From an optimization exercise on the open Yosys and OpenROAD flow, aimed at small area and a short achievable clock period; shortcuts taken in it are not production practice.
In this exercise RTL edits were held to simulation tests only and were not proved equivalent to the original.
The series may have gaps, and a smaller design here may also do less where the tests do not look.

## flow/design.v in outline (module list and top-level ports)
// module resampler_q15: 8882 lines
// module fa_cell: 4 lines
module resampler_q15 #(
    parameter TAP_COUNT = 9,
    parameter DATA_WIDTH = 16
)(
    input  logic                  clk,
    input  logic                  rst_n,
    input  logic signed [31:0]    ppm_in,
    input  logic [TAP_COUNT*DATA_WIDTH-1:0] coeffs,
    input  logic [DATA_WIDTH-1:0] data_in,
    input  logic                  data_in_valid,
    output logic                  data_in_ready,
    output logic [DATA_WIDTH-1:0] data_out,
    output logic                  data_out_valid
);
  // ...
==> flow/flow/run.sh <==
#!/bin/bash
# The standard layout (standard.sh, ORFS synthesis to final), with:
# - the resizer's setup repair aimed below the clock period, so that it buffers
#   and sizes the design's long paths;
# - the synthesis buffers removed at floorplan, so that the resizer buffers
#   those nets itself;
# - the port buffers made as sky130_fd_sc_hd__buf_1 (the resizer sizes them up
#   where a path needs it).
# The SDC and every other setting are the standard flow's.
set -euo pipefail
bash standard.sh SETUP_SLACK_MARGIN=12.8 REMOVE_ABC_BUFFERS=1 \
  "BUFFER_PORTS_ARGS=-buffer_cell sky130_fd_sc_hd__buf_1" finish > standard_make.log 2>&1
==> flow/standard.sh <==
#!/bin/bash
# synth_recipe.tcl (not shown) runs the flow's synth.tcl, then flattens the netlist and writes it again
# the make line also repeats each setting of config.mk as NAME=value (left out here)
make -C /OpenROAD-flow-scripts/flow DESIGN_CONFIG=/design/flow/config.mk WORK_HOME=/design/flow/orfs CLKGATE_MAP_FILE= SYNTH_SCRIPT=/design/flow/synth_recipe.tcl "${@:-finish}"
==> flow/config.mk <==
export PLATFORM = sky130hd
export DESIGN_NAME = resampler_q15
export DESIGN_NICKNAME = resampler_q15
export VERILOG_FILES = /design/flow/design.v
export SDC_FILE = /design/flow/constraint.sdc
export NUM_CORES = 4
export LEC_CHECK = 0
export ABC_AREA = 1
export CAP_MARGIN = 20
export CORE_MARGIN = 2
export CORE_UTILIZATION = 65
export CTS_CLUSTER_DIAMETER = 100
export CTS_CLUSTER_SIZE = 24
export SLEW_MARGIN = 20
export SYNTH_HIERARCHICAL = 1
export SYNTH_MINIMUM_KEEP_SIZE = 0
==> flow/constraint.sdc <==
create_clock -name core_clock -period 19.0 [get_ports {clk}]
set_input_delay 3.8000 -clock core_clock [delete_from_list [all_inputs] [get_ports {clk}]]
set_output_delay 3.8000 -clock core_clock [all_outputs]
set_load 0.01 [all_outputs]
==> run_1/clk_routes.png <==
(2 px per µm)
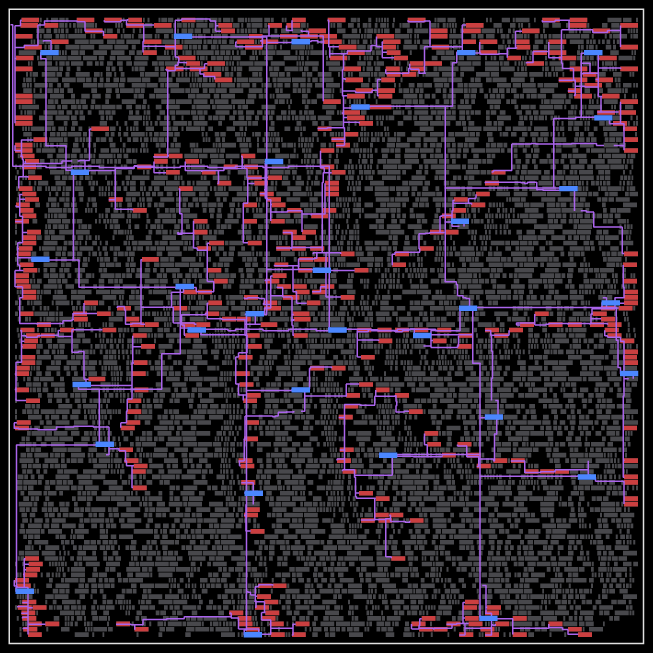
legend:
  clock wires:
    colour: purple
    length: 6320 µm
  flip-flops:
    colour: red
    count: 414
  clock drivers:
    colour: blue
    count: 31
flops lie: widely spread
routed clock nets: 32
Clock Latency Late Sink: 0.71 ns
Max Clock Skew: 0.04410 ns

==> run_1/flops_by_reg.png <==
(1.5 px per µm) Other sequential cells in the stronger grey, the rest of the logic in the fainter grey.
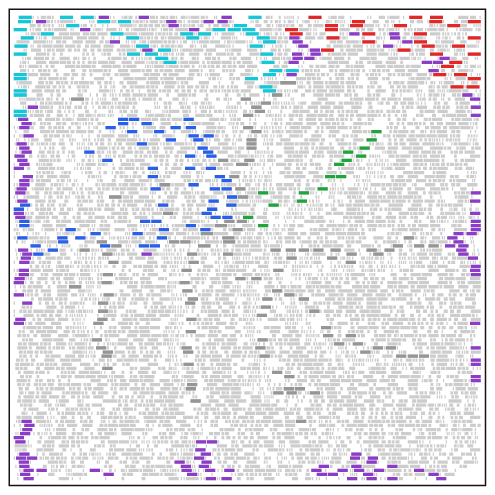
legend:
  creg:
    colour: purple
    flops: 144
    where: widely spread
  ppm_accum:
    colour: red
    flops: 32
    where: upper right
  yr:
    colour: cyan
    flops: 46
  w1:
    colour: green
    flops: 16
  p1:
    colour: blue
    flops: 62
not coloured: 114
Seq area share: 0.1296
Register Area: 8725 µm²

==> run_1/layer_met1.png <==
(1.5 px per µm)
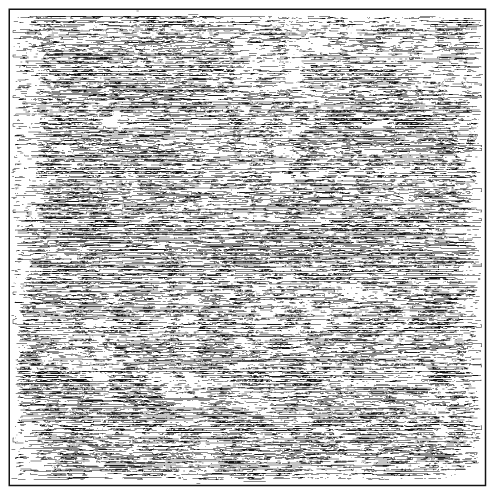
longest straight run: 110 µm
nets with wire on the layer: 8017
main direction: horizontal
wire length on this layer: 80.2 mm
Detailed Route WL: 198900 µm
GR Util met1: 0.5354

==> metrics.md, run 1 <==
| Metric | Value |
|---|---|
| Setup CP Type | `reg2out` |
| # fillers | `7905` |
| N_diodes | `0` |
| Overall routing resource usage | `0.3878` |
| Final setup vio count | `0` |
| Ys flop type | `dfxtp_1` |
| CTS max path bufs | `3` |
| Largest net degree at the start of global routing | `~200` |
| Max FFs per register | `144` |
| Antenna Violating Nets Remaining | `0` |
| Final worst slack | `roughly 12 ns` |
| # port buffers | `211` |
| Setup crit start kind | `register` |
| Routed len/inst | `23.30 µm` |
| Run status | `no timing/DRC/antenna violations` |
| Vias in the first global route | `around 56000` |
| Largest cells by area after synthesis | `fa_1, xor2_1, dfxtp_1` |
| RSZ-0062 raised after global routing | `yes` |
| Overflow after GRT | `0` |
| CTS tree | `done` |
| Placed Instances | `around 8400` |
| Ratio of cells with drive above 1 in the final layout | `0.05758` |
| Initial DRC count | `between 6000 and 7000` |
| Root Buffer | `clkbuf_16` |
| Dpl ws | `around 11 ns` |
| Post-synthesis sequential area ratio | `0.1370` |
| Most frequent cell after synthesis | `xor2_1` |
| Compound-gate portion of the synthesized area | `0.1671` |
| Mapped Cells | `~7400` |
| Final Max Tran Viols | `0` |
| EDFF count, synth | `0` |
| CP Capture Type | `output port` |
| Clock sinks | `between 400 and 500` |
| Rows | `~110` |
## run 1: metal layers
layer  vias to the layer above  track usage
li1                      24660            -
met3                       579      0.08476
met2                      3424       0.6012
met1                     27190       0.5354
met4                         4       0.1433
met5                         -            0
## run 1: worst max-delay path, delay by kind of cell, from the launching register on
kind,cells,cell delay (ns)
AND/OR/NAND/NOR,4,0.81
flip-flops,1,0.42
buffers and inverters,3,0.41
XOR/XNOR,1,0.16
adder cells (fa/ha/maj),1,0.29
## run 1: placed cells by master (no fill, tap or decap), types with 17 or more instances in the layout
cell       synthesis  routed
dfrtp_1           79      79
a31oi_1           49      49
a211oi_1          17      17
a21oi_2            3      19
buf_4             20     103
buf_6             10      23
xnor2_1           19      19
a21oi_1          339     322
nand3b_1          17      17
buf_2             93      21
nand2_1          991     975
dfxtp_1          334     325
nand3_1          230     221
buf_1             59     186
o22ai_1         1064    1057
nand4_1           23      23
buf_12             0      21
o21ai_0          138     135
o21ai_1           26      17
fa_1             895     893
inv_1            502     494
xor2_1          1162    1157
o21a_1            37      37
nor2_1           350     343
a21o_1            20      20
nor3_1            34      31
nand2_2           14      18
ha_1             358     347
clkbuf_16          0      38
o21bai_1          22      22
## run 1: stage by stage
stage               hold WS (ns)  instance area [µm²]    util
floorplan                 0.4430                60890       -
global placement          0.4536                64280  0.6647
finish                    0.4770                67330  0.6962
global route              0.4918                67330  0.6962
CTS                       0.4756                66370  0.6863
detailed placement        0.4600                64280  0.6647
## run 1: final cells by class
| class | count | area share |
|---|---|---|
| clock buffers | 35 | 0.01189 |
| clock inverters | 23 | 0.005036 |
| inverters | 521 | 0.02992 |
| multi-input cells | 5881 | 0.7569 |
| flip-flops and latches | 414 | 0.1296 |
| well taps | 1276 | 0.02371 |
| repair buffers | 384 | 0.04285 |
| repair inverters | 2 | 0.0001487 |
## run 1: what timing repair did
item                                    in CTS  in global routing
hold buffers                                 0                  0
gates cloned                                 2                  9
setup buffers                               35                 30
pin swaps                                   29                 30
endpoints found under the setup margin     157                118
resized for setup                          142                131
--- run 2 (diff from run 1) ---
--- a/flow/flow/run.sh
+++ b/flow/flow/run.sh
@@ -8,5 +8,5 @@
 #   where a path needs it).
 # The SDC and every other setting are the standard flow's.
 set -euo pipefail
-bash standard.sh SETUP_SLACK_MARGIN=12.8 REMOVE_ABC_BUFFERS=1 \
+bash standard.sh SETUP_SLACK_MARGIN=12.2 REMOVE_ABC_BUFFERS=1 \
   "BUFFER_PORTS_ARGS=-buffer_cell sky130_fd_sc_hd__buf_1" finish > standard_make.log 2>&1
==> run_2/io_fan.png <==
(1.5 px per µm)
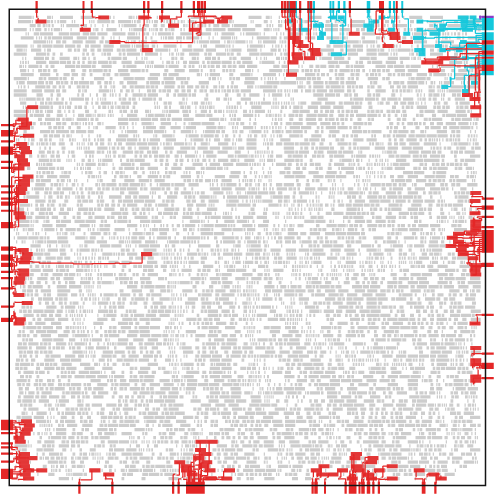
legend:
  data_in_ready:
    colour: purple
    bits: 1
    direction: output
    end_cells: 1
    buffers: 0
    wire: 3.20 µm
  ppm_in:
    colour: cyan
    bits: 32
    direction: input
    end_cells: 46
    buffers: 32
    wire: 805 µm
  coeffs:
    colour: red
    bits: 144
    direction: input
    end_cells: 144
    buffers: 144
    wire: 2740 µm
io pins: 213
# port buffers: 211

==> metrics.md, run 2 <==
| Metric | Value |
|---|---|
| Max Clock Skew | `0.04403 ns (was 0.04410 ns)` |
| Final setup vio count | `0 (unchanged)` |
| Critical path, cell by cell | `ha_1 -> a21oi_1 -> o21ai_1 -> nand2_1 -> nand3_2 -> nand2_1 -> nand3_4 -> nand3_1 -> nand2_1 -> xor2_1 -> clkbuf_2 (was ha_4 -> nand4_1 -> nor2_4 -> buf_6 -> buf_4 -> nand4_1 -> nand3_1 -> xor2_1 -> buf_2)` |
| Commonest non-fill, non-tap cell in the layout | `xor2_1 (unchanged)` |
| # fillers | `8128 (was 7905)` |
| Mapped Cells | `7424 (unchanged)` |
| Post-synthesis sequential area ratio | `0.1370 (unchanged)` |
| Detailed Route WL | `193200 µm (was 198900 µm)` |
| Via Count | `55230 (was 55860)` |
| # nets final | `8617 (was 8683)` |
| Setup CP Type | `reg2out (unchanged)` |
| Synth area leader | `fa_1 (unchanged)` |
| Placed cell areas | `64280 µm² (unchanged)` |
| Design area | `65800 µm² (was 67330 µm²)` |
| Run status | `no timing/DRC/antenna violations (unchanged)` |
| Most frequent cells in the layout | `xor2_1, o22ai_1, nand2_1 (unchanged)` |
| Vias in the first global route | `55200 (was 55560)` |
| RSZ-0062 raised after global routing | `no (was yes)` |
| CP delay by family, top | `simple AND/OR/NAND/NOR gates (unchanged)` |
| Placed Instances | `8402 (unchanged)` |
| Ratio of cells with drive above 1 in the final layout | `0.03545 (was 0.05758)` |
| Clock Latency Late Sink | `0.71 ns (about the same)` |
| Initial DRC count | `5904 (was 6676)` |
| DRC violations left | `0 (unchanged)` |
| Ys flop type | `dfxtp_1 (unchanged)` |
| Routed len/inst | `22.81 µm (was 23.30 µm)` |
| CTS max path bufs | `3 (unchanged)` |
| Final Max Tran Viols | `0 (unchanged)` |
| Setup crit start kind | `register (unchanged)` |
| CTS tree | `done (unchanged)` |
| EDFF count, synth | `0 (unchanged)` |
| Overflow after GRT | `0 (unchanged)` |
| Most frequent cell after synthesis | `xor2_1 (unchanged)` |
| Root Buffer | `clkbuf_16 (unchanged)` |
| Worst Path Required | `15.20 ns (about the same)` |
| CP Capture Type | `output port (unchanged)` |
| H-tree levels | `1 (unchanged)` |
| Stages on the worst setup path | `11 (was 9)` |
| Rows | `114 (unchanged)` |
| Critical path buffer and inverter count | `1 (was 3)` |
| Antenna Violating Nets Remaining | `0 (unchanged)` |
| Max FFs per register | `144 (unchanged)` |
| Largest cells by area after synthesis | `fa_1, xor2_1, dfxtp_1 (unchanged)` |
| Largest net degree at the start of global routing | `203 (unchanged)` |
==> run_2/flops_by_reg.png <==
(1.5 px per µm) Other sequential cells in the stronger grey, the rest of the logic in the fainter grey.
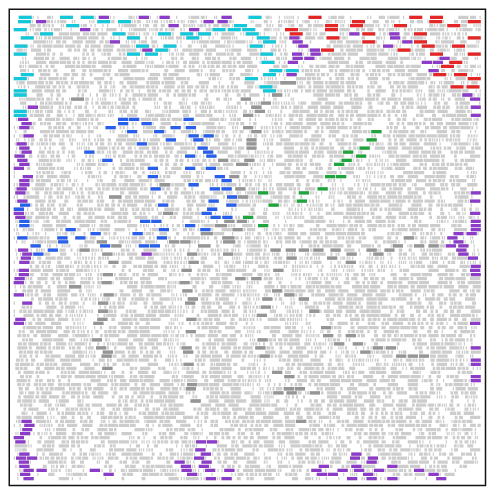
legend:
  ppm_accum:
    colour: red
    flops: 32
    where: upper right
  w1:
    colour: green
    flops: 16
  creg:
    colour: purple
    flops: 144
    where: widely spread
  p1:
    colour: blue
    flops: 62
  yr:
    colour: cyan
    flops: 46
Finished Core Util: 0.6804
Seq area share: 0.1326

==> run 2: cell counts after synthesis <==
No cell type changed its count.
==> run 2: kinds of logic (layout without fill, tap and decap cells) <==
kind of cell,after synthesis,after routing,share of synthesized area
AOI/OAI and AO/OA,1761,1761,0.1671
xor gates and xnor gates,1181,1181,0.1630
adders and majority gates,1253,1253,0.3530
buffers and inverters,1131,901,0.07111
DFF,414,414,0.1370
other,2,3,0.0001184
and+or+nand+nor,1682,1682,0.1087
==> run 2: what timing repair did <==
item / CTS / global route
buffers inserted: 5 / 4
pin swaps: 3 / 2
gates cloned: 0 / 1
resized for setup: 21 / 44
setup endpoints to repair: 101 / 84
==> run 2: per-layer routing <==
layer,track usage,vias up,routed length [µm]
met5,0,-,14
met4,0.1355,2,7319
met3,0.07593,540,20620
met2,0.5968,3283,85810
met1,0.5346,26900,79460
li1,-,24510,-
==> run 2: layout make-up <==
| cell class | count | area (µm²) | area share |
|---|---|---|---|
| multi-input cells | 5879 | 50450 | 0.7667 |
| repair buffers | 321 | 1882 | 0.02860 |
| clock buffers | 35 | 800.8 | 0.01217 |
| inverters | 521 | 1999 | 0.03039 |
| flip-flops and latches | 414 | 8725 | 0.1326 |
| clock inverters | 23 | 339.1 | 0.005153 |
| repair inverters | 1 | 5.005 | 0.00007606 |
| diodes | 1 | 2.502 | 0.00003803 |
| well taps | 1276 | 1597 | 0.02426 |
==> run 2: worst min-delay path: cells and delay by family (launching register included) <==
kind | cells | cell delay [ns]
simple gates | 1 | 0.06
flops | 1 | 0.32
compound gates | 1 | 0.05
==> run 2: per-stage QoR <==
stage | worst slack, ns | util | hold slack, ns
after floorplan | 5.327 | - | 0.4430
after global placement | 11.41 | 0.6647 | 0.4536
after detailed placement | 11.26 | 0.6647 | 0.4600
after CTS | 12.18 | 0.6779 | 0.4756
after global routing | 12.19 | 0.6804 | 0.4918
final | 12.35 | 0.6804 | 0.4743
--- run 3 (diff from run 2) ---
--- a/flow/flow/run.sh
+++ b/flow/flow/run.sh
@@ -8,5 +8,5 @@
 #   where a path needs it).
 # The SDC and every other setting are the standard flow's.
 set -euo pipefail
-bash standard.sh SETUP_SLACK_MARGIN=12.2 REMOVE_ABC_BUFFERS=1 \
+bash standard.sh SETUP_SLACK_MARGIN=12.5 REMOVE_ABC_BUFFERS=1 \
   "BUFFER_PORTS_ARGS=-buffer_cell sky130_fd_sc_hd__buf_1" finish > standard_make.log 2>&1
--- a/flow/config.mk
+++ b/flow/config.mk
@@ -11,6 +11,7 @@
 export CORE_UTILIZATION = 65
 export CTS_CLUSTER_DIAMETER = 100
 export CTS_CLUSTER_SIZE = 24
+export GPL_ROUTABILITY_DRIVEN = 0
 export SLEW_MARGIN = 20
 export SYNTH_HIERARCHICAL = 1
 export SYNTH_MINIMUM_KEEP_SIZE = 0
==> run_3/io_fan.png <==
(1.5 px per µm)
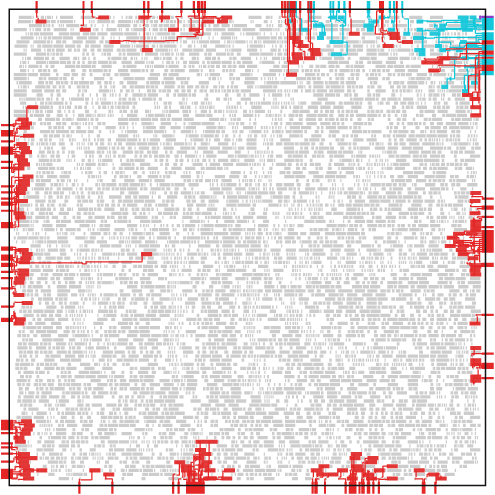
legend:
  ppm_in:
    colour: cyan
    bits: 32
    direction: input
    end_cells: 46
    buffers: 32
    wire: 803 µm
  coeffs:
    colour: red
    bits: 144
    direction: input
    end_cells: 144
    buffers: 144
    wire: 2750 µm
  data_in_ready:
    colour: purple
    bits: 1
    direction: output
    end_cells: 1
    buffers: 0
    wire: 3.20 µm

==> metrics.md, run 3 <==
| Metric | Value |
|---|---|
| Run status | `no timing/DRC/antenna violations (unchanged)` |
| Overflow after GRT | `0 (unchanged)` |
| Max Clock Skew | `0.04471 ns (was 0.04403 ns)` |
| H-tree levels | `1 (unchanged)` |
| Most frequent cells in the layout | `xor2_1, o22ai_1, nand2_1 (unchanged)` |
| CP Capture Type | `output port (unchanged)` |
| Post-synthesis mux area share | `0 (unchanged)` |
| Root Buffer | `clkbuf_16 (unchanged)` |
| Post-synthesis sequential area ratio | `0.1370 (unchanged)` |
| Main combinational cell family by area after synthesis | `adder cells (unchanged)` |
| Final Max Tran Viols | `0 (unchanged)` |
| Post-synthesis simple-gate area fraction | `0.1087 (unchanged)` |
| CTS tree | `done (unchanged)` |
| EDFF count, synth | `0 (unchanged)` |
| Vias in the first global route | `55320 (was 55200)` |
| Finished Core Util | `0.6884 (was 0.6804)` |
| Setup CP Type | `reg2out (unchanged)` |
| # nets final | `8662 (was 8617)` |
| Hold_buf cts | `0 (unchanged)` |
| Clock Latency Late Sink | `0.71 ns (about the same)` |
| Ys flop type | `dfxtp_1 (unchanged)` |
| Register Area | `8725 µm² (unchanged)` |
| N_diodes | `0 (was 1)` |
| Synth area leader | `fa_1 (unchanged)` |
| Post-Synth XOR/XNOR Area | `0.1630 (unchanged)` |
| Io pins | `213 (unchanged)` |
| Largest net degree at the start of global routing | `203 (unchanged)` |
| Initial DRC count | `6347 (was 5904)` |
| Clock sinks | `414 (unchanged)` |
| RSZ-0062 raised after global routing | `yes (was no)` |
| Mapped Cells | `7424 (unchanged)` |
| Area occupied by multi-input gates | `50700 µm² (was 50450 µm²)` |
| CTS max path bufs | `3 (unchanged)` |
| Final setup vio count | `0 (unchanged)` |
| Largest cells by area after synthesis | `fa_1, xor2_1, dfxtp_1 (unchanged)` |
| Hold_ws | `0.4743 ns (about the same)` |
| Rows | `114 (unchanged)` |
| Max FFs per register | `144 (unchanged)` |
| Overall routing resource usage | `0.3854 (was 0.3833)` |
==> run_3/layer_met1.png <==
(1.5 px per µm)
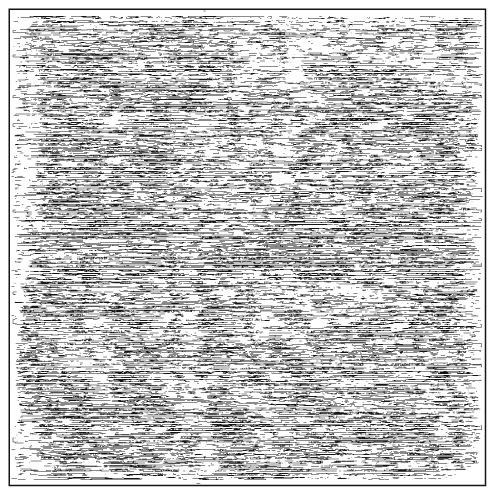
longest straight run: 80.5 µm
share of all routed wire: 40%
Detailed Route WL: 195800 µm
GR Util met1: 0.5346
Via Count: 55720

[run 3: cell types whose count changed in the layout (fill, tap and decap cells not counted), sizes merged, moves of 2 or more]
cell      previous run  this run
clkinvlp             7        11
clkinv              10         8
clkbuf              39        44
buf                317       355
[run 3: critical path, cell delays in order (launching register included)]
cell and delay (ns):
dfrtp_1 0.42, ha_4 0.30, nand4_1 0.13, buf_4 0.17, nor2_4 0.18, nand3_2 0.12
nand3_4 0.18, nand2_2 0.08, nand3_2 0.06, xor2_1 0.17, buf_2 0.16
[run 3: final cells by class]
class / count / area share
inverters: 521 / 0.03018
repair buffers: 364 / 0.03591
well taps: 1276 / 0.02398
clock buffers: 35 / 0.01203
flip-flops and latches: 414 / 0.1310
repair inverters: 2 / 0.0001503
multi-input cells: 5880 / 0.7616
clock inverters: 23 / 0.005093
[run 3: cell families after synthesis]
family,Yosys count
XOR/XNOR,1181
buffers and inverters,1131
flip-flops,414
other,2
AO/OA/AOI/OAI,1761
AND/OR/NAND/NOR,1682
adder cells (fa/ha/maj),1253
[run 3: routing by layer]
layer  global-route usage  vias to the layer above  part of all wire
li1                     -                    24600                 -
met1               0.5346                    27100              0.40
met2               0.5983                     3418              0.44
met3              0.07927                      606              0.11
met4               0.1425                        2             0.040
met5                    0                        -          0.000066
[run 3: what timing repair did]
item	CTS	global route
gates resized for setup	68	85
setup endpoints to repair	133	100
buffers inserted	23	28
pin swaps	15	27
cloned	2	2
[run 3: through the flow]
stage | worst slack [ns] | cell area, µm² | std cells
global placement | 11.41 | 64280 | 8402
CTS | 12.48 | 65980 | 8485
finish | 12.51 | 66580 | 8515
detailed placement | 11.26 | 64280 | 8402
global route | 12.41 | 66580 | 8515
floorplan | 5.327 | 60890 | 6814
## Run 4: large edit since run 3, in outline
flow/design.v: 8886 -> 8858 lines; modules unchanged: 1
  resampler_q15: edited, 8882 -> 8854 lines
--- a/flow/config.mk
+++ b/flow/config.mk
@@ -12,5 +12,4 @@
 export CTS_CLUSTER_DIAMETER = 100
 export CTS_CLUSTER_SIZE = 24
-export GPL_ROUTABILITY_DRIVEN = 0
 export SLEW_MARGIN = 20
 export SYNTH_HIERARCHICAL = 1
==> run_4/layer_met1.png <==
(1.5 px per µm)
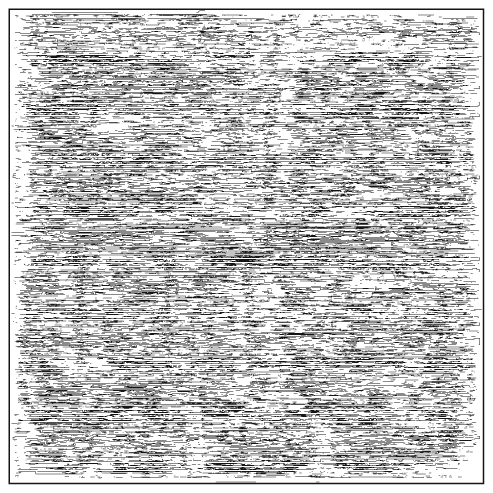
nets with wire on the layer: 7893
main direction: horizontal
Detailed Route WL: 198200 µm
GR Util met1: 0.5286

==> metrics.md, run 4 <==
| Metric | Value |
|---|---|
| EDFF count, synth | `0 (unchanged)` |
| N_diodes | `0 (unchanged)` |
| Post-synthesis sequential area ratio | `0.1348 (was 0.1370)` |
| Clock sinks | `406 (was 414)` |
| Most frequent cells in the layout | `xor2_1, o22ai_1, nand2_1 (unchanged)` |
| Setup CP Type | `reg2out (unchanged)` |
| Ys flop type | `dfxtp_1 (unchanged)` |
| Overflow after GRT | `0 (unchanged)` |
| Design area | `66200 µm² (was 66580 µm²)` |
| # fillers | `7895 (was 8020)` |
| CTS tree | `done (unchanged)` |
| Antenna Violating Nets Remaining | `0 (unchanged)` |
| Placed cell areas | `63850 µm² (was 64280 µm²)` |
| Via Count | `55230 (was 55720)` |
| Setup crit start kind | `register (unchanged)` |
| Largest net degree at the start of global routing | `172 (was 203)` |
| Max FFs per register | `144 (unchanged)` |
| Slowest cell on crit path | `dfrtp_1 (unchanged)` |
| Mapped Cells | `7345 (was 7424)` |
| Io pins | `213 (unchanged)` |
| Routed len/inst | `23.49 µm (was 23.00 µm)` |
| Vias in the first global route | `56040 (was 55320)` |
| DRC violations left | `0 (unchanged)` |
| Clock Latency Late Sink | `0.71 ns (about the same)` |
| RSZ-0062 raised after global routing | `yes (unchanged)` |
| Final Max Tran Viols | `0 (unchanged)` |
| Commonest non-fill, non-tap cell in the layout | `xor2_1 (unchanged)` |
| Hold_ws | `0.4768 ns (was 0.4743 ns)` |
| Stages on the worst setup path | `13 (was 10)` |
| CP Capture Type | `output port (unchanged)` |
| Worst Path Required | `15.20 ns (about the same)` |
| Critical path buffer and inverter count | `2 (unchanged)` |
| Run status | `no timing/DRC/antenna violations (unchanged)` |
==> run_4/io_fan.png <==
(1.5 px per µm)
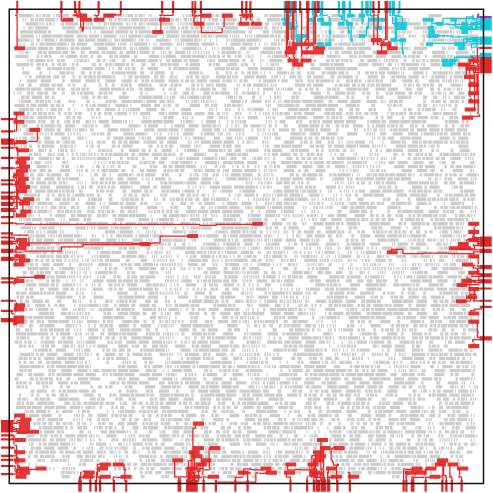
legend:
  coeffs:
    colour: red
    bits: 144
    direction: input
    end_cells: 144
    buffers: 144
    wire: 2860 µm
  data_in_ready:
    colour: purple
    bits: 1
    direction: output
    end_cells: 1
    buffers: 0
    wire: 4.00 µm
  ppm_in:
    colour: cyan
    bits: 32
    direction: input
    end_cells: 46
    buffers: 32
    wire: 660 µm

-- run 4: logic make-up (layout without fill, tap and decap cells) --
kind of cell / after synthesis / count (layout) / synth area share
flops: 406 / 406 / 0.1348
buf+inv: 1104 / 917 / 0.06988
compound gates: 1764 / 1764 / 0.1690
fa+ha+maj: 1251 / 1251 / 0.3553
other cells: 2 / 2 / 0.0001193
simple gates: 1638 / 1642 / 0.1068
xor+xnor: 1180 / 1180 / 0.1642
-- run 4: area by class of cell --
type,instances,area [µm²],area share
multi-input cells,5839,50630,0.7648
flip-flops and latches,406,8524,0.1288
repair buffers,364,2472,0.03735
inverters,497,1914,0.02892
well taps,1276,1597,0.02412
clock buffers,40,839.6,0.01268
clock inverters,16,225.2,0.003402
-- run 4: worst register-to-register path: stages (launching register included) --
cell     delay (ns)
dfxtp_4        0.47
nor2_1         0.29
inv_2          0.17
nand2_4        0.38
buf_4          0.62
o22ai_1        0.21
xor2_1         0.25
fa_1           0.49
fa_1           0.41
fa_1           0.54
fa_1           0.42
ha_1           0.34
a21oi_2        0.20
nor2_1         0.06
nor2_1         0.15
nor2_1         0.06
nor2_1         0.20
inv_1          0.11
nand2_1        0.07
nand2_1        0.16
inv_1          0.16
o21a_1         0.14
nand3_1        0.08
nand3_1        0.09
nand2_1        0.06
-- run 4: timing repair --
item / in CTS / in global routing
buffers inserted: 17 / 27
gates cloned: 1 / 5
resized for setup: 90 / 90
setup endpoints to repair: 127 / 97
pin swaps: 23 / 24
endpoints found under the hold margin: 0 / 0
-- run 4: metal layers --
metal / GRT usage / vias to the layer above / wire length (µm)
met5: 0 / - / 11
met4: 0.1528 / 2 / 8135
met3: 0.07703 / 589 / 23180
met2: 0.6181 / 3377 / 88720
met1: 0.5286 / 26900 / 78140
li1: - / 24360 / -
-- run 4: per-stage QoR --
| stage | std cells | setup WS, ns | utilization |
|---|---|---|---|
| floorplan | 6738 | 5.324 | - |
| detailed placement | 8331 | 11.36 | 0.6631 |
| global route | 8438 | 12.28 | 0.6876 |
| finish | 8438 | 12.39 | 0.6876 |
| CTS | 8405 | 12.37 | 0.6805 |
| global placement | 8330 | 11.20 | 0.6628 |
## Run 5: large edit since run 4, in outline
flow/design.v: 8858 -> 8886 lines; modules unchanged: 1
  resampler_q15: edited, 8854 -> 8882 lines
==> run_5/clk_routes.png <==
(2 px per µm)
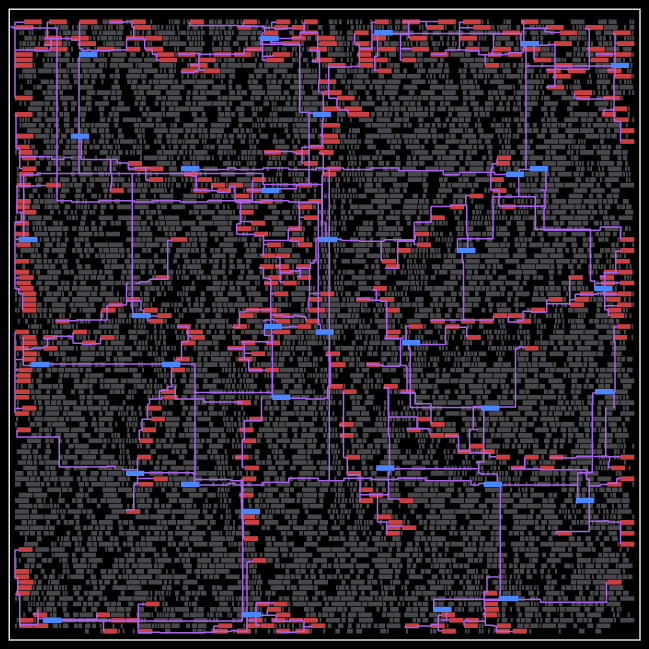
legend:
  clock wires:
    colour: purple
    length: 6720 µm
  clock drivers:
    colour: blue
    count: 34
  flip-flops:
    colour: red
    count: 398
flops lie: widely spread
Max Clock Skew: 0.03088 ns
Clock Latency Late Sink: 0.63 ns

==> metrics.md, run 5 <==
| Metric | Value |
|---|---|
| H-tree levels | `2 (was 1)` |
| Synth area leader | `fa_1 (unchanged)` |
| Finished Core Util | `0.6905 (was 0.6876)` |
| Crit path largest cell delay | `0.39 ns (was 0.43 ns)` |
| Antenna Violating Nets Remaining | `0 (unchanged)` |
| CTS tree | `done (unchanged)` |
| Detailed Route WL | `197300 µm (was 198200 µm)` |
| CTS max path bufs | `3 (unchanged)` |
| Synth Area in Adders | `0.3575 (was 0.3553)` |
| Post-Synth XOR/XNOR Area | `0.1656 (was 0.1642)` |
| Setup CP Type | `reg2out (unchanged)` |
| Post-synthesis mux area share | `0 (unchanged)` |
| Critical path's most frequent cell | `nand3_4 (was nand2_2)` |
| Vias in the first global route | `55970 (was 56040)` |
| Initial DRC count | `5910 (was 6190)` |
| Overall routing resource usage | `0.3964 (was 0.3904)` |
| RSZ-0062 raised after global routing | `yes (unchanged)` |
| Rows | `113 (was 114)` |
| Largest cells by area after synthesis | `fa_1, xor2_1, o22ai_1 (was fa_1, xor2_1, dfxtp_1)` |
| Syn Area/Cell | `8.578 µm² (was 8.571 µm²)` |
| Critical path, cell by cell | `ha_1 -> a21o_1 -> a21oi_2 -> o21bai_1 -> nand2b_4 -> nand2_4 -> nand3_4 -> nand3_4 -> nand3_4 -> xor2_2 -> buf_2 (was ha_4 -> nand2_2 -> inv_2 -> nand3_4 -> nor3_4 -> nand4_1 -> nand3_4 -> a21o_1 -> nand3_2 -> nand2_2 -> nand2_2 -> nand2_1 -> buf_2)` |
| # fillers | `7922 (was 7895)` |
| Overflow after GRT | `0 (unchanged)` |
| Post-synthesis simple-gate area fraction | `0.1076 (was 0.1068)` |
| Register bit total from synthesis | `398 (was 406)` |
| Placed Instances | `8291 (was 8331)` |
| Via Count | `55070 (was 55230)` |
| Run status | `no timing/DRC/antenna violations (unchanged)` |
| Worst Path Required | `15.20 ns (about the same)` |
| Max FFs per register | `144 (unchanged)` |
| # nets final | `8554 (was 8582)` |
| Clock sinks | `398 (was 406)` |
| Io pins | `213 (unchanged)` |
| CP Capture Type | `output port (unchanged)` |
| DRC violations left | `0 (unchanged)` |
| Final Max Tran Viols | `0 (unchanged)` |
| Largest net degree at the start of global routing | `109 (was 172)` |
| Slowest cell on crit path | `dfrtp_1 (unchanged)` |
| Most frequent cells in the layout | `xor2_1, o22ai_1, nand2_1 (unchanged)` |
| Setup tns final | `0 ns (unchanged)` |
| EDFF count, synth | `0 (unchanged)` |
| Commonest non-fill, non-tap cell in the layout | `xor2_1 (unchanged)` |
| Ratio of cells with drive above 1 in the final layout | `0.04810 (was 0.04859)` |
| Post-synthesis sequential area ratio | `0.1334 (was 0.1348)` |
| # port buffers | `211 (unchanged)` |
| Ys flop type | `dfxtp_1 (unchanged)` |
| Routed len/inst | `23.50 µm (was 23.49 µm)` |
| Main combinational cell family by area after synthesis | `adder cells (unchanged)` |
| Root Buffer | `clkbuf_16 (unchanged)` |
| Hold_buf cts | `0 (unchanged)` |
==> run_5/io_fan.png <==
(1.5 px per µm)
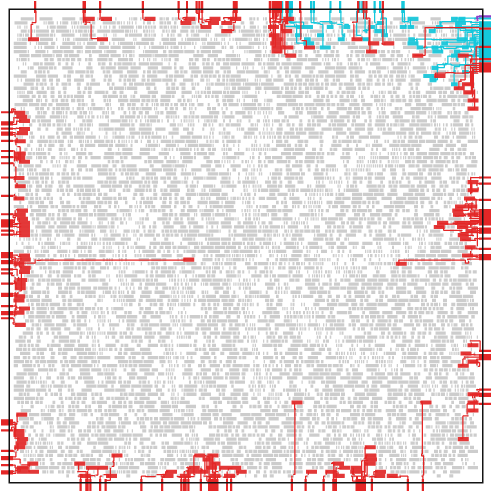
legend:
  ppm_in:
    colour: cyan
    bits: 32
    direction: input
    end_cells: 46
    buffers: 32
    wire: 881 µm
  coeffs:
    colour: red
    bits: 144
    direction: input
    end_cells: 144
    buffers: 144
    wire: 2560 µm
  data_in_ready:
    colour: purple
    bits: 1
    direction: output
    end_cells: 1
    buffers: 0
    wire: 4.50 µm

## run 5: cell types whose count changed after synthesis, moves of 7 or more
cell      delta
nand3_1     +26
buf_1       +10
a21oi_1     -10
a221oi_1     -7
o21a_1       -7
dfxtp_1     -16
clkbuf_1    -15
dfrtp_1      +8
nand2_1     -35
## run 5: layer usage
metal	wire, µm	vias up	track usage
li1	-	24270	-
met1	77920	26920	0.5248
met2	88270	3276	0.6177
met3	22050	609	0.09762
met4	9093	2	0.1767
met5	10	-	0
## run 5: cells by family after synthesis
group / Yosys count
fa+ha+maj: 1256
flops: 398
other cells: 2
buf+inv: 1102
compound gates: 1732
xor+xnor: 1186
simple gates: 1637
## run 5: final cells by class
type | count | area, µm² | share of cell area
multi-input combinational | 5820 | 50470 | 0.7670
inverter | 497 | 1912 | 0.02905
antenna | 2 | 5.005 | 0.00007606
timing repair inverter | 1 | 5.005 | 0.00007606
timing repair buffer | 354 | 2243 | 0.03409
tap | 1265 | 1583 | 0.02405
sequential | 398 | 8404 | 0.1277
clock inverter | 22 | 279.0 | 0.004240
clock buffer | 39 | 900.9 | 0.01369
## run 5: repair_timing
action,in CTS,in global routing
pin swaps,12,10
setup endpoints to repair,137,95
buffers inserted,25,11
gates resized for setup,65,76
cloned,6,2
## run 5: critical path, delay by kind of cell (launching register included)
family          cells  cell delay, ns
xor+xnor            1            0.15
buf+inv             1            0.14
flops               1            0.39
compound gates      3            0.47
simple gates        5            0.61
fa+ha+maj           1            0.31
## run 5: through the flow
step                area (µm²)  worst slack, ns  hold WS (ns)
floorplan                60200            5.351        0.4430
global placement         63580            11.32        0.4537
detailed placement       63580            11.26        0.4624
CTS                      65400            12.48        0.4753
global route             65800            12.36        0.4940
finish                   65800            12.49        0.4749
--- run 6 (diff from run 5) ---
--- a/flow/config.mk
+++ b/flow/config.mk
@@ -9,8 +9,8 @@
 export CAP_MARGIN = 20
 export CORE_MARGIN = 2
 export CORE_UTILIZATION = 65
-export CTS_CLUSTER_DIAMETER = 100
-export CTS_CLUSTER_SIZE = 24
+export CTS_CLUSTER_DIAMETER = 110
+export CTS_CLUSTER_SIZE = 28
 export SLEW_MARGIN = 20
 export SYNTH_HIERARCHICAL = 1
 export SYNTH_MINIMUM_KEEP_SIZE = 0
==> run_6/flops_by_reg.png <==
(1.5 px per µm) Other sequential cells in the stronger grey, the rest of the logic in the fainter grey.
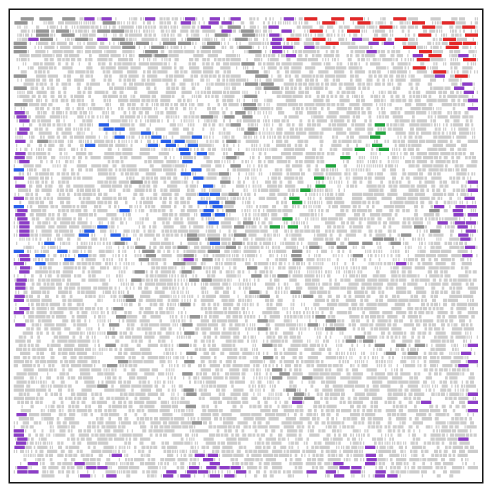
legend:
  creg:
    colour: purple
    flops: 144
    where: widely spread
  w1:
    colour: green
    flops: 16
  p1:
    colour: blue
    flops: 46
  ppm_accum:
    colour: red
    flops: 32
    where: upper right
not coloured: 160
Seq area share: 0.1279
Finished Core Util: 0.6897
Register Area: 8404 µm²

==> metrics.md, run 6 <==
| Metric | Value |
|---|---|
| Mapped Cells | `7313 (unchanged)` |
| Synth area leader | `fa_1 (unchanged)` |
| Non-filler instance count after layout | `8399 (was 8398)` |
| Setup CP Type | `reg2out (unchanged)` |
| Rows | `113 (unchanged)` |
| Routed len/inst | `23.57 µm (was 23.50 µm)` |
| Largest cells by area after synthesis | `fa_1, xor2_1, o22ai_1 (unchanged)` |
| Syn Area/Cell | `8.578 µm² (unchanged)` |
| # fillers | `7976 (was 7922)` |
| Run status | `no timing/DRC/antenna violations (unchanged)` |
| EDFF count, synth | `0 (unchanged)` |
| Ys flop type | `dfxtp_1 (unchanged)` |
| Clock Latency Late Sink | `0.69 ns (was 0.63 ns)` |
| Hold_buf cts | `0 (unchanged)` |
| # port buffers | `211 (unchanged)` |
| Final setup vio count | `0 (unchanged)` |
| CTS tree | `done (unchanged)` |
| Setup tns final | `0 ns (unchanged)` |
| Most frequent cell after synthesis | `xor2_1 (unchanged)` |
| Register bit total from synthesis | `398 (unchanged)` |
| Overall routing resource usage | `0.3935 (was 0.3964)` |
| Dpl ws | `11.26 ns (unchanged)` |
| Setup crit start kind | `register (unchanged)` |
| Post-synthesis sequential area ratio | `0.1334 (unchanged)` |
| CTS max path bufs | `3 (unchanged)` |
| Max FFs per register | `144 (unchanged)` |
| Worst Path Required | `15.20 ns (about the same)` |
| Antenna Violating Nets Remaining | `0 (unchanged)` |
| Design area | `65720 µm² (was 65800 µm²)` |
| Overflow after GRT | `0 (unchanged)` |
| Placed cell areas | `63580 µm² (unchanged)` |
| Critical path's most frequent cell | `nand3_4 (unchanged)` |
| H-tree levels | `1 (was 2)` |
| Vias in the first global route | `55850 (was 55970)` |
| Placed Instances | `8291 (unchanged)` |
| RSZ-0062 raised after global routing | `yes (unchanged)` |
| Detailed Route WL | `198000 µm (was 197300 µm)` |
| Commonest non-fill, non-tap cell in the layout | `xor2_1 (unchanged)` |
| Root Buffer | `clkbuf_16 (unchanged)` |
| Initial DRC count | `6070 (was 5910)` |
| Most frequent cells in the layout | `xor2_1, o22ai_1, nand2_1 (unchanged)` |
| Largest net degree at the start of global routing | `109 (unchanged)` |
| Final Max Tran Viols | `0 (unchanged)` |
| Ratio of cells with drive above 1 in the final layout | `0.04894 (was 0.04810)` |
| Critical path, cell by cell | `ha_1 -> a21o_1 -> a21oi_2 -> o21bai_1 -> nand2b_4 -> nand2_4 -> nand3_4 -> nand3_4 -> nand3_4 -> xor2_2 -> buf_2 (unchanged)` |
==> run_6/layer_met1.png <==
(1.5 px per µm)
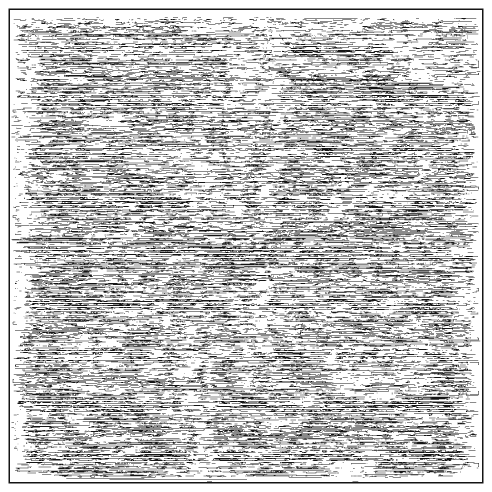
main direction: horizontal
share of all routed wire: 39%
nets with wire on the layer: 7885
GR Util met1: 0.5273
Via Count: 55310

[run 6: cell types whose count changed in the layout (fill, tap and decap cells not counted), moves of 3 or more]
cell       previous run  this run
buf_6                13        10
clkbuf_16            35        29
buf_4               103       113
clkbuf_2              5         0
buf_2                 5        12
buf_8                 6         9
[run 6: cell type report]
| class | instances | area (µm²) | share of cell area |
|---|---|---|---|
| clock inverters | 20 | 289.0 | 0.004398 |
| well taps | 1265 | 1583 | 0.02408 |
| repair inverters | 1 | 5.005 | 0.00007615 |
| diodes | 3 | 7.507 | 0.0001142 |
| clock buffers | 32 | 737.0 | 0.01121 |
| inverters | 497 | 1916 | 0.02915 |
| multi-input cells | 5821 | 50490 | 0.7682 |
| repair buffers | 362 | 2292 | 0.03488 |
| flip-flops and latches | 398 | 8404 | 0.1279 |
[run 6: worst max-delay path: cells and delay by family, from the launching register on]
family | cells | cell delay [ns]
AND/OR/NAND/NOR | 5 | 0.62
AO/OA/AOI/OAI | 3 | 0.50
flip-flops | 1 | 0.39
adder cells (fa/ha/maj) | 1 | 0.31
XOR/XNOR | 1 | 0.15
buffers and inverters | 1 | 0.15
[run 6: what timing repair did]
action / 4_1_cts / 5_1_grt
pin swaps: 11 / 19
gates resized for setup: 71 / 81
gates cloned: 5 / 4
endpoints found under the setup margin: 137 / 91
buffers inserted: 24 / 20
[run 6: kinds of logic after synthesis]
kind of cell / Yosys count / share of synthesized area
AO/OA/AOI/OAI: 1732 / 0.1656
XOR/XNOR: 1186 / 0.1656
adder cells (fa/ha/maj): 1256 / 0.3575
buffers and inverters: 1102 / 0.07013
flip-flops: 398 / 0.1334
other: 2 / 0.0001197
AND/OR/NAND/NOR: 1637 / 0.1076
[run 6: per-layer routing]
layer / part of all wire / track usage / vias up
li1: - / - / 24270
met1: 0.39 / 0.5273 / 27020
met2: 0.45 / 0.6197 / 3408
met3: 0.11 / 0.08380 / 615
met4: 0.046 / 0.1672 / 2
met5: 0.000051 / 0 / -
--- run 7 (diff from run 6) ---
--- a/flow/flow/run.sh
+++ b/flow/flow/run.sh
@@ -8,5 +8,5 @@
 #   where a path needs it).
 # The SDC and every other setting are the standard flow's.
 set -euo pipefail
-bash standard.sh SETUP_SLACK_MARGIN=12.5 REMOVE_ABC_BUFFERS=1 \
+bash standard.sh SETUP_SLACK_MARGIN=12.65 REMOVE_ABC_BUFFERS=1 \
   "BUFFER_PORTS_ARGS=-buffer_cell sky130_fd_sc_hd__buf_1" finish > standard_make.log 2>&1
--- a/flow/config.mk
+++ b/flow/config.mk
@@ -9,8 +9,8 @@
 export CAP_MARGIN = 20
 export CORE_MARGIN = 2
 export CORE_UTILIZATION = 65
-export CTS_CLUSTER_DIAMETER = 110
-export CTS_CLUSTER_SIZE = 28
+export CTS_CLUSTER_DIAMETER = 100
+export CTS_CLUSTER_SIZE = 24
 export SLEW_MARGIN = 20
 export SYNTH_HIERARCHICAL = 1
 export SYNTH_MINIMUM_KEEP_SIZE = 0
==> run_7/clk_routes.png <==
(2 px per µm)
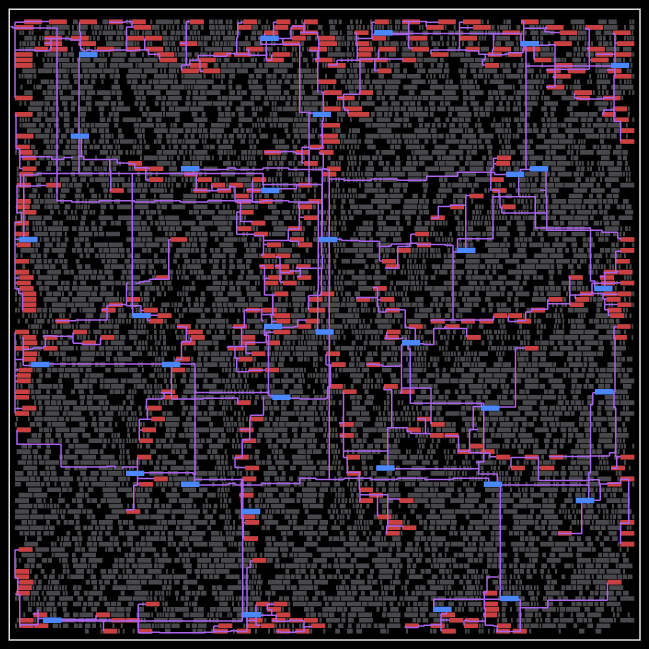
legend:
  flip-flops:
    colour: red
    count: 398
  clock wires:
    colour: purple
    length: 6780 µm
  clock drivers:
    colour: blue
    count: 34
routed clock nets: 35
Clock Latency Late Sink: 0.64 ns

==> metrics.md, run 7 <==
| Metric | Value |
|---|---|
| RSZ-0062 raised after global routing | `yes (unchanged)` |
| Slowest cell on crit path | `dfrtp_1 (unchanged)` |
| Critical path's most frequent cell | `nand2_1 (was nand3_4)` |
| Antenna Violating Nets Remaining | `0 (unchanged)` |
| Ratio of cells with drive above 1 in the final layout | `0.05484 (was 0.04894)` |
| CTS max path bufs | `3 (unchanged)` |
| EDFF count, synth | `0 (unchanged)` |
| DRC violations left | `0 (unchanged)` |
| Rows | `113 (unchanged)` |
| Stages on the worst setup path | `12 (was 11)` |
| Overflow after GRT | `0 (unchanged)` |
| Run status | `no timing/DRC/antenna violations (unchanged)` |
| CTS tree | `done (unchanged)` |
| Synth area leader | `fa_1 (unchanged)` |
| Placed Instances | `8291 (unchanged)` |
| Setup tns final | `0 ns (unchanged)` |
| Detailed Route WL | `199200 µm (was 198000 µm)` |
| Post-synthesis sequential area ratio | `0.1334 (unchanged)` |
| Placed cell areas | `63580 µm² (unchanged)` |
| Post-synth top cells | `xor2_1, o22ai_1, nand2_1, fa_1, inv_1 (unchanged)` |
| Design area | `66190 µm² (was 65720 µm²)` |
| Critical path buffer and inverter count | `2 (was 1)` |
| Slew @ Worst Pin | `1.082 ns (was 1.077 ns)` |
| Clock sinks | `398 (unchanged)` |
| Vias in the first global route | `56170 (was 55850)` |
| Most frequent cells in the layout | `xor2_1, o22ai_1, fa_1 (was xor2_1, o22ai_1, nand2_1)` |
| Max Clock Skew | `0.03043 ns (was 0.03462 ns)` |
| Ys flop type | `dfxtp_1 (unchanged)` |
| Critical path, cell by cell | `ha_4 -> nand2_4 -> nor3_4 -> nand2_2 -> inv_4 -> nand3_4 -> nand3_4 -> nand4_1 -> nand2_1 -> nand2_1 -> nand2_1 -> buf_2 (was ha_1 -> a21o_1 -> a21oi_2 -> o21bai_1 -> nand2b_4 -> nand2_4 -> nand3_4 -> nand3_4 -> nand3_4 -> xor2_2 -> buf_2)` |
| Largest cells by area after synthesis | `fa_1, xor2_1, o22ai_1 (unchanged)` |
| CP Capture Type | `output port (unchanged)` |
| Via Count | `55270 (was 55310)` |
| Register bit total from synthesis | `398 (unchanged)` |
| Area of the core | `95290 µm² (unchanged)` |
| Setup CP Type | `reg2out (unchanged)` |
| # nets final | `8571 (was 8557)` |
| Commonest non-fill, non-tap cell in the layout | `xor2_1 (unchanged)` |
| Final setup vio count | `0 (unchanged)` |
| Largest net degree at the start of global routing | `109 (unchanged)` |
| Worst Path Required | `15.20 ns (about the same)` |
| Overall routing resource usage | `0.3984 (was 0.3935)` |
| Setup crit start kind | `register (unchanged)` |
| Crit path largest cell delay | `0.43 ns (was 0.39 ns)` |
| Final Max Tran Viols | `0 (unchanged)` |
| Mapped Cells | `7313 (unchanged)` |
| Max FFs per register | `144 (unchanged)` |
| Initial DRC count | `5788 (was 6070)` |
| CP delay by family, top | `simple AND/OR/NAND/NOR gates (unchanged)` |
| Io pins | `213 (unchanged)` |
| Syn Area/Cell | `8.578 µm² (unchanged)` |
| Most frequent cell after synthesis | `xor2_1 (unchanged)` |
| Routed len/inst | `23.67 µm (was 23.57 µm)` |
| Hold_buf cts | `0 (unchanged)` |
| Root Buffer | `clkbuf_16 (unchanged)` |
| H-tree levels | `2 (was 1)` |
| # port buffers | `211 (unchanged)` |
==> run_7/io_fan.png <==
(1.5 px per µm)
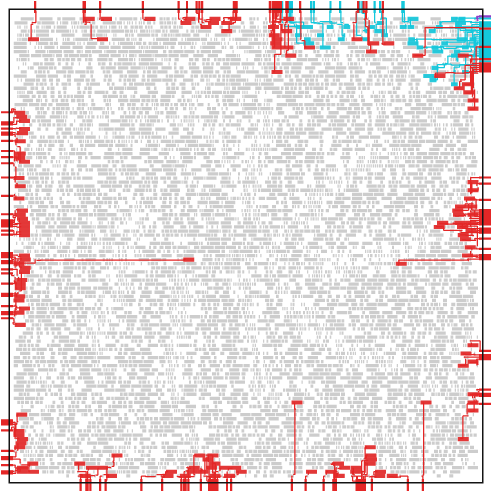
legend:
  ppm_in:
    colour: cyan
    bits: 32
    direction: input
    end_cells: 46
    buffers: 32
    wire: 881 µm
  data_in_ready:
    colour: purple
    bits: 1
    direction: output
    end_cells: 1
    buffers: 0
    wire: 4.50 µm
  coeffs:
    colour: red
    bits: 144
    direction: input
    end_cells: 144
    buffers: 144
    wire: 2560 µm

==> run 7: changes by cell type in the layout (fill, tap and decap cells not counted), sizes merged <==
cell    previous run  this run
bufinv             1         0
buf              359       365
nand2            949       948
diode              3         2
clkinv            12        13
inv              500       502
clkbuf            35        45
==> run 7: final cells by class <==
cell class	instances	area, µm²
multi-input cells	5820	50630
fillers	7852	29110
flip-flops and latches	398	8404
repair buffers	371	2461
inverters	497	1919
well taps	1265	1583
clock buffers	39	900.9
clock inverters	22	279.0
repair inverters	1	5.005
diodes	2	5.005
==> run 7: what timing repair did <==
action                     4_1_cts  5_1_grt
buffers inserted                38       14
cloned                           6        3
resized for setup              108       97
setup endpoints to repair      155      111
pin swaps                       23       23
==> run 7: kinds of logic (layout without fill, tap and decap cells) <==
| kind of cell | after synthesis | in the layout | synth area share |
|---|---|---|---|
| AOI/OAI and AO/OA | 1732 | 1734 | 0.1656 |
| xor gates and xnor gates | 1186 | 1186 | 0.1656 |
| adders and majority gates | 1256 | 1256 | 0.3575 |
| buffers and inverters | 1102 | 930 | 0.07013 |
| DFF | 398 | 398 | 0.1334 |
| other | 2 | 4 | 0.0001197 |
| and+or+nand+nor | 1637 | 1642 | 0.1076 |
==> run 7: per-layer routing <==
metal | track usage | vias to the layer above | wire [µm]
li1 | - | 24310 | -
met1 | 0.5277 | 26920 | 78270
met2 | 0.6214 | 3381 | 88550
met3 | 0.09775 | 658 | 22570
met4 | 0.1765 | 2 | 9806
met5 | 0 | - | 10
==> run 7: metrics by stage <==
stage                     setup slack, ns  hold slack, ns  utilization
final                               12.55          0.4764       0.6946
after global placement              11.32          0.4537       0.6672
after global routing                12.44          0.4940       0.6945
after floorplan                     5.351          0.4430            -
after detailed placement            11.26          0.4624       0.6672
after CTS                           12.51          0.4753       0.6888
==> run 8: too many edits to list; what changed since run 7 <==
flow/design.v: 8886 -> 8870 lines; modules unchanged: 1
  resampler_q15: edited, 8882 -> 8866 lines
--- a/flow/flow/run.sh
+++ b/flow/flow/run.sh
@@ -9,4 +9,4 @@
 # The SDC and every other setting are the standard flow's.
 set -euo pipefail
-bash standard.sh SETUP_SLACK_MARGIN=12.65 REMOVE_ABC_BUFFERS=1 \
+bash standard.sh SETUP_SLACK_MARGIN=12.5 REMOVE_ABC_BUFFERS=1 \
   "BUFFER_PORTS_ARGS=-buffer_cell sky130_fd_sc_hd__buf_1" finish > standard_make.log 2>&1
==> run_8/io_fan.png <==
(1.5 px per µm)
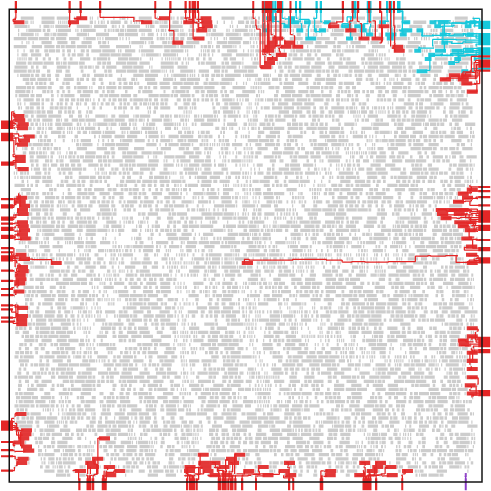
legend:
  ppm_in:
    colour: cyan
    bits: 32
    direction: input
    end_cells: 46
    buffers: 32
    wire: 730 µm
  coeffs:
    colour: red
    bits: 144
    direction: input
    end_cells: 144
    buffers: 144
    wire: 2510 µm
  data_in_ready:
    colour: purple
    bits: 1
    direction: output
    end_cells: 1
    buffers: 0
    wire: 3.40 µm

==> metrics.md, run 8 <==
| Metric | Value |
|---|---|
| GR Util met2 | `0.6008 (was 0.6214)` |
| Root Buffer | `clkbuf_16 (unchanged)` |
| Slowest cell on crit path | `dfrtp_1 (unchanged)` |
| Critical path, cell by cell | `ha_4 -> a21oi_2 -> o21ai_2 -> a21oi_2 -> nand2_1 -> nand2_1 -> nand2_1 -> nand2_1 -> nand2_1 -> a21oi_1 -> xnor2_1 -> clkbuf_2 (was ha_4 -> nand2_4 -> nor3_4 -> nand2_2 -> inv_4 -> nand3_4 -> nand3_4 -> nand4_1 -> nand2_1 -> nand2_1 -> nand2_1 -> buf_2)` |
| Most frequent cells in the layout | `xor2_1, o22ai_1, nand2_1 (was xor2_1, o22ai_1, fa_1)` |
| Run status | `no timing/DRC/antenna violations (unchanged)` |
| CTS tree | `done (unchanged)` |
| CTS max path bufs | `3 (unchanged)` |
| DRC violations left | `0 (unchanged)` |
| # port buffers | `211 (unchanged)` |
| Detailed Route WL | `192700 µm (was 199200 µm)` |
| Overflow after GRT | `0 (unchanged)` |
| Crit path largest cell delay | `0.42 ns (was 0.43 ns)` |
| Final setup vio count | `0 (unchanged)` |
| Dpl ws | `11.39 ns (was 11.26 ns)` |
| Hold_buf cts | `0 (unchanged)` |
| Synth area leader | `fa_1 (unchanged)` |
| Vias in the first global route | `54840 (was 56170)` |
| Area of the core | `95150 µm² (was 95290 µm²)` |
| Rows | `113 (unchanged)` |
| Post-synth top cells | `xor2_1, o22ai_1, nand2_1, fa_1, inv_1 (unchanged)` |
| Setup tns final | `0 ns (unchanged)` |
| # fillers | `7881 (was 7852)` |
| Largest cells by area after synthesis | `fa_1, xor2_1, o22ai_1 (unchanged)` |
| GR peak layer | `met2 (unchanged)` |
| Antenna Violating Nets Remaining | `0 (unchanged)` |
| Final worst slack | `12.48 ns (was 12.55 ns)` |
| Placed Instances | `8255 (was 8291)` |
| Worst Path Required | `15.20 ns (about the same)` |
| Routed len/inst | `23.07 µm (was 23.67 µm)` |
| Non-filler instance count after layout | `8351 (was 8415)` |
| Commonest non-fill, non-tap cell in the layout | `xor2_1 (unchanged)` |
| Most frequent cell after synthesis | `xor2_1 (unchanged)` |
| Io pins | `213 (unchanged)` |
| Setup crit start kind | `register (unchanged)` |
| Critical path's most frequent cell | `nand2_1 (unchanged)` |
| Clock sinks | `394 (was 398)` |
==> run_8/clk_routes.png <==
(2 px per µm)
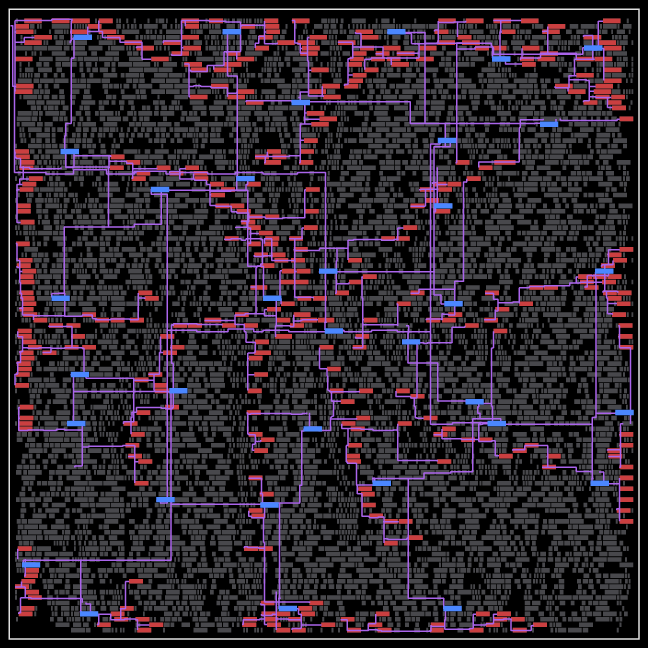
legend:
  clock drivers:
    colour: blue
    count: 34
  flip-flops:
    colour: red
    count: 394
  clock wires:
    colour: purple
    length: 6720 µm
flops lie: widely spread
Max Clock Skew: 0.02613 ns

run 8: cell families (layout without fill, tap and decap cells):
logic type,after synthesis,after routing,share of synthesized area
other,2,2,0.0001201
XOR/XNOR,1186,1186,0.1661
AND/OR/NAND/NOR,1580,1581,0.1037
AO/OA/AOI/OAI,1764,1764,0.1695
adder cells (fa/ha/maj),1251,1251,0.3578
buffers and inverters,1107,908,0.07049
flip-flops,394,394,0.1322
run 8: critical path, delay by kind of cell, from the launching register on:
| family | cells | cell delay (ns) |
|---|---|---|
| XOR/XNOR | 1 | 0.16 |
| flip-flops | 1 | 0.42 |
| buffers and inverters | 1 | 0.17 |
| adder cells (fa/ha/maj) | 1 | 0.26 |
| AND/OR/NAND/NOR | 5 | 0.47 |
| AO/OA/AOI/OAI | 4 | 0.62 |
run 8: what timing repair did:
action,CTS,global route
gates cloned,1,2
pin swaps,10,11
buffers inserted,10,22
resized for setup,56,98
endpoints found under the setup margin,138,109
run 8: final cells by class:
type | count | area [µm²] | share of cell area
Tap cell | 1265 | 1583 | 0.02411
Inverter | 505 | 1947 | 0.02965
Sequential cell | 394 | 8307 | 0.1265
Clock inverter | 25 | 361.6 | 0.005507
Clock buffer | 36 | 879.6 | 0.01340
Multi-Input combinational cell | 5784 | 50270 | 0.7657
Timing Repair Buffer | 342 | 2306 | 0.03512
run 8: routing by layer:
metal | wire length [µm] | part of all wire | up-vias
met4 | 7578 | 0.039 | 0
met3 | 20890 | 0.11 | 535
met1 | 77560 | 0.40 | 26700
met2 | 86670 | 0.45 | 3290
met5 | 0 | 0 | -
li1 | - | - | 24140
run 8: metrics by stage:
stage                     cell area [µm²]  utilization  hold slack [ns]
after floorplan                     60020            -           0.4430
after global placement              63370       0.6660           0.4532
after detailed placement            63370       0.6660           0.4605
after CTS                           65040       0.6835           0.4756
after global routing                65660       0.6900           0.4874
final                               65660       0.6900           0.4743
--- run 9 (diff from run 8) ---
--- a/flow/flow/run.sh
+++ b/flow/flow/run.sh
@@ -8,5 +8,5 @@
 #   where a path needs it).
 # The SDC and every other setting are the standard flow's.
 set -euo pipefail
-bash standard.sh SETUP_SLACK_MARGIN=12.5 REMOVE_ABC_BUFFERS=1 \
+bash standard.sh SETUP_SLACK_MARGIN=12.65 REMOVE_ABC_BUFFERS=1 \
   "BUFFER_PORTS_ARGS=-buffer_cell sky130_fd_sc_hd__buf_1" finish > standard_make.log 2>&1
==> run_9/io_fan.png <==
(1.5 px per µm)
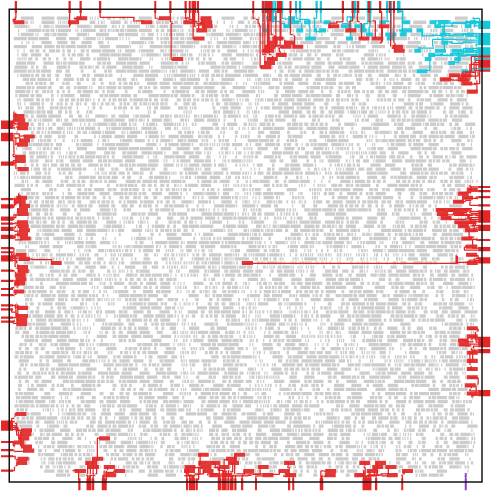
legend:
  coeffs:
    colour: red
    bits: 144
    direction: input
    end_cells: 144
    buffers: 144
    wire: 2530 µm
  ppm_in:
    colour: cyan
    bits: 32
    direction: input
    end_cells: 46
    buffers: 32
    wire: 729 µm
  data_in_ready:
    colour: purple
    bits: 1
    direction: output
    end_cells: 1
    buffers: 0
    wire: 3.40 µm

==> metrics.md, run 9 <==
| Metric | Value |
|---|---|
| Initial DRC count | `6170 (was 5744)` |
| CTS tree | `done (unchanged)` |
| Synth area leader | `fa_1 (unchanged)` |
| Hold_ws | `0.4746 ns (was 0.4743 ns)` |
| Ys flop type | `dfxtp_1 (unchanged)` |
| Placed Instances | `8255 (unchanged)` |
| # port buffers | `211 (unchanged)` |
| Clock sinks | `394 (unchanged)` |
| Rows | `113 (unchanged)` |
| Setup CP Type | `reg2out (unchanged)` |
| Overflow after GRT | `0 (unchanged)` |
| CP Capture Type | `output port (unchanged)` |
| DRC violations left | `0 (unchanged)` |
| Hold_buf cts | `0 (unchanged)` |
| H-tree levels | `2 (unchanged)` |
| Run status | `no timing/DRC/antenna violations (unchanged)` |
| Commonest non-fill, non-tap cell in the layout | `xor2_1 (unchanged)` |
| Worst Path Required | `15.20 ns (about the same)` |
| Final Max Tran Viols | `0 (unchanged)` |
| Ratio of cells with drive above 1 in the final layout | `0.05123 (was 0.04445)` |
| Most frequent cells in the layout | `xor2_1, o22ai_1, nand2_1 (unchanged)` |
| Largest cells by area after synthesis | `fa_1, xor2_1, o22ai_1 (unchanged)` |
| Area of the core | `95150 µm² (unchanged)` |
| Post-synthesis sequential area ratio | `0.1322 (unchanged)` |
| Setup crit start kind | `register (unchanged)` |
| Vias in the first global route | `54920 (was 54840)` |
| Max FFs per register | `144 (unchanged)` |
| Placed cell areas | `63370 µm² (unchanged)` |
| Syn Area/Cell | `8.585 µm² (unchanged)` |
| Largest net degree at the start of global routing | `124 (unchanged)` |
| Max Clock Skew | `0.02802 ns (was 0.02613 ns)` |
| Register bit total from synthesis | `394 (unchanged)` |
| Non-filler instance count after layout | `8370 (was 8351)` |
==> run_9/layer_met1.png <==
(1.5 px per µm)
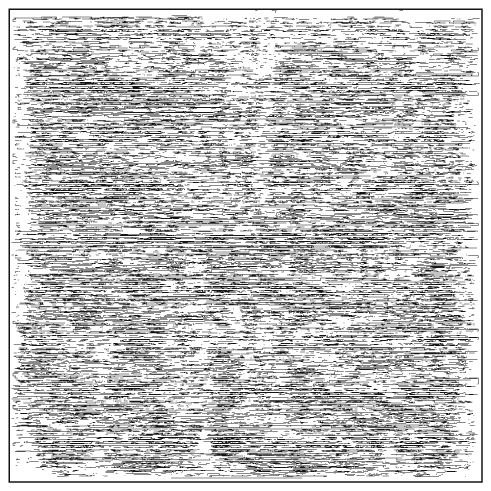
longest straight run: 115 µm
main direction: horizontal
nets with wire on the layer: 7835
share of all routed wire: 40%
GR Util met1: 0.5230
Via Count: 54920
Detailed Route WL: 195000 µm

-- run 9: cell counts after synthesis --
No cell type changed its count.
-- run 9: logic make-up (layout without fill, tap and decap cells) --
group           count (synthesis)  in the layout  share of synthesized area
flops                         394            394                     0.1322
buf+inv                      1107            927                    0.07049
simple gates                 1580           1581                     0.1037
fa+ha+maj                    1251           1251                     0.3578
xor+xnor                     1186           1186                     0.1661
other cells                     2              2                  0.0001201
compound gates               1764           1764                     0.1695
-- run 9: layout make-up --
type | instances | area, µm²
Multi-Input combinational cell | 5784 | 50410
Fill cell | 7813 | 29000
Sequential cell | 394 | 8307
Timing Repair Buffer | 361 | 2651
Inverter | 505 | 1961
Tap cell | 1265 | 1583
Clock buffer | 36 | 879.6
Clock inverter | 25 | 361.6
-- run 9: what timing repair did --
item / in CTS / in global routing
endpoints found under the setup margin: 157 / 121
setup buffers: 17 / 31
pin swaps: 11 / 16
cloned: 1 / 5
resized for setup: 83 / 141
-- run 9: routing by layer --
metal,track usage,routed length [µm]
met1,0.5230,78020
met2,0.6020,87860
met3,0.07991,21010
met4,0.1634,8071
met5,0,0
-- run 9: worst max-delay path, stage by stage (launching register included) --
cell,delay (ns)
dfrtp_1,0.42
ha_4,0.27
a21oi_4,0.16
o21ai_2,0.10
a21oi_2,0.17
inv_1,0.08
nand2_2,0.08
nand3_4,0.10
a21o_4,0.24
nand2_1,0.07
nand2_1,0.06
xor2_1,0.16
buf_2,0.16
-- run 9: through the flow --
stage               utilization  setup slack, ns
floorplan                     -            5.328
global placement         0.6660            11.52
detailed placement       0.6660            11.39
CTS                      0.6854            12.44
global route             0.6953            12.35
finish                   0.6953            12.49

-- port drivers added, routing unchanged --
No port has a modelled driver above. Below, the same layouts with a new extraction and two added sets of constraints. Step 1 sets driving cells, clkbuf_16 on the clock port and buf_2 on the other inputs (assumed; they add their load-dependent delay and slew). Step 2 adds t to the input delays and takes it off the output delays; t is the mean of the earliest and latest rising clock arrival at the registers after step 1. Input paths then give back, and output paths get back, about the clock's delay inside the block. a / b / c = ideal / step 1 / step 2; a / b = the first two.
run	t, ns	setup WS [ns]	hold WS [ns]	slew at the worst register clock pin (ns)	cell pins on the clock port's net
run 1	0.760	12.413 / 12.337 / 12.126	0.477 / 0.477 / 0.477	0.11 / 0.11	1
run 2	0.760	12.350 / 12.274 / 11.642	0.474 / 0.474 / 0.474	0.10 / 0.10	1
run 3	0.764	12.506 / 12.429 / 11.826	0.474 / 0.474 / 0.474	0.11 / 0.11	1
run 4	0.762	12.389 / 12.317 / 11.849	0.477 / 0.477 / 0.477	0.11 / 0.11	1
run 5	0.704	12.490 / 12.409 / 11.888	0.475 / 0.475 / 0.475	0.10 / 0.10	1
run 6	0.750	12.396 / 12.321 / 11.843	0.481 / 0.481 / 0.481	0.12 / 0.12	1
run 7	0.702	12.550 / 12.472 / 12.057	0.476 / 0.476 / 0.476	0.10 / 0.10	1
run 8	0.705	12.480 / 12.402 / 12.007	0.474 / 0.474 / 0.474	0.10 / 0.10	1
run 9	0.713	12.486 / 12.406 / 12.105	0.475 / 0.475 / 0.475	0.10 / 0.10	1
After both steps setup and hold are still met in every run listed. For run 2, which loses most, drivers alone change the setup slack by -0.076 ns; drivers and shift together by -0.708 ns.
